Source: an optimization exercise on an open RTL-to-GDS flow (aim: small area). Production flows keep margins and buffers that such runs may drop.
At most, simulation tests tie the RTL to the original design; equivalence was not proved.
Some runs may be left out. An edit can pass the tests and still lose a function that they never use.
Only the layout flow was run in runs 1 and 2; the RTL was not checked for function there.

--- flow/design.v: outline only ---
// module add12: 16 lines
// module add13: 16 lines
// module SubRenderer: 1652 lines
module SubRenderer(clk, rst, hcount, vcount, blank, startscreen, collision,
                   yPos, fish1X, fish1Y, fish2X, fish2Y, octo1X, octo1Y,
                   rock1X, rock1Y, shark1X, shark1Y,
                   bub1Y, bub2Y, bub3Y, bub4Y, bub5Y, waveX,
                   R, G, B);
  // ...
==> flow/flow/run.sh <==
#!/bin/bash
# The standard layout (standard.sh) with two changes:
#  - synthesis maps the logic with flow/abc_deep.script (ABC's deepsyn, then area
#    mapping) in place of ORFS's abc_area.script; everything else in the synthesis
#    is synth_recipe.tcl unchanged;
#  - placement buffers every input and output port with buf_1, the smallest buffer.
# Each tool's output goes to the ORFS logs under orfs/logs; standard.sh's own output
# goes to standard.log.
set -euo pipefail
HERE=$(pwd)
export MY_ABC_SCRIPT="$HERE/flow/abc_deep.script"
export BUFFER_PORTS_ARGS="-buffer_cell sky130_fd_sc_hd__buf_1"
{
  cat <<'EOT'
proc abc {args} {
  set i [lsearch -exact $args -script]
  if {$i >= 0} {
    set args [lreplace $args [expr {$i + 1}] [expr {$i + 1}] $::env(MY_ABC_SCRIPT)]
  }
  yosys abc {*}$args
}
EOT
  cat synth_recipe.tcl
} > own_synth.tcl
sed "s#SYNTH_SCRIPT=[^ ]*#SYNTH_SCRIPT=$HERE/own_synth.tcl#" standard.sh > own_standard.sh
grep -q "SYNTH_SCRIPT=$HERE/own_synth.tcl" own_standard.sh
bash own_standard.sh > standard.log 2>&1
==> flow/flow/abc_deep.script <==
strash; &get -n; &deepsyn -T 60; &put; strash; dch -f; amap; topo
==> flow/standard.sh <==
#!/bin/bash
# synth_recipe.tcl (not shown) runs the flow's synth.tcl, then flattens the netlist and writes it again
# the make line also repeats each setting of config.mk as NAME=value (left out here)
make -C /OpenROAD-flow-scripts/flow DESIGN_CONFIG=/design/flow/config.mk WORK_HOME=/design/flow/orfs CLKGATE_MAP_FILE= SYNTH_SCRIPT=/design/flow/synth_recipe.tcl "${@:-finish}"
==> flow/config.mk <==
export PLATFORM = sky130hd
export DESIGN_NAME = SubRenderer
export DESIGN_NICKNAME = SubRenderer
export VERILOG_FILES = /design/flow/design.v
export SDC_FILE = /design/flow/constraint.sdc
export NUM_CORES = 4
export LEC_CHECK = 0
export ABC_AREA = 1
export CAP_MARGIN = 20
export CORE_MARGIN = 2
export CORE_UTILIZATION = 40
export SLEW_MARGIN = 20
export SYNTH_HIERARCHICAL = 1
export SYNTH_MINIMUM_KEEP_SIZE = 0
==> flow/constraint.sdc <==
create_clock -name core_clock -period 25.0 [get_ports {clk}]
set_input_delay 5.0000 -clock core_clock [delete_from_list [all_inputs] [get_ports {clk}]]
set_output_delay 5.0000 -clock core_clock [all_outputs]
set_load 0.01 [all_outputs]
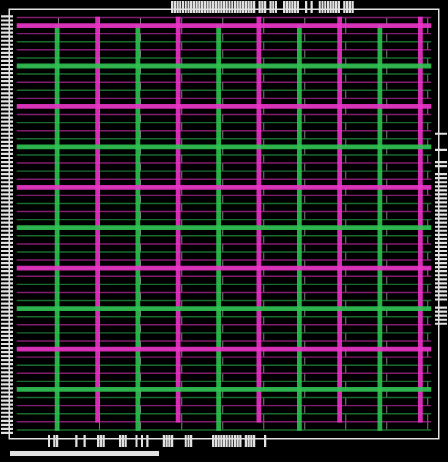
(run_1/floorplan.png)
Bar = 50 µm. Pins as bars on the die edge. Tap cells in gray.
legend:
  VDD:
    color: magenta
  VSS:
    color: green
rows: 51
met1 rails: 52
tap cells: 265
met5 straps: 10
Chip Height: 144 µm
Core Area: 0.0193 mm²
die width: 144 µm

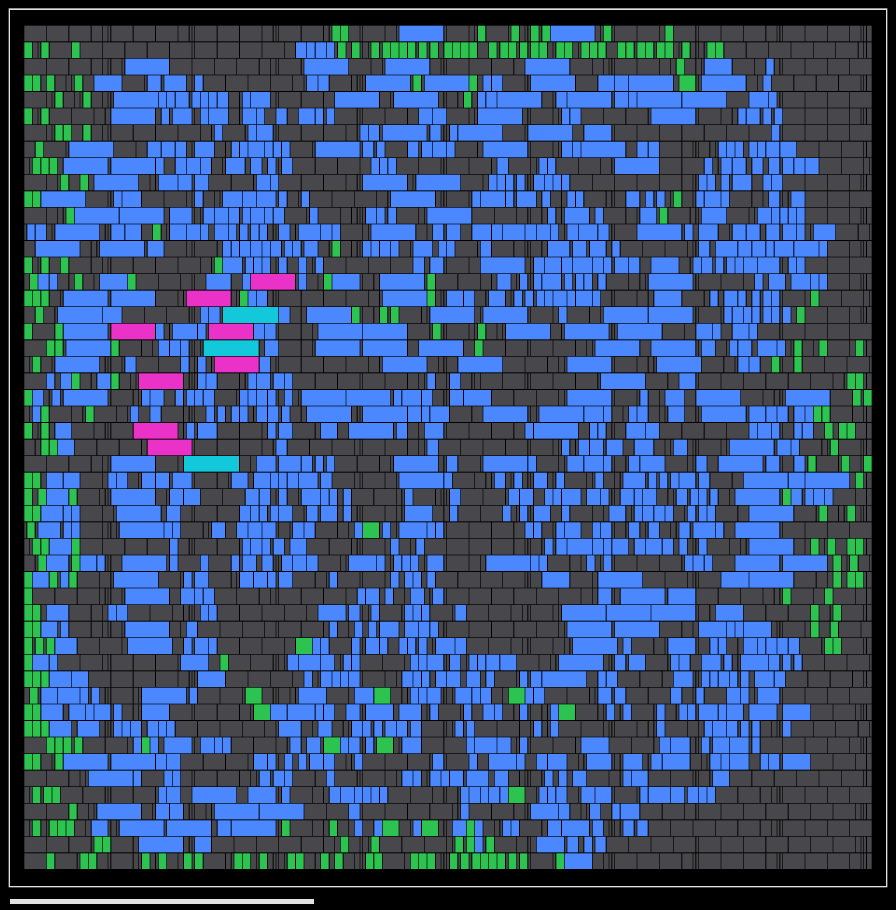
(run_1/class_map.png)
Bar = 50 µm. Fill, decap, tap and diode cells in gray.
legend:
  remaining logic cells:
    color: blue
    cells: 1057
    share_of_their_area: 86%
  remaining buffers and delay cells:
    color: green
    cells: 251
    share_of_their_area: 11%
  clock-net drivers:
    color: cyan
    cells: 3
    share_of_their_area: 0.84%
  registers:
    color: magenta
    cells: 8
    share_of_their_area: 1.8%
row count: 51
fin util: 0.480

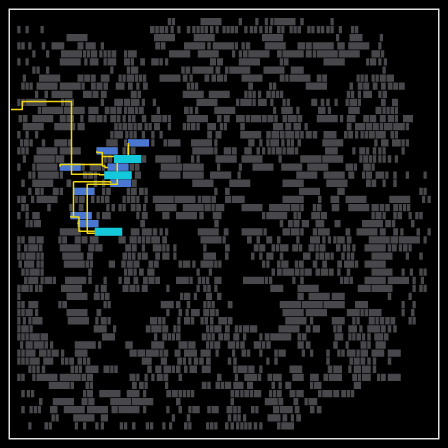
(run_1/clock_wires.png)
legend:
  clock-net drivers:
    color: cyan
    count: 3
  flip-flops:
    color: blue
    count: 8
  clock wires:
    color: yellow
    length: 187 µm
flops lie: west
routed clock nets: 4
Fin Clk Skew: 0 ns

==> summary.txt, run 1 <==
Ys Warns - 9
Commonest cells after routing, fill and taps aside - 238 x buf_1, 209 x nor2_1, 133 x fa_1, 126 x clkinv_1, 84 x nand2_1
Postcts setup bufs - 0
Number of synthesized flops with an enable pin - 0
Total number of vias - 9342
Total of max-cap violations - 0
Clk Latency, worst-skew pair - 0.23 ns
Total GRT Usage - 0.307
Wirelength per Cell - 20.3 µm
CTS tree - yes
Area delta synth->final - 18.5%
Worst EP required - 25.14 ns
# clock sinks - 8
Setup violations, final - 0
Post-Synthesis Cells - 1056
Die ar. - 0.0207 mm²
Sequential area share after synthesis - 0.0204
Antenna violations before repair - 0
Vias per inst - 5.89
Final Slew Violations - 0
Post_cts resized - 0
Status - no timing/DRC/antenna violations
Worst-path maximum fanout - 13
Clock Root Buffer - clkbuf_16
Drt pass-1 iters - 8
Worst Reg-to-Reg Cells - 3
I/O pin count - 239
Mapped cell area - 0.00784 mm²
Max stage delay on crit path - 0.68 ns
Layout cells sized above 1 - 0.0144
Endpoints failing hold - 0
Antenna-violating nets left - 0
Largest net degree at the start of global routing - 18
Count of cell types in the netlist - 54
CP max-delay cell - clkinv_1
Synth Register Bits - 8
Clk pin slew, worst setup/hold paths - 0.04 ns
Fin crit share - 0.552
TNS Setup - 0 ns
Routed WL - 32100 µm
Critical path's most frequent cell - fa_1
Startpoint Class - input port
FF-to-FF setup slack - 24.17 ns
GRT overflow - 0
run 1: cell type report:
| type | count | area, µm² | area share |
|---|---|---|---|
| diodes | 1 | 2.50 | 0.000269 |
| well taps | 265 | 332 | 0.0357 |
| flip-flops and latches | 8 | 160 | 0.0172 |
| multi-input cells | 931 | 7250 | 0.781 |
| inverters | 126 | 473 | 0.0509 |
| repair buffers | 251 | 991 | 0.107 |
| clock buffers | 3 | 75.1 | 0.00808 |
run 1: critical path: cells and delay by family:
family | cells | cell delay [ns]
AND/OR/NAND/NOR | 12 | 2.09
adder cells (fa/ha/maj) | 11 | 4.13
buffers and inverters | 4 | 1.38
AO/OA/AOI/OAI | 7 | 1.35
run 1: per-stage QoR:
step                      hold WS [ns]  setup WS [ns]  cell area [µm²]
after global routing             0.500          10.53             9290
after floorplan                  0.478          12.33             7870
after CTS                        0.481          11.30             9290
after detailed placement         0.473          11.10             9210
after global placement           0.464          11.23             9210
final                            0.482          11.19             9290
run 1: kinds of logic after synthesis:
kind of cell | Yosys count | synth area share
AO/OA/AOI/OAI | 289 | 0.255
adder cells (fa/ha/maj) | 168 | 0.396
buffers and inverters | 126 | 0.0604
flip-flops | 8 | 0.0204
other | 2 | 0.000959
AND/OR/NAND/NOR | 463 | 0.268
run 1: metal layers:
| layer | vias to the layer above | part of all wire | GRT usage |
|---|---|---|---|
| met2 | 546 | 0.45 | 0.505 |
| met5 | - | 0 | 0 |
| met4 | 0 | 0.054 | 0.148 |
| met3 | 69 | 0.083 | 0.0393 |
| met1 | 4348 | 0.41 | 0.399 |
| li1 | 4379 | - | - |
run 1: cells in the mapped netlist, drive strengths merged (2+ instances only):
cell type / count
conb: 2
a32oi: 4
o32ai: 9
nor2: 209
nand4: 10
fa: 133
o31ai: 6
o211a: 3
o211ai: 3
or3: 11
a2111o: 2
a21oi: 68
a2111oi: 5
a22oi: 16
o22ai: 14
o21ai: 47
nor2b: 5
and3: 10
nor3b: 3
or4: 12
a41oi: 3
nor3: 47
o2111ai: 2
dfxtp: 8
or2: 11
o32a: 8
o311ai: 3
nand3: 29
a211oi: 9
o21a: 10
ha: 35
o22a: 6
o221ai: 5
o221a: 6
a311oi: 3
o41ai: 4
a221oi: 2
nand2: 84
a31o: 2
a222oi: 15
a31oi: 28
nor4: 27
clkinv: 126
## Run 2: files that changed since run 1, shown whole
removed: flow/flow/run.sh
removed: flow/flow/abc_deep.script
removed: flow/standard.sh
==> flow/design.v <==
`timescale 1ns / 1ps
module drawWaves(blank, hcount, vcount, waveX, waveY, wave, nextWave);
	input blank;
	input signed[10:0] hcount, vcount;
	input signed[11:0] waveX, waveY;
	output wave;
	output signed[11:0] nextWave;
assign wave = ~blank & ((((hcount-(waveX))*(hcount-(waveX)))+((vcount-waveY)*(vcount-waveY))) <= 1024) |
											(hcount>=0 & hcount <=640 & vcount>=0 & vcount<=36);
assign nextWave = waveX-64;	
endmodule
`timescale 1ns / 1ps
module drawBubble(blank, hcount, vcount, bub1X, bub1Y, bubble);
	input blank;
	input signed [10:0] hcount, vcount;
	input signed [11:0] bub1X, bub1Y;
	output bubble;
	assign bubble = ~blank & ((((hcount-bub1X)*(hcount-bub1X) + (vcount-bub1Y)*(vcount-bub1Y)) <= 49 &
										(((hcount-bub1X)*(hcount-bub1X) + (vcount-bub1Y)*(vcount-bub1Y)) >= 25)));
endmodule
`timescale 1ns / 1ps
module drawRock(blank, hcount, vcount, rockX, rockY, rock);
	input blank;
	input signed [10:0] hcount, vcount;
	input signed [11:0] rockX, rockY;
	output rock;
	assign rock = ~blank & ((hcount>=(rockX-25) & hcount<=rockX) &
										(vcount>=rockY & vcount <= (rockY+25)));
endmodule
`timescale 1ns / 1ps
module drawFish(blank, hcount, vcount, fishX, fishY, fish, fishEyes);
	input blank;
	input signed [11:0] fishX, fishY;
	input signed [10:0] hcount,vcount;
	output fish, fishEyes;
	assign fish = ~blank & 	((hcount>=(fishX-90) & hcount <=(fishX-30) &            
										vcount>=(fishY-30) & vcount<=(fishY+30)) |
									(hcount>=(fishX-30) & hcount <=(fishX-20) &
										vcount>=(fishY-20) & vcount<=(fishY+23)) |
									(hcount>=(fishX-20) & hcount <=(fishX-15) &
										vcount>=(fishY-10) & vcount<=(fishY+15)) |
									(hcount>=(fishX-15) & hcount <=(fishX-10) &
										vcount>=(fishY) & vcount<=(fishY+10))   |
								   (hcount>=(fishX-10) & hcount<=(fishX) &					 
									(vcount>(fishY-15) & vcount<(fishY+27))	&
										((vcount-(fishY-15))>=(-(hcount-fishX)))   &
										((vcount-(fishY+27))<=(hcount-fishX))))
										&
									~((((hcount>=(fishX-79) & hcount<=(fishX-71))|           
										  (hcount>=(fishX-64) & hcount<=(fishX-57))  |
										  (hcount>=(fishX-53) & hcount<=(fishX-49)))  &
										  (vcount<=(fishY+11) & vcount>=(fishY))) |
										  (((hcount>=(fishX-90) & hcount<=(fishX-80))|
										  (hcount>=(fishX-72) & hcount<=(fishX-65))  |
										  (hcount>=(fishX-57) & hcount<=(fishX-49)))  &
										  (vcount<=(fishY+16) & vcount>=(fishY+6))));			
	assign fishEyes = ~blank & (hcount>=(fishX-85) & hcount<=(fishX-75) &			 
											vcount>=(fishY-20) & vcount <=(fishY-12))	|										
										(hcount>=(fishX-72) & hcount<=(fishX-60) &
											vcount>=(fishY-23) & vcount <=(fishY-11));
endmodule
`timescale 1ns / 1ps
module drawOcto(blank, hcount, vcount, octoX, octoY, octopus, octoEyes);
	input blank;
	input signed[11:0] octoX, octoY;
	input signed [10:0] hcount,vcount;
	output octopus, octoEyes;
	assign octopus = ~blank &  (hcount>=(octoX-65) & hcount<=(octoX-20) &			 
											vcount>=(octoY-25) & vcount <=(octoY+20))|										
										(hcount>=(octoX-90) & hcount<=(octoX-65) &			 
											vcount>=(octoY+7) & vcount <=(octoY+20))|										
										(hcount>=(octoX-100) & hcount<=(octoX-80) &
											vcount>=(octoY+20) & vcount <=(octoY+30))|										
										(hcount>=(octoX-65) & hcount<=(octoX-55) &
											vcount>=(octoY+20) & vcount <=(octoY+45))|										
										(hcount>=(octoX-70) & hcount<=(octoX-60) &
											vcount>=(octoY+40) & vcount <=(octoY+55))|										
										(hcount>=(octoX-45) & hcount<=(octoX-35) &
											vcount>=(octoY+20) & vcount <=(octoY+45))|										
										(hcount>=(octoX-35) & hcount<=(octoX-25) &
											vcount>=(octoY+35) & vcount <=(octoY+60))|										
										(hcount>=(octoX-35) & hcount<=(octoX-20) &
											vcount>=(octoY+50) & vcount <=(octoY+60))|										
										(hcount>=(octoX-30) & hcount<=(octoX-5) &
											vcount>=(octoY+20) & vcount <=(octoY+30))|										
										(hcount>=(octoX-15) & hcount<=(octoX-5) &
											vcount>=(octoY+20) & vcount <=(octoY+45))|										
										(hcount>=(octoX-15) & hcount<=(octoX) &
											vcount>=(octoY+35) & vcount <=(octoY+45));	
	assign octoEyes = ~blank &   (hcount>=(octoX-57) & hcount<=(octoX-45) &			 
											vcount>=(octoY-20) & vcount <=(octoY-5))|										
										(hcount>=(octoX-40) & hcount<=(octoX-30) &
											vcount>=(octoY-17) & vcount <=(octoY-5));									
endmodule
`timescale 1ns / 1ps
module drawShark(blank, hcount, vcount, sharkX, sharkY, shark, sharkEyes);
input blank;
input signed[11:0] hcount, vcount;
input signed[11:0] sharkX, sharkY;
output shark, sharkEyes;
assign shark = ~blank & (((hcount>=(sharkX-55) & hcount<=(sharkX-20)) &
((3*(vcount-(sharkY+10))) <= hcount-(sharkX-40)) &
((vcount-(sharkY+10)) <= (-1*(hcount-(sharkX-25)))) &
(vcount>(sharkY-5) & vcount <(sharkY+10))) |
((hcount>(sharkX-35) & hcount<=(sharkX-25)) &
((vcount-(sharkY-5)) >= (-1*(hcount-(sharkX-35)))) &
(vcount>(sharkY-15) & vcount<=(sharkY-5))) |
(((vcount-(sharkY+5)) <= (-1*(hcount-(sharkX-10)))) &
(hcount>=(sharkX-20) & hcount<=(sharkX-5)) &
(vcount>(sharkY-5) & vcount<(sharkY+5))) |
((hcount>=(sharkX-5) & hcount<=(sharkX+2)) &
(vcount>=(sharkY-10) & vcount<=(sharkY+7))));
assign sharkEyes = ~blank & ((hcount>=(sharkX-50) & hcount<=(sharkX-46)) & (vcount>=(sharkY-3) & vcount<=(sharkY)));
endmodule
`timescale 1ns / 1ps
module SubRenderer(clk, rst, hcount, vcount, blank, startscreen, collision,
                   yPos, fish1X, fish1Y, fish2X, fish2Y, octo1X, octo1Y,
                   rock1X, rock1Y, shark1X, shark1Y,
                   bub1Y, bub2Y, bub3Y, bub4Y, bub5Y, waveX,
                   R, G, B);
	input clk;
	input rst;	 
	input [10:0] hcount, vcount;	 
	input blank;	 
	input startscreen, collision;	 
	input signed [11:0] yPos,
		fish1X, fish1Y,
		fish2X, fish2Y,
		octo1X, octo1Y,
		rock1X, rock1Y,
		shark1X, shark1Y,
		bub1Y, bub2Y, bub3Y, bub4Y, bub5Y,
		waveX;
	output reg [2:0] R, G;
	output reg [1:0] B;
	wire signed [11:0] xPos = 100;
	wire signed [11:0] waveY = 30;
	wire signed [11:0] bub1X = 500, bub2X = 400, bub3X = 300, bub4X = 200, bub5X = 100;
	wire submarine, water, bubble1, bubble2, bubble3, bubble4, bubble5;
	wire wave1,wave2,wave3,wave4,wave5,wave6,wave7,wave8,wave9,wave10,wave11,moon,
			fish1, fishEyes1,
			fish2, fishEyes2,
		  octopus1, octoEyes1,
		  rock1,
		  shark1, sharkEyes1;
	assign submarine = ~blank & 																						
				((hcount >= xPos & hcount <= xPos+30 & vcount >= yPos & vcount <= yPos+10) |		 
				(hcount >= xPos+5 & hcount <= xPos+15 & vcount >= yPos-4 & vcount <= yPos) |		 
				(hcount >= xPos+30 & hcount <= xPos+32 & vcount >= yPos+1 & vcount <= yPos+9)|	 
				(hcount >= xPos+30 & hcount <= xPos+32 & vcount >= yPos+1 & vcount <= yPos+9) |
				(hcount >= xPos+32 & hcount <= xPos+34 & vcount >= yPos+2 & vcount <= yPos+8) |
				(hcount >= xPos+34 & hcount <= xPos+36 & vcount >= yPos+3 & vcount <= yPos+7) |		
				(hcount >= xPos-5 & hcount <= xPos & vcount >= yPos+2 & vcount <= yPos+8)) ;		 
	wire signed [11:0]nextWave1, nextWave2, nextWave3, nextWave4, nextWave5, nextWave6, 
						nextWave7 ,nextWave8, nextWave9, nextWave10, nextWave11;
	drawWaves wv1(blank, hcount, vcount, waveX, waveY, wave1, nextWave1);
	drawWaves wv2(blank, hcount, vcount, nextWave1, waveY, wave2, nextWave2);
	drawWaves wv3(blank, hcount, vcount, nextWave2, waveY, wave3, nextWave3);
	drawWaves wv4(blank, hcount, vcount, nextWave3, waveY, wave4, nextWave4);
	drawWaves wv5(blank, hcount, vcount, nextWave4, waveY, wave5, nextWave5);
	drawWaves wv6(blank, hcount, vcount, nextWave5, waveY, wave6, nextWave6);
	drawWaves wv7(blank, hcount, vcount, nextWave6, waveY, wave7, nextWave7);
	drawWaves wv8(blank, hcount, vcount, nextWave7, waveY, wave8, nextWave8);
	drawWaves wv9(blank, hcount, vcount, nextWave8, waveY, wave9, nextWave9);
	drawWaves wv10(blank, hcount, vcount, nextWave9, waveY, wave10, nextWave10);
	drawWaves wv11(blank, hcount, vcount, nextWave10, waveY, wave11, nextWave11);
	assign water = ~blank & (hcount>=0 & hcount<=640 & vcount>=30 & vcount<=480);
	drawBubble bub1(blank, hcount, vcount, bub1X, bub1Y, bubble1);
	drawBubble bub2(blank, hcount, vcount, bub2X, bub2Y, bubble2);
	drawBubble bub3(blank, hcount, vcount, bub3X, bub3Y, bubble3);
	drawBubble bub4(blank, hcount, vcount, bub4X, bub4Y, bubble4);
	drawBubble bub5(blank, hcount, vcount, bub5X, bub5Y, bubble5);
	assign moon = ~blank & (((hcount-400)*(hcount-400) + (vcount-0)*(vcount-0)) <= 1224);
	drawRock rck1(blank, hcount, vcount, rock1X, rock1Y, rock1);
	drawFish fsh1(blank, hcount, vcount, fish1X, fish1Y, fish1, fishEyes1);
	drawFish fsh2(blank, hcount, vcount, fish2X, fish2Y, fish2, fishEyes2);
	drawOcto oct1(blank, hcount, vcount, octo1X, octo1Y, octopus1, octoEyes1);
	drawShark sk1(blank, hcount, vcount, shark1X, shark1Y, shark1, sharkEyes1);
	always @ (posedge clk) begin
	if (rst) begin
		R <= 0;
		G <= 0;
		B <= 0;
	end
	else if (submarine)	begin    
			if (collision) begin
				if (~startscreen) begin
					R <= 3'b111;
					G <= 3'b001;
					B <= 2'b00;	
				end
			end
			else 
				begin
					R <= 3'b111;
					G <= 3'b110;
					B <= 2'b01;
				end
		end
		else if (moon) begin
			R <= 3'b111;
			G <= 3'b111;
			B <= 2'b11;
		end	
		else if (fishEyes1 | fishEyes2 ) begin
			R <= 3'b111;
			G <= 3'b010;
			B <= 2'b00;		
		end
		else if (fish1 | fish2) begin
			R <= 3'b111;
			G <= 3'b010;
			B <= 2'b11;		
		end
		else if (octoEyes1)begin
			R <= 3'b111;
			G <= 3'b000;
			B <= 2'b01;
		end		
		else if (sharkEyes1) begin
				R <= 3'b100;
				G <= 3'b000;
				B <= 2'b01;
		end
		else if (shark1) begin
				R <= 3'b110;
				G <= 3'b110;
				B <= 2'b11;
		end
		else if (octopus1) begin
			R <= 3'b001;
			G <= 3'b111;
			B <= 2'b11;		
		end
		else if (bubble1 | bubble2 | bubble3 | bubble4 | bubble5)begin
			R <= 3'b001;
			G <= 3'b110;
			B <= 2'b11;
		end
		else if (wave1 | wave2 | wave3 | wave4 | wave5 | wave6 |
									wave7 | wave8 | wave9 | wave10 | wave11) begin
			R <= 3'b000;
			G <= 3'b000;
			B <= 2'b00;
		end	
		else if (rock1) begin
				R <= 3'b011;
				G <= 3'b110;
				B <= 2'b01;
		end	
		else if (water) begin
			R <= 3'b000;
			G <= 3'b000;
			B <= 2'b11;
		end
		else begin	 
			R <= 0;
			G <= 0;
			B <= 0;
		end
	end
endmodule
==> flow/run.sh <==
#!/bin/bash
# synth_recipe.tcl (not shown) runs the flow's synth.tcl, then flattens the netlist and writes it again
# the make line also repeats each setting of config.mk as NAME=value (left out here)
make -C /OpenROAD-flow-scripts/flow DESIGN_CONFIG=/design/flow/config.mk WORK_HOME=/design/flow/orfs CLKGATE_MAP_FILE= SYNTH_SCRIPT=/design/flow/synth_recipe.tcl finish
==> flow/config.mk <==
export PLATFORM = sky130hd
export DESIGN_NAME = SubRenderer
export DESIGN_NICKNAME = SubRenderer
export VERILOG_FILES = /design/flow/design.v
export SDC_FILE = /design/flow/constraint.sdc
export NUM_CORES = 4
export LEC_CHECK = 0
export ABC_AREA = 1
export CAP_MARGIN = 20
export CORE_MARGIN = 2
export CORE_UTILIZATION = 40
export SLEW_MARGIN = 20
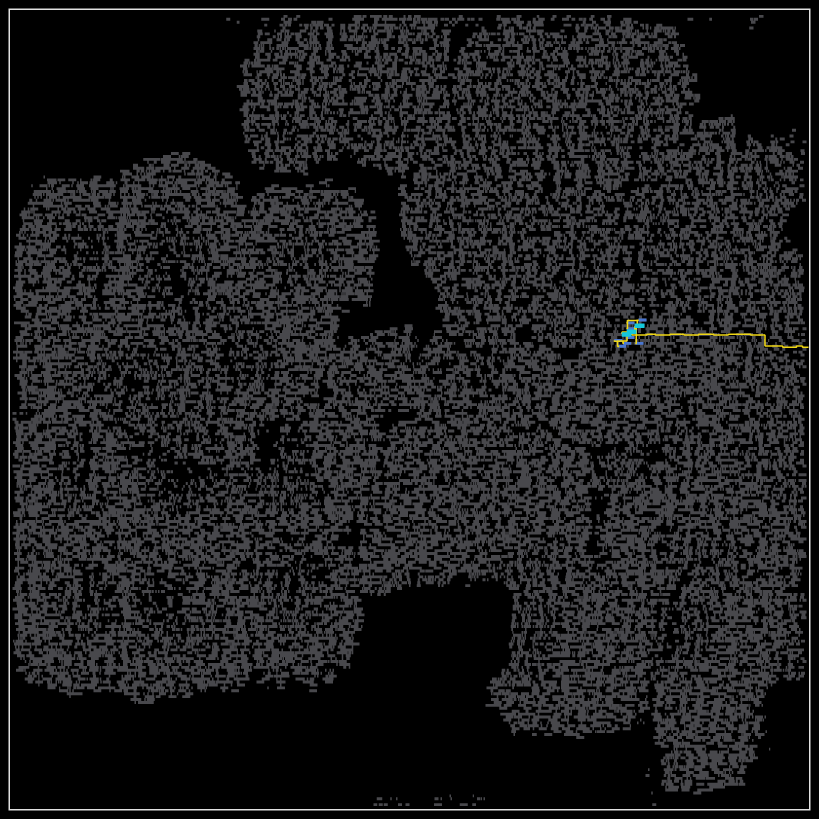
(run_2/clock_wires.png)
legend:
  clock-net drivers:
    color: cyan
    count: 3
  clock wires:
    color: yellow
    length: 287 µm
  flip-flops:
    color: blue
    count: 8
routed clock nets: 4
Clk Latency, worst-skew pair: 0.23 ns

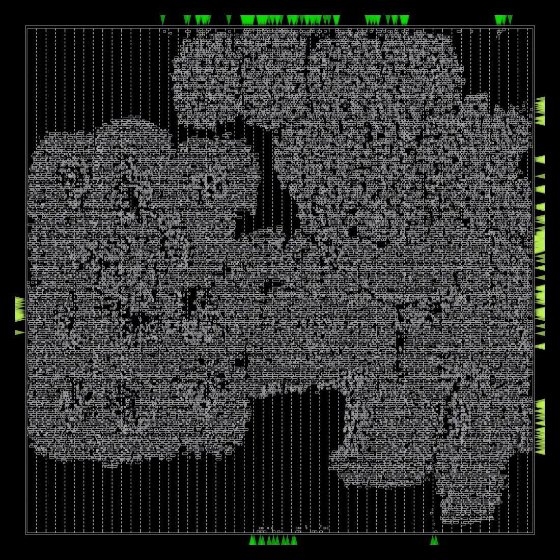
(run_2/placed.png)
number of fill cells: 55600
well tap count: 7234
Layout Cells excl Fill: 35200
num sequential: 8
fin util: 0.426

==> run 2 against run 1 <==
Against the previous run: synthesized cell count increased to 26 times the previous value; clock-buffer cell count unchanged; design area increased to 25 times the previous value; setup slack got worse by 7.2 ns; via count increased to 19 times the previous value; hold slack improved by 0.12 ns; largest cell class unchanged.
==> summary.txt, run 2 <==
Status - no timing/DRC/antenna violations (unchanged)
Vias in the first global route - 187000 (was 8887)
CP max-delay cell - nor2_1 (was clkinv_1)
GRT overflow - 0 (unchanged)
Ys Warns - 3 (was 9)
Number of synthesized flops with an enable pin - 0 (unchanged)
Clk pin slew, worst setup/hold paths - 0.04 ns (about the same)
Critical Path Sink Type - flop (unchanged)
Routed WL - 693000 µm (was 32100 µm)
Worst-path maximum fanout - 20 (was 13)
Commonest non-fill, non-tap cell in the layout - inv_1 (was buf_1)
Clock Root Buffer - clkbuf_16 (unchanged)
Drt drc - 0 (unchanged)
Commonest cells after routing, fill and taps aside - 6788 x inv_1, 4233 x fa_1, 3901 x nand2_1, 3339 x ha_1, 2722 x nor2_1 (was 238 x buf_1, 209 x nor2_1, 133 x fa_1, 126 x clkinv_1, 84 x nand2_1)
Most common cell in the synthesized netlist - inv_1 (was nor2_1)
Tmin final - 20.99 ns (was 13.81 ns)
Share of the synthesized area in the top cell type - 0.386 (was 0.340)
Vias per inst - 5.17 (was 5.89)
Number of cells on the critical path - 65 (was 34)
Mapped cell area - 0.219 mm² (was 0.00784 mm²)
Total GRT Usage - 0.252 (was 0.307)
Post-Synth Simple-Gate Area - 0.153 (was 0.268)
Placed Area - 0.232 mm² (was 0.00921 mm²)
Setup violations, final - 0 (unchanged)
FF-to-FF setup slack - 24.12 ns (was 24.17 ns)
CP delay by family, top - adder cells (unchanged)
Largest family of logic cells by synthesized area - adder cells (unchanged)
H-tree Lvls - 1 (unchanged)
Area delta synth->final - 5.87% (was 18.5%)
Post-Synthesis Cells - 27800 (was 1056)
Arr. time, crit path - 21.14 ns (was 13.95 ns)
Gpl congestion - 0.949 (was 0.960)
Fmax - 47.6 MHz (was 72.4 MHz)
CTS tree - yes (unchanged)
Chip Height - 744 µm (was 144 µm)
Starting density of the core - 0.402 (was 0.405)
Worst Reg-to-Reg Cells - 2 (was 3)
Fin crit share - 0.840 (was 0.552)
Post_cts resized - 0 (unchanged)
Layout cells sized above 1 - 0.0209 (was 0.0144)
Place WS - 3.91 ns (was 11.10 ns)
I/O pin count - 239 (unchanged)
CTS buffer count - 3 (unchanged)
Post-Synth XOR/XNOR Area - 0.0600 (was 0)
HPWL after DPL - 582000 µm (was 26300 µm)
Drt pass-1 iters - 8 (unchanged)
Sequential area share after synthesis - 0.000730 (was 0.0204)
Die width - 744 µm (was 144 µm)
Port Buf Inserts - 238 (unchanged)
Worst EP required - 25.15 ns (was 25.14 ns)
Postcts setup bufs - 0 (unchanged)
Dpl cells - 35200 (was 1581)
Violation count after the first detailed-route iteration - 13300 (was 832)
Total of max-cap violations - 0 (unchanged)
Setup slack after layout - 4.01 ns (was 11.19 ns)
Global-route wire length before repair - 1090000 µm (was 48400 µm)
Fin Clk Skew - 0 ns (unchanged)
Final Slew Violations - 0 (unchanged)
Synth Area in Adders - 0.577 (was 0.396)
Worst hold path class - reg -> reg (unchanged)
Yosys top cell by area - fa_1 (unchanged)
Total number of vias - 182000 (was 9342)
Die ar. - 0.554 mm² (was 0.0207 mm²)
CP Buf/Inv Count - 13 (was 4)
Slew margin rel. - 0.228 (was 0.387)
CP Class - in -> reg (unchanged)
Fin nets - 35700 (was 1720)
CTS Hold Bufs - 0 (unchanged)
Least-Margin Pin Slew - 1.15 ns (was 0.914 ns)
Endpoints failing hold - 0 (unchanged)
Wirelength per Cell - 19.7 µm (was 20.3 µm)
RSZ-0062 raised after global routing - no (unchanged)
Synthesized area per cell - 7.88 µm² (was 7.42 µm²)
WHS - 0.607 ns (was 0.482 ns)
Maximum clock path buffer count - 2 (unchanged)
Compound-gate portion of the synthesized area - 0.0833 (was 0.255)
Max stage delay on crit path - 0.78 ns (was 0.68 ns)
TNS Setup - 0 ns (unchanged)
Count of cell types in the netlist - 75 (was 54)
Most frequent cells after synthesis - 6797 x inv_1, 4233 x fa_1, 3905 x nand2_1 (was 209 x nor2_1, 133 x fa_1, 126 x clkinv_1)
Mux share of post-synthesis cell area - 0.000502 (was 0)
Post-synth top flop - dfxtp_1 (unchanged)
Top cells by area, synth - fa_1 39%, ha_1 19%, inv_1 12%, nand2_1 6.7%, nor2_1 4.7% (was fa_1 34%, nor2_1 10%, clkinv_1 6.0%, ha_1 5.6%, a21oi_1 4.3%)
Largest net degree at the start of global routing - 65 (was 18)
Cell depth of the worst hold path - 2 (unchanged)
Antenna violations before repair - 69 (was 0)
Antenna-violating nets left - 0 (unchanged)
# clock sinks - 8 (unchanged)
Synth Register Bits - 8 (unchanged)
Post-synthesis async set-or-reset flop share - 0 (unchanged)
Startpoint Class - input port (unchanged)
Critical path's most frequent cell - nand2_1 (was fa_1)
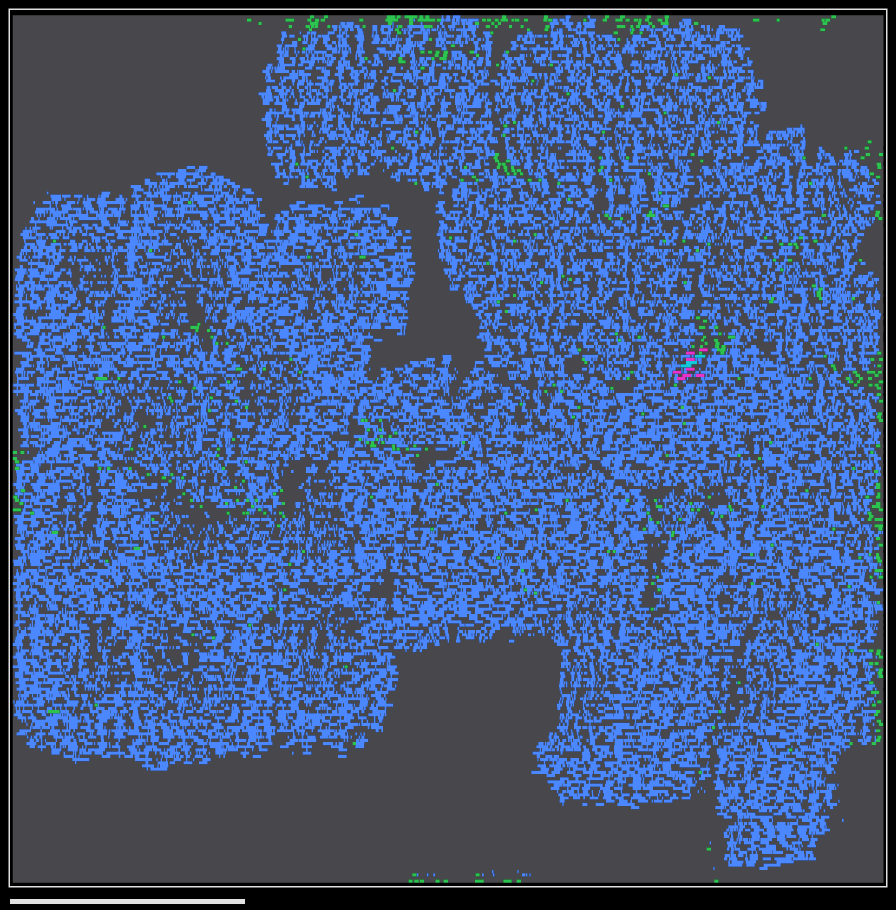
(run_2/class_map.png)
Bar = 200 µm. Fill, decap, tap and diode cells in gray.
legend:
  registers:
    color: magenta
    cells: 8
    share_of_their_area: 0.072%
  clock-net drivers:
    color: cyan
    cells: 3
    share_of_their_area: 0.034%
  remaining buffers and delay cells:
    color: green
    cells: 541
    share_of_their_area: 2.1%
  remaining logic cells:
    color: blue
    cells: 27388
    share_of_their_area: 98%
Final Cell Area: 0.232 mm²
row count: 271
sequential share of cell area: 0.000690
Core Area: 0.545 mm²

[run 2: kinds of logic after synthesis]
group                    after synthesis
buffers and inverters               7318
flip-flops                             8
other                                  1
multiplexers                          10
XOR/XNOR                            1492
AO/OA/AOI/OAI                       3213
adder cells (fa/ha/maj)             7573
AND/OR/NAND/NOR                     8202
[run 2: area by class of cell]
cell class              count  area [µm²]
inverters                6897       25900
well taps                7234        9050
clock buffers               3        75.1
multi-input cells       20500      192000
flip-flops and latches      8         160
repair buffers            541        4750
diodes                     29        72.6
fillers                 55600      313000
[run 2: per-layer routing]
metal  GRT usage  vias up  share of wire
li1            -    85800              -
met4      0.0892       30          0.044
met5           0        -        0.00030
met3      0.0278     1084          0.067
met2       0.413     5530           0.46
met1       0.344    89500           0.43
[run 2: worst min-delay path, delay by kind of cell (launching register included)]
family	cells	cell delay [ns]
DFF	1	0.40
AOI/OAI and AO/OA	1	0.05
and+or+nand+nor	1	0.11
[run 2: per-stage QoR]
stage	utilization
2_1_floorplan	-
3_3_place_gp	0.425
3_5_place_dp	0.425
4_1_cts	0.426
5_1_grt	0.426
6_report	0.426
## Run 3: files that changed since run 2, shown whole
removed: flow/run.sh
==> flow/design.v <==
`timescale 1ns / 1ps
module adds(a, b, s);
	input [10:0] a;
	input [11:0] b;
	output [11:0] s;
	wire [11:0] x = {a[10], a};
	wire [11:0] y = b;
	function [11:0] f(input [11:0] a, input [11:0] b);
		integer i;
		reg c;
		begin
			c = 1'b0;
			for (i = 0; i < 12; i = i + 1) begin
				f[i] = a[i] ^ b[i] ^ c;
				c = (a[i] & b[i]) | (a[i] & c) | (b[i] & c);
			end
		end
	endfunction
	assign s = f(x, y);
endmodule
module adds1(a, b, s);
	input [10:0] a;
	input [11:0] b;
	output [11:0] s;
	wire [11:0] x = {a[10], a};
	wire [11:0] y = b;
	function [11:0] f(input [11:0] a, input [11:0] b);
		integer i;
		reg c;
		begin
			c = 1'b1;
			for (i = 0; i < 12; i = i + 1) begin
				f[i] = a[i] ^ b[i] ^ c;
				c = (a[i] & b[i]) | (a[i] & c) | (b[i] & c);
			end
		end
	endfunction
	assign s = f(x, y);
endmodule
module addk(a, b, s);
	input [10:0] a;
	input [11:0] b;
	output [12:0] s;
	wire [12:0] x = {2'b11, a};
	wire [12:0] y = {b[11], b};
	function [12:0] f(input [12:0] a, input [12:0] b);
		integer i;
		reg c;
		begin
			c = 1'b0;
			for (i = 0; i < 13; i = i + 1) begin
				f[i] = a[i] ^ b[i] ^ c;
				c = (a[i] & b[i]) | (a[i] & c) | (b[i] & c);
			end
		end
	endfunction
	assign s = f(x, y);
endmodule
module addy(a, b, s);
	input [10:0] a;
	input [11:0] b;
	output [12:0] s;
	wire [12:0] x = {2'b11, a};
	wire [12:0] y = {1'b0, b};
	function [12:0] f(input [12:0] a, input [12:0] b);
		integer i;
		reg c;
		begin
			c = 1'b0;
			for (i = 0; i < 13; i = i + 1) begin
				f[i] = a[i] ^ b[i] ^ c;
				c = (a[i] & b[i]) | (a[i] & c) | (b[i] & c);
			end
		end
	endfunction
	assign s = f(x, y);
endmodule
module SubRenderer(clk, rst, hcount, vcount, blank, startscreen, collision,
                   yPos, fish1X, fish1Y, fish2X, fish2Y, octo1X, octo1Y,
                   rock1X, rock1Y, shark1X, shark1Y,
                   bub1Y, bub2Y, bub3Y, bub4Y, bub5Y, waveX,
                   R, G, B);
	input clk;
	input rst;	 
	input [10:0] hcount, vcount;	 
	input blank;	 
	input startscreen, collision;	 
	input signed [11:0] yPos,
		fish1X, fish1Y,
		fish2X, fish2Y,
		octo1X, octo1Y,
		rock1X, rock1Y,
		shark1X, shark1Y,
		bub1Y, bub2Y, bub3Y, bub4Y, bub5Y,
		waveX;
	output reg [2:0] R, G;
	output reg [1:0] B;
	wire nb = ~blank;
	wire [10:0] nh = ~hcount, nv = ~vcount;
	wire submarine, moon, fish1, fishEyes1, fish2, fishEyes2, octopus1, octoEyes1,
		shark1, sharkEyes1, bubble, wave, rock1;
	wire [12:0] hu = {2'b00, hcount};
	wire [12:0] vu = {2'b00, vcount};
	wire [12:0] sn;
	addy sa(nv, yPos, sn);
	wire [11:0] f1x, f1y, f2x, f2y, ox, oy, rx, ry, bn, wn, bY;
	wire [12:0] kx, ky;
	adds1 af1x(nh, fish1X, f1x);
	adds af1y(nv, fish1Y, f1y);
	adds1 af2x(nh, fish2X, f2x);
	adds af2y(nv, fish2Y, f2y);
	adds1 aox(nh, octo1X, ox);
	adds aoy(nv, octo1Y, oy);
	addk akx(nh, shark1X, kx);
	addk aky(nv, shark1Y, ky);
	adds1 arx(nh, rock1X, rx);
	adds ary(nv, rock1Y, ry);
	adds abn(nv, bY, bn);	 
	adds awn(nh, waveX, wn);	 
	function geu(input [12:0] x, input integer k);
		integer i;
		reg r;
		begin
			r = 1'b1;
			for (i = 0; i < 13; i = i + 1) r = k[i] ? (x[i] & r) : (x[i] | r);
			geu = r;
		end
	endfunction
	function leu(input [12:0] x, input integer k);
		integer i;
		reg r;
		begin
			r = 1'b1;
			for (i = 0; i < 13; i = i + 1) r = k[i] ? (~x[i] | r) : (~x[i] & r);
			leu = r;
		end
	endfunction
	function les6(input [5:0] a, input [5:0] b, input s);
		integer i;
		reg r;
		begin
			r = ~s;
			for (i = 0; i < 6; i = i + 1) r = a[i] ? (b[i] & r) : (b[i] | r);
			les6 = r;
		end
	endfunction
	function lev6(input [5:0] a, input [5:0] b);
		integer i;
		reg r;
		begin
			r = 1'b1;
			for (i = 0; i < 6; i = i + 1) r = (a[i] == b[i]) ? r : b[i];
			lev6 = r;
		end
	endfunction
	function [5:0] moon_w(input [5:0] i);
		case (i)
		6'd0: moon_w = 6'd34;
		6'd1: moon_w = 6'd34;
		6'd2: moon_w = 6'd34;
		6'd3: moon_w = 6'd34;
		6'd4: moon_w = 6'd34;
		6'd5: moon_w = 6'd34;
		6'd6: moon_w = 6'd34;
		6'd7: moon_w = 6'd34;
		6'd8: moon_w = 6'd34;
		6'd9: moon_w = 6'd33;
		6'd10: moon_w = 6'd33;
		6'd11: moon_w = 6'd33;
		6'd12: moon_w = 6'd32;
		6'd13: moon_w = 6'd32;
		6'd14: moon_w = 6'd32;
		6'd15: moon_w = 6'd31;
		6'd16: moon_w = 6'd31;
		6'd17: moon_w = 6'd30;
		6'd18: moon_w = 6'd30;
		6'd19: moon_w = 6'd29;
		6'd20: moon_w = 6'd28;
		6'd21: moon_w = 6'd27;
		6'd22: moon_w = 6'd27;
		6'd23: moon_w = 6'd26;
		6'd24: moon_w = 6'd25;
		6'd25: moon_w = 6'd24;
		6'd26: moon_w = 6'd23;
		6'd27: moon_w = 6'd22;
		6'd28: moon_w = 6'd20;
		6'd29: moon_w = 6'd19;
		6'd30: moon_w = 6'd18;
		6'd31: moon_w = 6'd16;
		6'd32: moon_w = 6'd14;
		6'd33: moon_w = 6'd11;
		6'd34: moon_w = 6'd8;
		6'd35: moon_w = 6'd0;
		6'd36: moon_w = 6'd0;
		6'd37: moon_w = 6'd0;
		6'd38: moon_w = 6'd0;
		6'd39: moon_w = 6'd0;
		6'd40: moon_w = 6'd0;
		6'd41: moon_w = 6'd0;
		6'd42: moon_w = 6'd0;
		6'd43: moon_w = 6'd0;
		6'd44: moon_w = 6'd0;
		6'd45: moon_w = 6'd0;
		6'd46: moon_w = 6'd0;
		6'd47: moon_w = 6'd0;
		6'd48: moon_w = 6'd0;
		6'd49: moon_w = 6'd0;
		6'd50: moon_w = 6'd0;
		6'd51: moon_w = 6'd0;
		6'd52: moon_w = 6'd0;
		6'd53: moon_w = 6'd0;
		6'd54: moon_w = 6'd0;
		6'd55: moon_w = 6'd0;
		6'd56: moon_w = 6'd0;
		6'd57: moon_w = 6'd0;
		6'd58: moon_w = 6'd0;
		6'd59: moon_w = 6'd0;
		6'd60: moon_w = 6'd0;
		6'd61: moon_w = 6'd0;
		6'd62: moon_w = 6'd0;
		6'd63: moon_w = 6'd0;
		default: moon_w = 6'd0;
		endcase
	endfunction
	function [0:0] ring(input [7:0] i);
		case (i)
		8'd0: ring = 1'd0;
		8'd1: ring = 1'd0;
		8'd2: ring = 1'd0;
		8'd3: ring = 1'd0;
		8'd4: ring = 1'd0;
		8'd5: ring = 1'd1;
		8'd6: ring = 1'd1;
		8'd7: ring = 1'd1;
		8'd8: ring = 1'd0;
		8'd9: ring = 1'd1;
		8'd10: ring = 1'd1;
		8'd11: ring = 1'd1;
		8'd12: ring = 1'd0;
		8'd13: ring = 1'd0;
		8'd14: ring = 1'd0;
		8'd15: ring = 1'd0;
		8'd16: ring = 1'd0;
		8'd17: ring = 1'd0;
		8'd18: ring = 1'd0;
		8'd19: ring = 1'd0;
		8'd20: ring = 1'd0;
		8'd21: ring = 1'd1;
		8'd22: ring = 1'd1;
		8'd23: ring = 1'd0;
		8'd24: ring = 1'd0;
		8'd25: ring = 1'd0;
		8'd26: ring = 1'd1;
		8'd27: ring = 1'd1;
		8'd28: ring = 1'd0;
		8'd29: ring = 1'd0;
		8'd30: ring = 1'd0;
		8'd31: ring = 1'd0;
		8'd32: ring = 1'd0;
		8'd33: ring = 1'd0;
		8'd34: ring = 1'd0;
		8'd35: ring = 1'd0;
		8'd36: ring = 1'd0;
		8'd37: ring = 1'd1;
		8'd38: ring = 1'd1;
		8'd39: ring = 1'd0;
		8'd40: ring = 1'd0;
		8'd41: ring = 1'd0;
		8'd42: ring = 1'd1;
		8'd43: ring = 1'd1;
		8'd44: ring = 1'd0;
		8'd45: ring = 1'd0;
		8'd46: ring = 1'd0;
		8'd47: ring = 1'd0;
		8'd48: ring = 1'd0;
		8'd49: ring = 1'd0;
		8'd50: ring = 1'd0;
		8'd51: ring = 1'd0;
		8'd52: ring = 1'd1;
		8'd53: ring = 1'd1;
		8'd54: ring = 1'd1;
		8'd55: ring = 1'd0;
		8'd56: ring = 1'd0;
		8'd57: ring = 1'd0;
		8'd58: ring = 1'd1;
		8'd59: ring = 1'd1;
		8'd60: ring = 1'd1;
		8'd61: ring = 1'd0;
		8'd62: ring = 1'd0;
		8'd63: ring = 1'd0;
		8'd64: ring = 1'd0;
		8'd65: ring = 1'd0;
		8'd66: ring = 1'd0;
		8'd67: ring = 1'd1;
		8'd68: ring = 1'd1;
		8'd69: ring = 1'd1;
		8'd70: ring = 1'd0;
		8'd71: ring = 1'd0;
		8'd72: ring = 1'd0;
		8'd73: ring = 1'd0;
		8'd74: ring = 1'd0;
		8'd75: ring = 1'd1;
		8'd76: ring = 1'd1;
		8'd77: ring = 1'd1;
		8'd78: ring = 1'd0;
		8'd79: ring = 1'd0;
		8'd80: ring = 1'd1;
		8'd81: ring = 1'd1;
		8'd82: ring = 1'd1;
		8'd83: ring = 1'd1;
		8'd84: ring = 1'd1;
		8'd85: ring = 1'd0;
		8'd86: ring = 1'd0;
		8'd87: ring = 1'd0;
		8'd88: ring = 1'd0;
		8'd89: ring = 1'd0;
		8'd90: ring = 1'd0;
		8'd91: ring = 1'd0;
		8'd92: ring = 1'd1;
		8'd93: ring = 1'd1;
		8'd94: ring = 1'd1;
		8'd95: ring = 1'd1;
		8'd96: ring = 1'd1;
		8'd97: ring = 1'd1;
		8'd98: ring = 1'd1;
		8'd99: ring = 1'd1;
		8'd100: ring = 1'd0;
		8'd101: ring = 1'd0;
		8'd102: ring = 1'd0;
		8'd103: ring = 1'd0;
		8'd104: ring = 1'd0;
		8'd105: ring = 1'd0;
		8'd106: ring = 1'd0;
		8'd107: ring = 1'd0;
		8'd108: ring = 1'd0;
		8'd109: ring = 1'd1;
		8'd110: ring = 1'd1;
		8'd111: ring = 1'd1;
		8'd112: ring = 1'd1;
		8'd113: ring = 1'd0;
		8'd114: ring = 1'd0;
		8'd115: ring = 1'd0;
		8'd116: ring = 1'd0;
		8'd117: ring = 1'd0;
		8'd118: ring = 1'd0;
		8'd119: ring = 1'd0;
		8'd120: ring = 1'd0;
		8'd121: ring = 1'd0;
		8'd122: ring = 1'd0;
		8'd123: ring = 1'd0;
		8'd124: ring = 1'd0;
		8'd125: ring = 1'd0;
		8'd126: ring = 1'd0;
		8'd127: ring = 1'd0;
		8'd128: ring = 1'd0;
		8'd129: ring = 1'd0;
		8'd130: ring = 1'd0;
		8'd131: ring = 1'd0;
		8'd132: ring = 1'd0;
		8'd133: ring = 1'd0;
		8'd134: ring = 1'd0;
		8'd135: ring = 1'd0;
		8'd136: ring = 1'd0;
		8'd137: ring = 1'd0;
		8'd138: ring = 1'd0;
		8'd139: ring = 1'd0;
		8'd140: ring = 1'd0;
		8'd141: ring = 1'd0;
		8'd142: ring = 1'd0;
		8'd143: ring = 1'd0;
		8'd144: ring = 1'd1;
		8'd145: ring = 1'd0;
		8'd146: ring = 1'd0;
		8'd147: ring = 1'd0;
		8'd148: ring = 1'd0;
		8'd149: ring = 1'd0;
		8'd150: ring = 1'd0;
		8'd151: ring = 1'd0;
		8'd152: ring = 1'd0;
		8'd153: ring = 1'd0;
		8'd154: ring = 1'd0;
		8'd155: ring = 1'd0;
		8'd156: ring = 1'd0;
		8'd157: ring = 1'd0;
		8'd158: ring = 1'd0;
		8'd159: ring = 1'd0;
		8'd160: ring = 1'd1;
		8'd161: ring = 1'd1;
		8'd162: ring = 1'd1;
		8'd163: ring = 1'd1;
		8'd164: ring = 1'd0;
		8'd165: ring = 1'd0;
		8'd166: ring = 1'd0;
		8'd167: ring = 1'd0;
		8'd168: ring = 1'd0;
		8'd169: ring = 1'd0;
		8'd170: ring = 1'd0;
		8'd171: ring = 1'd0;
		8'd172: ring = 1'd0;
		8'd173: ring = 1'd1;
		8'd174: ring = 1'd1;
		8'd175: ring = 1'd1;
		8'd176: ring = 1'd1;
		8'd177: ring = 1'd1;
		8'd178: ring = 1'd1;
		8'd179: ring = 1'd1;
		8'd180: ring = 1'd1;
		8'd181: ring = 1'd0;
		8'd182: ring = 1'd0;
		8'd183: ring = 1'd0;
		8'd184: ring = 1'd0;
		8'd185: ring = 1'd0;
		8'd186: ring = 1'd0;
		8'd187: ring = 1'd0;
		8'd188: ring = 1'd1;
		8'd189: ring = 1'd1;
		8'd190: ring = 1'd1;
		8'd191: ring = 1'd1;
		8'd192: ring = 1'd0;
		8'd193: ring = 1'd0;
		8'd194: ring = 1'd0;
		8'd195: ring = 1'd1;
		8'd196: ring = 1'd1;
		8'd197: ring = 1'd1;
		8'd198: ring = 1'd0;
		8'd199: ring = 1'd0;
		8'd200: ring = 1'd0;
		8'd201: ring = 1'd0;
		8'd202: ring = 1'd0;
		8'd203: ring = 1'd1;
		8'd204: ring = 1'd1;
		8'd205: ring = 1'd1;
		8'd206: ring = 1'd0;
		8'd207: ring = 1'd0;
		8'd208: ring = 1'd0;
		8'd209: ring = 1'd0;
		8'd210: ring = 1'd0;
		8'd211: ring = 1'd0;
		8'd212: ring = 1'd1;
		8'd213: ring = 1'd1;
		8'd214: ring = 1'd1;
		8'd215: ring = 1'd0;
		8'd216: ring = 1'd0;
		8'd217: ring = 1'd0;
		8'd218: ring = 1'd1;
		8'd219: ring = 1'd1;
		8'd220: ring = 1'd1;
		8'd221: ring = 1'd0;
		8'd222: ring = 1'd0;
		8'd223: ring = 1'd0;
		8'd224: ring = 1'd0;
		8'd225: ring = 1'd0;
		8'd226: ring = 1'd0;
		8'd227: ring = 1'd0;
		8'd228: ring = 1'd0;
		8'd229: ring = 1'd1;
		8'd230: ring = 1'd1;
		8'd231: ring = 1'd0;
		8'd232: ring = 1'd0;
		8'd233: ring = 1'd0;
		8'd234: ring = 1'd1;
		8'd235: ring = 1'd1;
		8'd236: ring = 1'd0;
		8'd237: ring = 1'd0;
		8'd238: ring = 1'd0;
		8'd239: ring = 1'd0;
		8'd240: ring = 1'd0;
		8'd241: ring = 1'd0;
		8'd242: ring = 1'd0;
		8'd243: ring = 1'd0;
		8'd244: ring = 1'd0;
		8'd245: ring = 1'd1;
		8'd246: ring = 1'd1;
		8'd247: ring = 1'd0;
		8'd248: ring = 1'd0;
		8'd249: ring = 1'd0;
		8'd250: ring = 1'd1;
		8'd251: ring = 1'd1;
		8'd252: ring = 1'd0;
		8'd253: ring = 1'd0;
		8'd254: ring = 1'd0;
		8'd255: ring = 1'd0;
		default: ring = 1'd0;
		endcase
	endfunction
	function [5:0] wave_w(input [6:0] i);
		case (i)
		7'd0: wave_w = 6'd11;
		7'd1: wave_w = 6'd13;
		7'd2: wave_w = 6'd15;
		7'd3: wave_w = 6'd17;
		7'd4: wave_w = 6'd18;
		7'd5: wave_w = 6'd19;
		7'd6: wave_w = 6'd21;
		7'd7: wave_w = 6'd22;
		7'd8: wave_w = 6'd23;
		7'd9: wave_w = 6'd24;
		7'd10: wave_w = 6'd24;
		7'd11: wave_w = 6'd25;
		7'd12: wave_w = 6'd26;
		7'd13: wave_w = 6'd27;
		7'd14: wave_w = 6'd27;
		7'd15: wave_w = 6'd28;
		7'd16: wave_w = 6'd28;
		7'd17: wave_w = 6'd29;
		7'd18: wave_w = 6'd29;
		7'd19: wave_w = 6'd30;
		7'd20: wave_w = 6'd30;
		7'd21: wave_w = 6'd30;
		7'd22: wave_w = 6'd30;
		7'd23: wave_w = 6'd31;
		7'd24: wave_w = 6'd31;
		7'd25: wave_w = 6'd31;
		7'd26: wave_w = 6'd31;
		7'd27: wave_w = 6'd31;
		7'd28: wave_w = 6'd31;
		7'd29: wave_w = 6'd31;
		7'd30: wave_w = 6'd32;
		7'd31: wave_w = 6'd31;
		7'd32: wave_w = 6'd31;
		7'd33: wave_w = 6'd31;
		7'd34: wave_w = 6'd31;
		7'd35: wave_w = 6'd31;
		7'd36: wave_w = 6'd31;
		7'd37: wave_w = 6'd31;
		7'd38: wave_w = 6'd30;
		7'd39: wave_w = 6'd30;
		7'd40: wave_w = 6'd30;
		7'd41: wave_w = 6'd30;
		7'd42: wave_w = 6'd29;
		7'd43: wave_w = 6'd29;
		7'd44: wave_w = 6'd28;
		7'd45: wave_w = 6'd28;
		7'd46: wave_w = 6'd27;
		7'd47: wave_w = 6'd27;
		7'd48: wave_w = 6'd26;
		7'd49: wave_w = 6'd25;
		7'd50: wave_w = 6'd24;
		7'd51: wave_w = 6'd24;
		7'd52: wave_w = 6'd23;
		7'd53: wave_w = 6'd22;
		7'd54: wave_w = 6'd21;
		7'd55: wave_w = 6'd19;
		7'd56: wave_w = 6'd18;
		7'd57: wave_w = 6'd17;
		7'd58: wave_w = 6'd15;
		7'd59: wave_w = 6'd13;
		7'd60: wave_w = 6'd11;
		7'd61: wave_w = 6'd7;
		7'd62: wave_w = 6'd0;
		7'd63: wave_w = 6'd0;
		7'd64: wave_w = 6'd0;
		7'd65: wave_w = 6'd0;
		7'd66: wave_w = 6'd0;
		7'd67: wave_w = 6'd0;
		7'd68: wave_w = 6'd0;
		7'd69: wave_w = 6'd0;
		7'd70: wave_w = 6'd0;
		7'd71: wave_w = 6'd0;
		7'd72: wave_w = 6'd0;
		7'd73: wave_w = 6'd0;
		7'd74: wave_w = 6'd0;
		7'd75: wave_w = 6'd0;
		7'd76: wave_w = 6'd0;
		7'd77: wave_w = 6'd0;
		7'd78: wave_w = 6'd0;
		7'd79: wave_w = 6'd0;
		7'd80: wave_w = 6'd0;
		7'd81: wave_w = 6'd0;
		7'd82: wave_w = 6'd0;
		7'd83: wave_w = 6'd0;
		7'd84: wave_w = 6'd0;
		7'd85: wave_w = 6'd0;
		7'd86: wave_w = 6'd0;
		7'd87: wave_w = 6'd0;
		7'd88: wave_w = 6'd0;
		7'd89: wave_w = 6'd0;
		7'd90: wave_w = 6'd0;
		7'd91: wave_w = 6'd0;
		7'd92: wave_w = 6'd0;
		7'd93: wave_w = 6'd0;
		7'd94: wave_w = 6'd0;
		7'd95: wave_w = 6'd0;
		7'd96: wave_w = 6'd0;
		7'd97: wave_w = 6'd0;
		7'd98: wave_w = 6'd0;
		7'd99: wave_w = 6'd0;
		7'd100: wave_w = 6'd0;
		7'd101: wave_w = 6'd0;
		7'd102: wave_w = 6'd0;
		7'd103: wave_w = 6'd0;
		7'd104: wave_w = 6'd0;
		7'd105: wave_w = 6'd0;
		7'd106: wave_w = 6'd0;
		7'd107: wave_w = 6'd0;
		7'd108: wave_w = 6'd0;
		7'd109: wave_w = 6'd0;
		7'd110: wave_w = 6'd0;
		7'd111: wave_w = 6'd0;
		7'd112: wave_w = 6'd0;
		7'd113: wave_w = 6'd0;
		7'd114: wave_w = 6'd0;
		7'd115: wave_w = 6'd0;
		7'd116: wave_w = 6'd0;
		7'd117: wave_w = 6'd0;
		7'd118: wave_w = 6'd0;
		7'd119: wave_w = 6'd0;
		7'd120: wave_w = 6'd0;
		7'd121: wave_w = 6'd0;
		7'd122: wave_w = 6'd0;
		7'd123: wave_w = 6'd0;
		7'd124: wave_w = 6'd0;
		7'd125: wave_w = 6'd0;
		7'd126: wave_w = 6'd0;
		7'd127: wave_w = 6'd7;
		default: wave_w = 6'd0;
		endcase
	endfunction
	wire f1_inx = (f1x[11:7] == 0);
	wire f1_iny = ((f1y[11:5] == 0) | (&f1y[11:5]));
	wire f1_b = f1_inx & f1_iny & (((geu(f1x[6:0], 80) & leu(f1x[6:0], 90)) & ((geu({~f1y[5], f1y[4:0]}, 26) & leu({~f1y[5], f1y[4:0]}, 61)) | (geu({~f1y[5], f1y[4:0]}, 1) & leu({~f1y[5], f1y[4:0]}, 14)))) |
			((geu(f1x[6:0], 73) & leu(f1x[6:0], 79)) & ((geu({~f1y[5], f1y[4:0]}, 32) & leu({~f1y[5], f1y[4:0]}, 61)) | (geu({~f1y[5], f1y[4:0]}, 1) & leu({~f1y[5], f1y[4:0]}, 19)))) |
			((geu(f1x[6:0], 71) & leu(f1x[6:0], 72)) & ((geu({~f1y[5], f1y[4:0]}, 32) & leu({~f1y[5], f1y[4:0]}, 61)) | (geu({~f1y[5], f1y[4:0]}, 1) & leu({~f1y[5], f1y[4:0]}, 14)))) |
			((geu(f1x[6:0], 65) & leu(f1x[6:0], 70)) & ((geu({~f1y[5], f1y[4:0]}, 26) & leu({~f1y[5], f1y[4:0]}, 61)) | (geu({~f1y[5], f1y[4:0]}, 1) & leu({~f1y[5], f1y[4:0]}, 14)))) |
			((geu(f1x[6:0], 58) & leu(f1x[6:0], 64)) & ((geu({~f1y[5], f1y[4:0]}, 32) & leu({~f1y[5], f1y[4:0]}, 61)) | (geu({~f1y[5], f1y[4:0]}, 1) & leu({~f1y[5], f1y[4:0]}, 19)))) |
			((geu(f1x[6:0], 57) & leu(f1x[6:0], 57)) & ((geu({~f1y[5], f1y[4:0]}, 32) & leu({~f1y[5], f1y[4:0]}, 61)) | (geu({~f1y[5], f1y[4:0]}, 1) & leu({~f1y[5], f1y[4:0]}, 14)))) |
			((geu(f1x[6:0], 54) & leu(f1x[6:0], 56)) & ((geu({~f1y[5], f1y[4:0]}, 26) & leu({~f1y[5], f1y[4:0]}, 61)) | (geu({~f1y[5], f1y[4:0]}, 1) & leu({~f1y[5], f1y[4:0]}, 14)))) |
			((geu(f1x[6:0], 49) & leu(f1x[6:0], 53)) & ((geu({~f1y[5], f1y[4:0]}, 32) & leu({~f1y[5], f1y[4:0]}, 61)) | (geu({~f1y[5], f1y[4:0]}, 1) & leu({~f1y[5], f1y[4:0]}, 14)))) |
			((geu(f1x[6:0], 30) & leu(f1x[6:0], 48)) & ((geu({~f1y[5], f1y[4:0]}, 1) & leu({~f1y[5], f1y[4:0]}, 61)))) |
			((geu(f1x[6:0], 20) & leu(f1x[6:0], 29)) & ((geu({~f1y[5], f1y[4:0]}, 8) & leu({~f1y[5], f1y[4:0]}, 51)))) |
			((geu(f1x[6:0], 15) & leu(f1x[6:0], 19)) & ((geu({~f1y[5], f1y[4:0]}, 16) & leu({~f1y[5], f1y[4:0]}, 41)))) |
			((geu(f1x[6:0], 11) & leu(f1x[6:0], 14)) & ((geu({~f1y[5], f1y[4:0]}, 21) & leu({~f1y[5], f1y[4:0]}, 31)))) |
			((geu(f1x[6:0], 10) & leu(f1x[6:0], 10)) & ((geu({~f1y[5], f1y[4:0]}, 14) & leu({~f1y[5], f1y[4:0]}, 36)))) |
			((geu(f1x[6:0], 9) & leu(f1x[6:0], 9)) & ((geu({~f1y[5], f1y[4:0]}, 13) & leu({~f1y[5], f1y[4:0]}, 37)))) |
			((geu(f1x[6:0], 8) & leu(f1x[6:0], 8)) & ((geu({~f1y[5], f1y[4:0]}, 12) & leu({~f1y[5], f1y[4:0]}, 38)))) |
			((geu(f1x[6:0], 7) & leu(f1x[6:0], 7)) & ((geu({~f1y[5], f1y[4:0]}, 11) & leu({~f1y[5], f1y[4:0]}, 39)))) |
			((geu(f1x[6:0], 6) & leu(f1x[6:0], 6)) & ((geu({~f1y[5], f1y[4:0]}, 10) & leu({~f1y[5], f1y[4:0]}, 40)))) |
			((geu(f1x[6:0], 5) & leu(f1x[6:0], 5)) & ((geu({~f1y[5], f1y[4:0]}, 9) & leu({~f1y[5], f1y[4:0]}, 41)))) |
			((geu(f1x[6:0], 4) & leu(f1x[6:0], 4)) & ((geu({~f1y[5], f1y[4:0]}, 8) & leu({~f1y[5], f1y[4:0]}, 42)))) |
			((geu(f1x[6:0], 3) & leu(f1x[6:0], 3)) & ((geu({~f1y[5], f1y[4:0]}, 7) & leu({~f1y[5], f1y[4:0]}, 43)))) |
			((geu(f1x[6:0], 2) & leu(f1x[6:0], 2)) & ((geu({~f1y[5], f1y[4:0]}, 6) & leu({~f1y[5], f1y[4:0]}, 44)))) |
			((leu(f1x[6:0], 1)) & ((geu({~f1y[5], f1y[4:0]}, 5) & leu({~f1y[5], f1y[4:0]}, 45)))));
	wire f1_e1 = f1_inx & f1_iny & (((geu(f1x[6:0], 75) & leu(f1x[6:0], 85)) & ((geu({~f1y[5], f1y[4:0]}, 43) & leu({~f1y[5], f1y[4:0]}, 51)))));
	wire f1_e2 = f1_inx & f1_iny & (((geu(f1x[6:0], 60) & leu(f1x[6:0], 72)) & ((geu({~f1y[5], f1y[4:0]}, 42) & leu({~f1y[5], f1y[4:0]}, 54)))));
	assign fish1 = nb & f1_b;
	assign fishEyes1 = (nb & f1_e1) | f1_e2;
	wire f2_inx = (f2x[11:7] == 0);
	wire f2_iny = ((f2y[11:5] == 0) | (&f2y[11:5]));
	wire f2_b = f2_inx & f2_iny & (((geu(f2x[6:0], 80) & leu(f2x[6:0], 90)) & ((geu({~f2y[5], f2y[4:0]}, 26) & leu({~f2y[5], f2y[4:0]}, 61)) | (geu({~f2y[5], f2y[4:0]}, 1) & leu({~f2y[5], f2y[4:0]}, 14)))) |
			((geu(f2x[6:0], 73) & leu(f2x[6:0], 79)) & ((geu({~f2y[5], f2y[4:0]}, 32) & leu({~f2y[5], f2y[4:0]}, 61)) | (geu({~f2y[5], f2y[4:0]}, 1) & leu({~f2y[5], f2y[4:0]}, 19)))) |
			((geu(f2x[6:0], 71) & leu(f2x[6:0], 72)) & ((geu({~f2y[5], f2y[4:0]}, 32) & leu({~f2y[5], f2y[4:0]}, 61)) | (geu({~f2y[5], f2y[4:0]}, 1) & leu({~f2y[5], f2y[4:0]}, 14)))) |
			((geu(f2x[6:0], 65) & leu(f2x[6:0], 70)) & ((geu({~f2y[5], f2y[4:0]}, 26) & leu({~f2y[5], f2y[4:0]}, 61)) | (geu({~f2y[5], f2y[4:0]}, 1) & leu({~f2y[5], f2y[4:0]}, 14)))) |
			((geu(f2x[6:0], 58) & leu(f2x[6:0], 64)) & ((geu({~f2y[5], f2y[4:0]}, 32) & leu({~f2y[5], f2y[4:0]}, 61)) | (geu({~f2y[5], f2y[4:0]}, 1) & leu({~f2y[5], f2y[4:0]}, 19)))) |
			((geu(f2x[6:0], 57) & leu(f2x[6:0], 57)) & ((geu({~f2y[5], f2y[4:0]}, 32) & leu({~f2y[5], f2y[4:0]}, 61)) | (geu({~f2y[5], f2y[4:0]}, 1) & leu({~f2y[5], f2y[4:0]}, 14)))) |
			((geu(f2x[6:0], 54) & leu(f2x[6:0], 56)) & ((geu({~f2y[5], f2y[4:0]}, 26) & leu({~f2y[5], f2y[4:0]}, 61)) | (geu({~f2y[5], f2y[4:0]}, 1) & leu({~f2y[5], f2y[4:0]}, 14)))) |
			((geu(f2x[6:0], 49) & leu(f2x[6:0], 53)) & ((geu({~f2y[5], f2y[4:0]}, 32) & leu({~f2y[5], f2y[4:0]}, 61)) | (geu({~f2y[5], f2y[4:0]}, 1) & leu({~f2y[5], f2y[4:0]}, 14)))) |
			((geu(f2x[6:0], 30) & leu(f2x[6:0], 48)) & ((geu({~f2y[5], f2y[4:0]}, 1) & leu({~f2y[5], f2y[4:0]}, 61)))) |
			((geu(f2x[6:0], 20) & leu(f2x[6:0], 29)) & ((geu({~f2y[5], f2y[4:0]}, 8) & leu({~f2y[5], f2y[4:0]}, 51)))) |
			((geu(f2x[6:0], 15) & leu(f2x[6:0], 19)) & ((geu({~f2y[5], f2y[4:0]}, 16) & leu({~f2y[5], f2y[4:0]}, 41)))) |
			((geu(f2x[6:0], 11) & leu(f2x[6:0], 14)) & ((geu({~f2y[5], f2y[4:0]}, 21) & leu({~f2y[5], f2y[4:0]}, 31)))) |
			((geu(f2x[6:0], 10) & leu(f2x[6:0], 10)) & ((geu({~f2y[5], f2y[4:0]}, 14) & leu({~f2y[5], f2y[4:0]}, 36)))) |
			((geu(f2x[6:0], 9) & leu(f2x[6:0], 9)) & ((geu({~f2y[5], f2y[4:0]}, 13) & leu({~f2y[5], f2y[4:0]}, 37)))) |
			((geu(f2x[6:0], 8) & leu(f2x[6:0], 8)) & ((geu({~f2y[5], f2y[4:0]}, 12) & leu({~f2y[5], f2y[4:0]}, 38)))) |
			((geu(f2x[6:0], 7) & leu(f2x[6:0], 7)) & ((geu({~f2y[5], f2y[4:0]}, 11) & leu({~f2y[5], f2y[4:0]}, 39)))) |
			((geu(f2x[6:0], 6) & leu(f2x[6:0], 6)) & ((geu({~f2y[5], f2y[4:0]}, 10) & leu({~f2y[5], f2y[4:0]}, 40)))) |
			((geu(f2x[6:0], 5) & leu(f2x[6:0], 5)) & ((geu({~f2y[5], f2y[4:0]}, 9) & leu({~f2y[5], f2y[4:0]}, 41)))) |
			((geu(f2x[6:0], 4) & leu(f2x[6:0], 4)) & ((geu({~f2y[5], f2y[4:0]}, 8) & leu({~f2y[5], f2y[4:0]}, 42)))) |
			((geu(f2x[6:0], 3) & leu(f2x[6:0], 3)) & ((geu({~f2y[5], f2y[4:0]}, 7) & leu({~f2y[5], f2y[4:0]}, 43)))) |
			((geu(f2x[6:0], 2) & leu(f2x[6:0], 2)) & ((geu({~f2y[5], f2y[4:0]}, 6) & leu({~f2y[5], f2y[4:0]}, 44)))) |
			((leu(f2x[6:0], 1)) & ((geu({~f2y[5], f2y[4:0]}, 5) & leu({~f2y[5], f2y[4:0]}, 45)))));
	wire f2_e1 = f2_inx & f2_iny & (((geu(f2x[6:0], 75) & leu(f2x[6:0], 85)) & ((geu({~f2y[5], f2y[4:0]}, 43) & leu({~f2y[5], f2y[4:0]}, 51)))));
	wire f2_e2 = f2_inx & f2_iny & (((geu(f2x[6:0], 60) & leu(f2x[6:0], 72)) & ((geu({~f2y[5], f2y[4:0]}, 42) & leu({~f2y[5], f2y[4:0]}, 54)))));
	assign fish2 = nb & f2_b;
	assign fishEyes2 = (nb & f2_e1) | f2_e2;
	wire o_inx = (ox[11:7] == 0);
	wire o_iny = ((oy[11:6] == 0) | (&oy[11:6]));
	wire o_b = o_inx & o_iny & (((geu({~oy[6], oy[5:0]}, 43) & leu({~oy[6], oy[5:0]}, 88)) & ((geu(ox[6:0], 20) & leu(ox[6:0], 65)))));
	wire o_l = o_inx & o_iny & (((geu({~oy[6], oy[5:0]}, 44) & leu({~oy[6], oy[5:0]}, 56)) & ((geu(ox[6:0], 65) & leu(ox[6:0], 90)))) |
			((geu({~oy[6], oy[5:0]}, 43) & leu({~oy[6], oy[5:0]}, 43)) & ((geu(ox[6:0], 55) & leu(ox[6:0], 100)) | (geu(ox[6:0], 35) & leu(ox[6:0], 45)) | (geu(ox[6:0], 5) & leu(ox[6:0], 30)))) |
			((geu({~oy[6], oy[5:0]}, 33) & leu({~oy[6], oy[5:0]}, 42)) & ((geu(ox[6:0], 80) & leu(ox[6:0], 100)) | (geu(ox[6:0], 55) & leu(ox[6:0], 65)) | (geu(ox[6:0], 35) & leu(ox[6:0], 45)) | (geu(ox[6:0], 5) & leu(ox[6:0], 30)))) |
			((geu({~oy[6], oy[5:0]}, 29) & leu({~oy[6], oy[5:0]}, 32)) & ((geu(ox[6:0], 55) & leu(ox[6:0], 65)) | (geu(ox[6:0], 35) & leu(ox[6:0], 45)) | (geu(ox[6:0], 5) & leu(ox[6:0], 15)))) |
			((geu({~oy[6], oy[5:0]}, 24) & leu({~oy[6], oy[5:0]}, 28)) & ((geu(ox[6:0], 55) & leu(ox[6:0], 65)) | (geu(ox[6:0], 25) & leu(ox[6:0], 45)) | (leu(ox[6:0], 15)))) |
			((geu({~oy[6], oy[5:0]}, 18) & leu({~oy[6], oy[5:0]}, 23)) & ((geu(ox[6:0], 55) & leu(ox[6:0], 70)) | (geu(ox[6:0], 25) & leu(ox[6:0], 45)) | (leu(ox[6:0], 15)))) |
			((geu({~oy[6], oy[5:0]}, 14) & leu({~oy[6], oy[5:0]}, 17)) & ((geu(ox[6:0], 60) & leu(ox[6:0], 70)) | (geu(ox[6:0], 25) & leu(ox[6:0], 35)))) |
			((geu({~oy[6], oy[5:0]}, 8) & leu({~oy[6], oy[5:0]}, 13)) & ((geu(ox[6:0], 60) & leu(ox[6:0], 70)) | (geu(ox[6:0], 20) & leu(ox[6:0], 35)))) |
			((geu({~oy[6], oy[5:0]}, 3) & leu({~oy[6], oy[5:0]}, 7)) & ((geu(ox[6:0], 20) & leu(ox[6:0], 35)))));
	wire o_e1 = o_inx & o_iny & (((geu({~oy[6], oy[5:0]}, 68) & leu({~oy[6], oy[5:0]}, 83)) & ((geu(ox[6:0], 45) & leu(ox[6:0], 57)))));
	wire o_e2 = o_inx & o_iny & (((geu({~oy[6], oy[5:0]}, 68) & leu({~oy[6], oy[5:0]}, 80)) & ((geu(ox[6:0], 30) & leu(ox[6:0], 40)))));
	assign octopus1 = (nb & o_b) | o_l;
	assign octoEyes1 = (nb & o_e1) | o_e2;
	wire k_inx = ((kx[12:6] == 0) | (&kx[12:6]));
	wire k_iny = ((ky[12:4] == 0) | (&ky[12:4]));
	wire k_b = k_inx & k_iny & (((geu({~ky[4], ky[3:0]}, 29) & leu({~ky[4], ky[3:0]}, 29)) & ((geu({~kx[6], kx[5:0]}, 88) & leu({~kx[6], kx[5:0]}, 89)))) |
			((geu({~ky[4], ky[3:0]}, 28) & leu({~ky[4], ky[3:0]}, 28)) & ((geu({~kx[6], kx[5:0]}, 88) & leu({~kx[6], kx[5:0]}, 90)))) |
			((geu({~ky[4], ky[3:0]}, 27) & leu({~ky[4], ky[3:0]}, 27)) & ((geu({~kx[6], kx[5:0]}, 88) & leu({~kx[6], kx[5:0]}, 91)))) |
			((geu({~ky[4], ky[3:0]}, 26) & leu({~ky[4], ky[3:0]}, 26)) & ((geu({~kx[6], kx[5:0]}, 88) & leu({~kx[6], kx[5:0]}, 92)))) |
			((geu({~ky[4], ky[3:0]}, 25) & leu({~ky[4], ky[3:0]}, 25)) & ((geu({~kx[6], kx[5:0]}, 88) & leu({~kx[6], kx[5:0]}, 93)) | (geu({~kx[6], kx[5:0]}, 61) & leu({~kx[6], kx[5:0]}, 68)))) |
			((geu({~ky[4], ky[3:0]}, 24) & leu({~ky[4], ky[3:0]}, 24)) & ((geu({~kx[6], kx[5:0]}, 88) & leu({~kx[6], kx[5:0]}, 94)) | (geu({~kx[6], kx[5:0]}, 61) & leu({~kx[6], kx[5:0]}, 68)))) |
			((geu({~ky[4], ky[3:0]}, 23) & leu({~ky[4], ky[3:0]}, 23)) & ((geu({~kx[6], kx[5:0]}, 88) & leu({~kx[6], kx[5:0]}, 95)) | (geu({~kx[6], kx[5:0]}, 61) & leu({~kx[6], kx[5:0]}, 68)))) |
			((geu({~ky[4], ky[3:0]}, 22) & leu({~ky[4], ky[3:0]}, 22)) & ((geu({~kx[6], kx[5:0]}, 88) & leu({~kx[6], kx[5:0]}, 96)) | (geu({~kx[6], kx[5:0]}, 61) & leu({~kx[6], kx[5:0]}, 68)))) |
			((geu({~ky[4], ky[3:0]}, 20) & leu({~ky[4], ky[3:0]}, 21)) & ((geu({~kx[6], kx[5:0]}, 88) & leu({~kx[6], kx[5:0]}, 97)) | (geu({~kx[6], kx[5:0]}, 61) & leu({~kx[6], kx[5:0]}, 68)))) |
			((geu({~ky[4], ky[3:0]}, 14) & leu({~ky[4], ky[3:0]}, 19)) & ((geu({~kx[6], kx[5:0]}, 61) & leu({~kx[6], kx[5:0]}, 118)))) |
			((geu({~ky[4], ky[3:0]}, 13) & leu({~ky[4], ky[3:0]}, 13)) & ((geu({~kx[6], kx[5:0]}, 70) & leu({~kx[6], kx[5:0]}, 118)) | (geu({~kx[6], kx[5:0]}, 61) & leu({~kx[6], kx[5:0]}, 68)))) |
			((geu({~ky[4], ky[3:0]}, 12) & leu({~ky[4], ky[3:0]}, 12)) & ((geu({~kx[6], kx[5:0]}, 71) & leu({~kx[6], kx[5:0]}, 118)) | (geu({~kx[6], kx[5:0]}, 61) & leu({~kx[6], kx[5:0]}, 68)))) |
			((geu({~ky[4], ky[3:0]}, 11) & leu({~ky[4], ky[3:0]}, 11)) & ((geu({~kx[6], kx[5:0]}, 72) & leu({~kx[6], kx[5:0]}, 118)) | (geu({~kx[6], kx[5:0]}, 61) & leu({~kx[6], kx[5:0]}, 68)))) |
			((geu({~ky[4], ky[3:0]}, 10) & leu({~ky[4], ky[3:0]}, 10)) & ((geu({~kx[6], kx[5:0]}, 83) & leu({~kx[6], kx[5:0]}, 118)) | (geu({~kx[6], kx[5:0]}, 61) & leu({~kx[6], kx[5:0]}, 68)))) |
			((geu({~ky[4], ky[3:0]}, 9) & leu({~ky[4], ky[3:0]}, 9)) & ((geu({~kx[6], kx[5:0]}, 84) & leu({~kx[6], kx[5:0]}, 115)) | (geu({~kx[6], kx[5:0]}, 61) & leu({~kx[6], kx[5:0]}, 68)))) |
			((geu({~ky[4], ky[3:0]}, 8) & leu({~ky[4], ky[3:0]}, 8)) & ((geu({~kx[6], kx[5:0]}, 85) & leu({~kx[6], kx[5:0]}, 112)) | (geu({~kx[6], kx[5:0]}, 61) & leu({~kx[6], kx[5:0]}, 68)))) |
			((geu({~ky[4], ky[3:0]}, 7) & leu({~ky[4], ky[3:0]}, 7)) & ((geu({~kx[6], kx[5:0]}, 86) & leu({~kx[6], kx[5:0]}, 109)))) |
			((geu({~ky[4], ky[3:0]}, 6) & leu({~ky[4], ky[3:0]}, 6)) & ((geu({~kx[6], kx[5:0]}, 87) & leu({~kx[6], kx[5:0]}, 106)))));
	wire k_e = k_inx & k_iny & (((geu({~ky[4], ky[3:0]}, 15) & leu({~ky[4], ky[3:0]}, 18)) & ((geu({~kx[6], kx[5:0]}, 109) & leu({~kx[6], kx[5:0]}, 113)))));
	assign shark1 = nb & k_b;
	assign sharkEyes1 = nb & k_e;
	wire r_inx = (rx[11:5] == 0);
	wire r_iny = (&ry[11:5]);
	wire r_b = r_inx & r_iny & (((leu(rx[4:0], 25)) & ((leu({~ry[4:0]}, 25)))));
	assign rock1 = nb & r_b;
	assign submarine = nb & ((sn[12:4] == 0) | (&sn[12:4])) & (((geu(hu, 100) & leu(hu, 130)) & (geu({~sn[4], sn[3:0]}, 5) & leu({~sn[4], sn[3:0]}, 15))) |
		((geu(hu, 130) & leu(hu, 132)) & (geu({~sn[4], sn[3:0]}, 6) & leu({~sn[4], sn[3:0]}, 14))) |
		((geu(hu, 132) & leu(hu, 134)) & (geu({~sn[4], sn[3:0]}, 7) & leu({~sn[4], sn[3:0]}, 13))) |
		((geu(hu, 134) & leu(hu, 136)) & (geu({~sn[4], sn[3:0]}, 8) & leu({~sn[4], sn[3:0]}, 12))) |
		((geu(hu, 95) & leu(hu, 100)) & (geu({~sn[4], sn[3:0]}, 7) & leu({~sn[4], sn[3:0]}, 13))) |
		((geu(hu, 105) & leu(hu, 115)) & (geu({~sn[4], sn[3:0]}, 15) & leu({~sn[4], sn[3:0]}, 19)) & (yPos[11:2] != 0)));
	wire [2:0] mh = {hcount[6] ^ ~(hcount[5] | hcount[4]), ~(hcount[5] ^ hcount[4]), ~hcount[4]};
	wire ms = mh[2];
	wire [5:0] mx = {mh[1:0], hcount[3:0]} ^ {6{ms}};
	assign moon = nb & geu(hu, 366) & leu(hu, 434) & (vcount[10:6] == 5'd0) & leu(vu, 34) &
		les6(mx, moon_w(vcount[5:0]), ms);
	wire bc1 = geu(hu, 493) & leu(hu, 507);
	wire bc2 = geu(hu, 393) & leu(hu, 407);
	wire bc3 = geu(hu, 293) & leu(hu, 307);
	wire bc4 = geu(hu, 193) & leu(hu, 207);
	wire bc5 = geu(hu, 93) & leu(hu, 107);
	assign bY = ({12{bc1}} & bub1Y) | ({12{bc2}} & bub2Y) | ({12{bc3}} & bub3Y) |
	            ({12{bc4}} & bub4Y) | ({12{bc5}} & bub5Y);
	wire [1:0] bj = {bc3 | bc4, bc1 | bc3 | bc5};
	wire [3:0] bdx = {hcount[3] ^ bj[1] ^ (~hcount[2] & bj[0]), hcount[2] ^ bj[0], hcount[1:0]};
	assign bubble = nb & (bc1 | bc2 | bc3 | bc4 | bc5) & ((bn[11:3] == 0) | (&bn[11:3])) & (leu({~bn[3], bn[2:0]}, 14)) &
		ring({bdx, ~bn[3:0]});
	wire ws = ~wn[5];
	wire [5:0] wx = {1'b0, wn[4:0] ^ {5{wn[5]}}};
	wire wvy = ((vcount[10:6] == 5'd0) & (vcount[5:0] != 6'd63)) | ((&vcount[10:6]) & (&vcount[5:1]));
	wire wcirc = ((wn[11:10] == 0) | (&wn[11:10])) & (geu({~wn[10], wn[9:0]}, 991) & leu({~wn[10], wn[9:0]}, 1695)) & wvy &
		les6(wx, wave_w({vcount[10], vcount[5:0]}), ws);
	assign wave = (nb & wcirc) | (leu(hu, 640) & leu(vu, 36));
	wire water = nb & leu(hu, 640) & geu(vu, 30) & leu(vu, 480);
	always @ (posedge clk) begin
	if (rst) begin
		R <= 0;
		G <= 0;
		B <= 0;
	end
	else if (submarine)	begin    
			if (collision) begin
				if (~startscreen) begin
					R <= 3'b111;
					G <= 3'b001;
					B <= 2'b00;
				end
			end
			else
				begin
					R <= 3'b111;
					G <= 3'b110;
					B <= 2'b01;
				end
		end
		else if (moon) begin
			R <= 3'b111;
			G <= 3'b111;
			B <= 2'b11;
		end
		else if (fishEyes1 | fishEyes2 ) begin
			R <= 3'b111;
			G <= 3'b010;
			B <= 2'b00;
		end
		else if (fish1 | fish2) begin
			R <= 3'b111;
			G <= 3'b010;
			B <= 2'b11;
		end
		else if (octoEyes1)begin
			R <= 3'b111;
			G <= 3'b000;
			B <= 2'b01;
		end
		else if (sharkEyes1) begin
				R <= 3'b100;
				G <= 3'b000;
				B <= 2'b01;
		end
		else if (shark1) begin
				R <= 3'b110;
				G <= 3'b110;
				B <= 2'b11;
		end
		else if (octopus1) begin
			R <= 3'b001;
			G <= 3'b111;
			B <= 2'b11;
		end
		else if (bubble)begin
			R <= 3'b001;
			G <= 3'b110;
			B <= 2'b11;
		end
		else if (wave) begin
			R <= 3'b000;
			G <= 3'b000;
			B <= 2'b00;
		end
		else if (rock1) begin
				R <= 3'b011;
				G <= 3'b110;
				B <= 2'b01;
		end
		else if (water) begin
			R <= 3'b000;
			G <= 3'b000;
			B <= 2'b11;
		end
		else begin	 
			R <= 0;
			G <= 0;
			B <= 0;
		end
	end
endmodule
==> flow/flow/run.sh <==
#!/bin/bash
# The standard layout (standard.sh) with two changes:
#  - synthesis maps the top module's logic with flow/abc_deep.script (rounds of ABC
#    deepsyn and area mapping) and the adder modules with flow/abc_small.script, in
#    place of ORFS's abc_area.script; everything else in the synthesis is
#    synth_recipe.tcl unchanged;
#  - placement buffers every input and output port with buf_1, the smallest buffer.
# Each tool's output goes to the ORFS logs under orfs/logs; standard.sh's own output
# goes to standard.log.
set -euo pipefail
HERE=$(pwd)
export MY_ABC_DEEP="$HERE/flow/abc_deep.script"
export MY_ABC_SMALL="$HERE/flow/abc_small.script"
export BUFFER_PORTS_ARGS="-buffer_cell sky130_fd_sc_hd__buf_1"
{
  cat <<'EOT'
proc abc {args} {
  set i [lsearch -exact $args -script]
  if {$i < 0} {
    yosys abc {*}$args
    return
  }
  set j [expr {$i + 1}]
  yosys abc {*}[lreplace $args $j $j $::env(MY_ABC_DEEP)] SubRenderer
  yosys abc {*}[lreplace $args $j $j $::env(MY_ABC_SMALL)] add*
}
EOT
  cat synth_recipe.tcl
} > own_synth.tcl
sed "s#SYNTH_SCRIPT=[^ ]*#SYNTH_SCRIPT=$HERE/own_synth.tcl#" standard.sh > own_standard.sh
grep -q "SYNTH_SCRIPT=$HERE/own_synth.tcl" own_standard.sh
bash own_standard.sh > standard.log 2>&1
==> flow/flow/abc_deep.script <==
strash; &get -n; &deepsyn -T 40; &put; strash; dch -f; amap; &get -n; &deepsyn -T 40; &put; strash; dch -f; amap; &get -n; &deepsyn -T 40; &put; strash; dch -f; amap; &get -n; &deepsyn -T 40; &put; strash; dch -f; amap; &get -n; &deepsyn -T 40; &put; strash; dch -f; amap; &get -n; &deepsyn -T 40; &put; strash; dch -f; amap; &get -n; &deepsyn -T 40; &put; strash; dch -f; amap; &get -n; &deepsyn -T 40; &put; strash; dch -f; amap; &get -n; &deepsyn -T 40; &put; strash; dch -f; amap; &get -n; &deepsyn -T 40; &put; strash; dch -f; amap; &get -n; &deepsyn -T 40; &put; strash; dch -f; amap; &get -n; &deepsyn -T 40; &put; strash; dch -f; amap; &get -n; &deepsyn -T 40; &put; strash; dch -f; amap; &get -n; &deepsyn -T 40; &put; strash; dch -f; amap; &get -n; &deepsyn -T 40; &put; strash; dch -f; amap; &get -n; &deepsyn -T 40; &dch -f; &nf -R 1000 -p -F 8 -A 4; &put; topo
==> flow/flow/abc_small.script <==
strash; dch -f; amap; topo
==> flow/standard.sh <==
#!/bin/bash
# synth_recipe.tcl (not shown) runs the flow's synth.tcl, then flattens the netlist and writes it again
# the make line also repeats each setting of config.mk as NAME=value (left out here)
make -C /OpenROAD-flow-scripts/flow DESIGN_CONFIG=/design/flow/config.mk WORK_HOME=/design/flow/orfs CLKGATE_MAP_FILE= SYNTH_SCRIPT=/design/flow/synth_recipe.tcl "${@:-finish}"
==> flow/config.mk <==
export PLATFORM = sky130hd
export DESIGN_NAME = SubRenderer
export DESIGN_NICKNAME = SubRenderer
export VERILOG_FILES = /design/flow/design.v
export SDC_FILE = /design/flow/constraint.sdc
export NUM_CORES = 4
export LEC_CHECK = 0
export ABC_AREA = 1
export CAP_MARGIN = 20
export CORE_MARGIN = 2
export CORE_UTILIZATION = 40
export CTS_BUF_LIST = sky130_fd_sc_hd__clkbuf_2
export SLEW_MARGIN = 20
export SYNTH_HIERARCHICAL = 1
export SYNTH_MINIMUM_KEEP_SIZE = 0
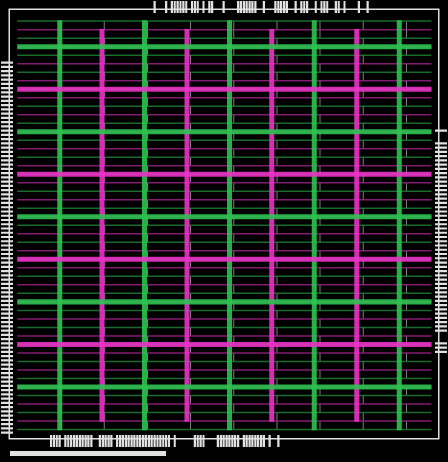
(run_3/floorplan.png)
Bar = 50 µm. Pins as bars on the die edge. Tap cells in gray.
legend:
  VSS:
    color: green
  VDD:
    color: magenta
met1 rails: 49
tap cells: 225
rows: 48
Core Area: 0.0173 mm²
die width: 137 µm

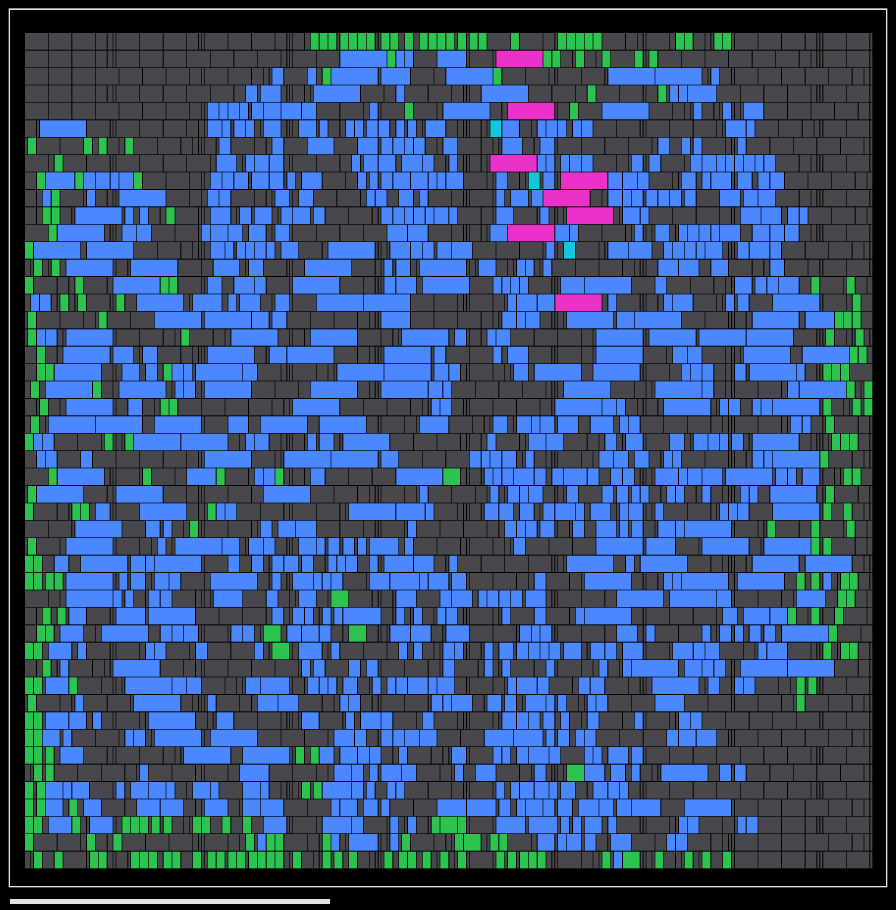
(run_3/class_map.png)
Bar = 50 µm. Fill, decap, tap and diode cells in gray.
legend:
  remaining buffers and delay cells:
    color: green
    cells: 247
    share_of_their_area: 12%
  registers:
    color: magenta
    cells: 8
    share_of_their_area: 2.0%
  clock-net drivers:
    color: cyan
    cells: 3
    share_of_their_area: 0.19%
  remaining logic cells:
    color: blue
    cells: 872
    share_of_their_area: 86%
fin util: 0.482
row count: 48
Final Cell Area: 0.00833 mm²

==> run 3 against run 2 <==
Against the previous run: still clean; fmax increased by 63%; final cell count decreased by 96%; area after synthesis decreased by 97%; synthesized cell count decreased by 97%; flip-flop and latch count unchanged; setup slack improved by 8.1 ns; critical path depth decreased by 34; routed wire length decreased by 96%; critical path type unchanged; highest routed layer is now met4.
==> summary.txt, run 3 <==
I/O pin count - 239 (unchanged)
H-tree Lvls - 1 (unchanged)
CP delay by family, top - adder cells (unchanged)
Worst-path maximum fanout - 13 (was 20)
Final Slew Violations - 0 (unchanged)
Vias per inst - 6.00 (was 5.17)
Postcts setup bufs - 0 (unchanged)
Fin crit share - 0.516 (was 0.840)
Clk pin slew, worst setup/hold paths - 0.08 ns (was 0.04 ns)
Violation count after the first detailed-route iteration - 618 (was 13300)
Area delta synth->final - 18.1% (was 5.87%)
Commonest cells after routing, fill and taps aside - 238 x buf_1, 130 x fa_1, 104 x nor2_1, 86 x nand2_1, 74 x a21oi_1 (was 6788 x inv_1, 4233 x fa_1, 3901 x nand2_1, 3339 x ha_1, 2722 x nor2_1)
Ys Warns - 11 (was 3)
Worst Reg-to-Reg Cells - 2 (unchanged)
Antenna-violating nets left - 0 (unchanged)
Fin Clk Skew - 0 ns (unchanged)
CP Buf/Inv Count - 4 (was 13)
Total of max-cap violations - 0 (unchanged)
Antenna violations before repair - 0 (was 69)
Fmax - 77.5 MHz (was 47.6 MHz)
Drt drc - 0 (unchanged)
Post_cts resized - 0 (unchanged)
Place WS - 11.87 ns (was 3.91 ns)
Starting density of the core - 0.408 (was 0.402)
Largest net degree at the start of global routing - 20 (was 65)
Startpoint Class - input port (unchanged)
Drt pass-1 iters - 8 (unchanged)
Die ar. - 0.0187 mm² (was 0.554 mm²)
HPWL after DPL - 22200 µm (was 582000 µm)
TNS Setup - 0 ns (unchanged)
WHS - 0.522 ns (was 0.607 ns)
Endpoints failing hold - 0 (unchanged)
Maximum clock path buffer count - 2 (unchanged)
Clock Root Buffer - clkbuf_2 (was clkbuf_16)
Worst EP required - 25.17 ns (was 25.15 ns)
Critical path's most frequent cell - fa_1 (was nand2_1)
CTS tree - yes (unchanged)
Post-Synthesis Cells - 880 (was 27800)
CTS buffer count - 3 (unchanged)
Setup slack after layout - 12.09 ns (was 4.01 ns)
Worst hold path class - reg -> reg (unchanged)
Synthesized area per cell - 8.02 µm² (was 7.88 µm²)
Fin nets - 1522 (was 35700)
RSZ-0062 raised after global routing - no (unchanged)
Vias in the first global route - 7850 (was 187000)
Ant diodes - 0 (was 29)
CP max-delay cell - clkinv_1 (was nor2_1)
Total GRT Usage - 0.289 (was 0.252)
GRT overflow - 0 (unchanged)
FF-to-FF setup slack - 24.21 ns (was 24.12 ns)
Port Buf Inserts - 238 (unchanged)
Setup violations, final - 0 (unchanged)
Gpl congestion - 0.982 (was 0.949)
Arr. time, crit path - 13.08 ns (was 21.14 ns)
CP Class - in -> reg (unchanged)
Slew margin rel. - 0.427 (was 0.228)
Global-route wire length before repair - 41900 µm (was 1090000 µm)
Mapped cell area - 0.00706 mm² (was 0.219 mm²)
Number of cells on the critical path - 31 (was 65)
# clock sinks - 8 (unchanged)
Total number of vias - 8136 (was 182000)
Tmin final - 12.91 ns (was 20.99 ns)
Cell depth of the worst hold path - 2 (unchanged)
Clk Latency, worst-skew pair - 0.25 ns (was 0.23 ns)
CTS Hold Bufs - 0 (unchanged)
Critical Path Sink Type - flop (unchanged)
Layout cells sized above 1 - 0.0133 (was 0.0209)
Status - no timing/DRC/antenna violations (unchanged)
Commonest non-fill, non-tap cell in the layout - buf_1 (was inv_1)
Max stage delay on crit path - 0.62 ns (was 0.78 ns)
Least-Margin Pin Slew - 0.855 ns (was 1.15 ns)
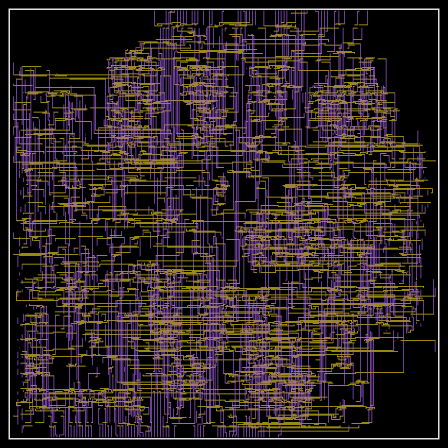
(run_3/layers.png)
Two of the layers only.
legend:
  M1:
    color: yellow
    wire_length: 11200 µm
  M2:
    color: purple
    wire_length: 12800 µm
Routed WL: 26500 µm
Wirelength per Cell: 19.6 µm

run 3: routing by layer:
| metal | global-route usage | part of all wire | vias to the layer above |
|---|---|---|---|
| met5 | 0 | 0 | - |
| met4 | 0.0475 | 0.017 | 0 |
| met3 | 0.0252 | 0.076 | 33 |
| met2 | 0.503 | 0.48 | 389 |
| met1 | 0.399 | 0.42 | 3876 |
| li1 | - | - | 3838 |
run 3: final cells by class:
cell class                      instances  area, µm²
Inverter                               57        214
Sequential cell                         8        160
Timing Repair Buffer                  247        961
Fill cell                            1805       8960
Clock buffer                            3       15.0
Multi-Input combinational cell        815       6700
Tap cell                              225        282
run 3: worst reg2reg max path: stages (launching register included):
cell	delay [ns]
dfxtp_1	0.34
o21ai_0	0.10
a221oi_1	0.26
run 3: metrics by stage:
stage	instance area, µm²	std cells	util
after floorplan	7060	880	-
after global placement	8320	1352	0.481
after detailed placement	8320	1352	0.481
after CTS	8330	1355	0.482
after global routing	8330	1355	0.482
final	8330	1355	0.482

-- what the ideal ports hide --
Ports are ideal in the flow. The routed layouts listed here were re-timed in OpenROAD.
Step 1 assumes that a clkbuf_16 drives the clock port and a buf_2 every other input.
Step 2, shift: input delay + t, output delay - t, t = (earliest + latest rising clock arrival at the registers) / 2. This alone moves slack from input paths to output paths.
Three values: ideal ports, drivers, drivers and shift; two values: the first two.
run	t, ns	setup slack, ns	worst setup path after step 2
run 1	0.265	11.190 / 11.199 / 10.935	input to register
run 2	0.285	4.012 / 4.037 / 3.752	input to register
run 3	0.270	12.092 / 12.080 / 11.810	input to register
After both steps setup and hold are still met in every run listed. For run 3, which loses most, drivers alone change the setup slack by -0.012 ns; drivers and shift together by -0.282 ns.
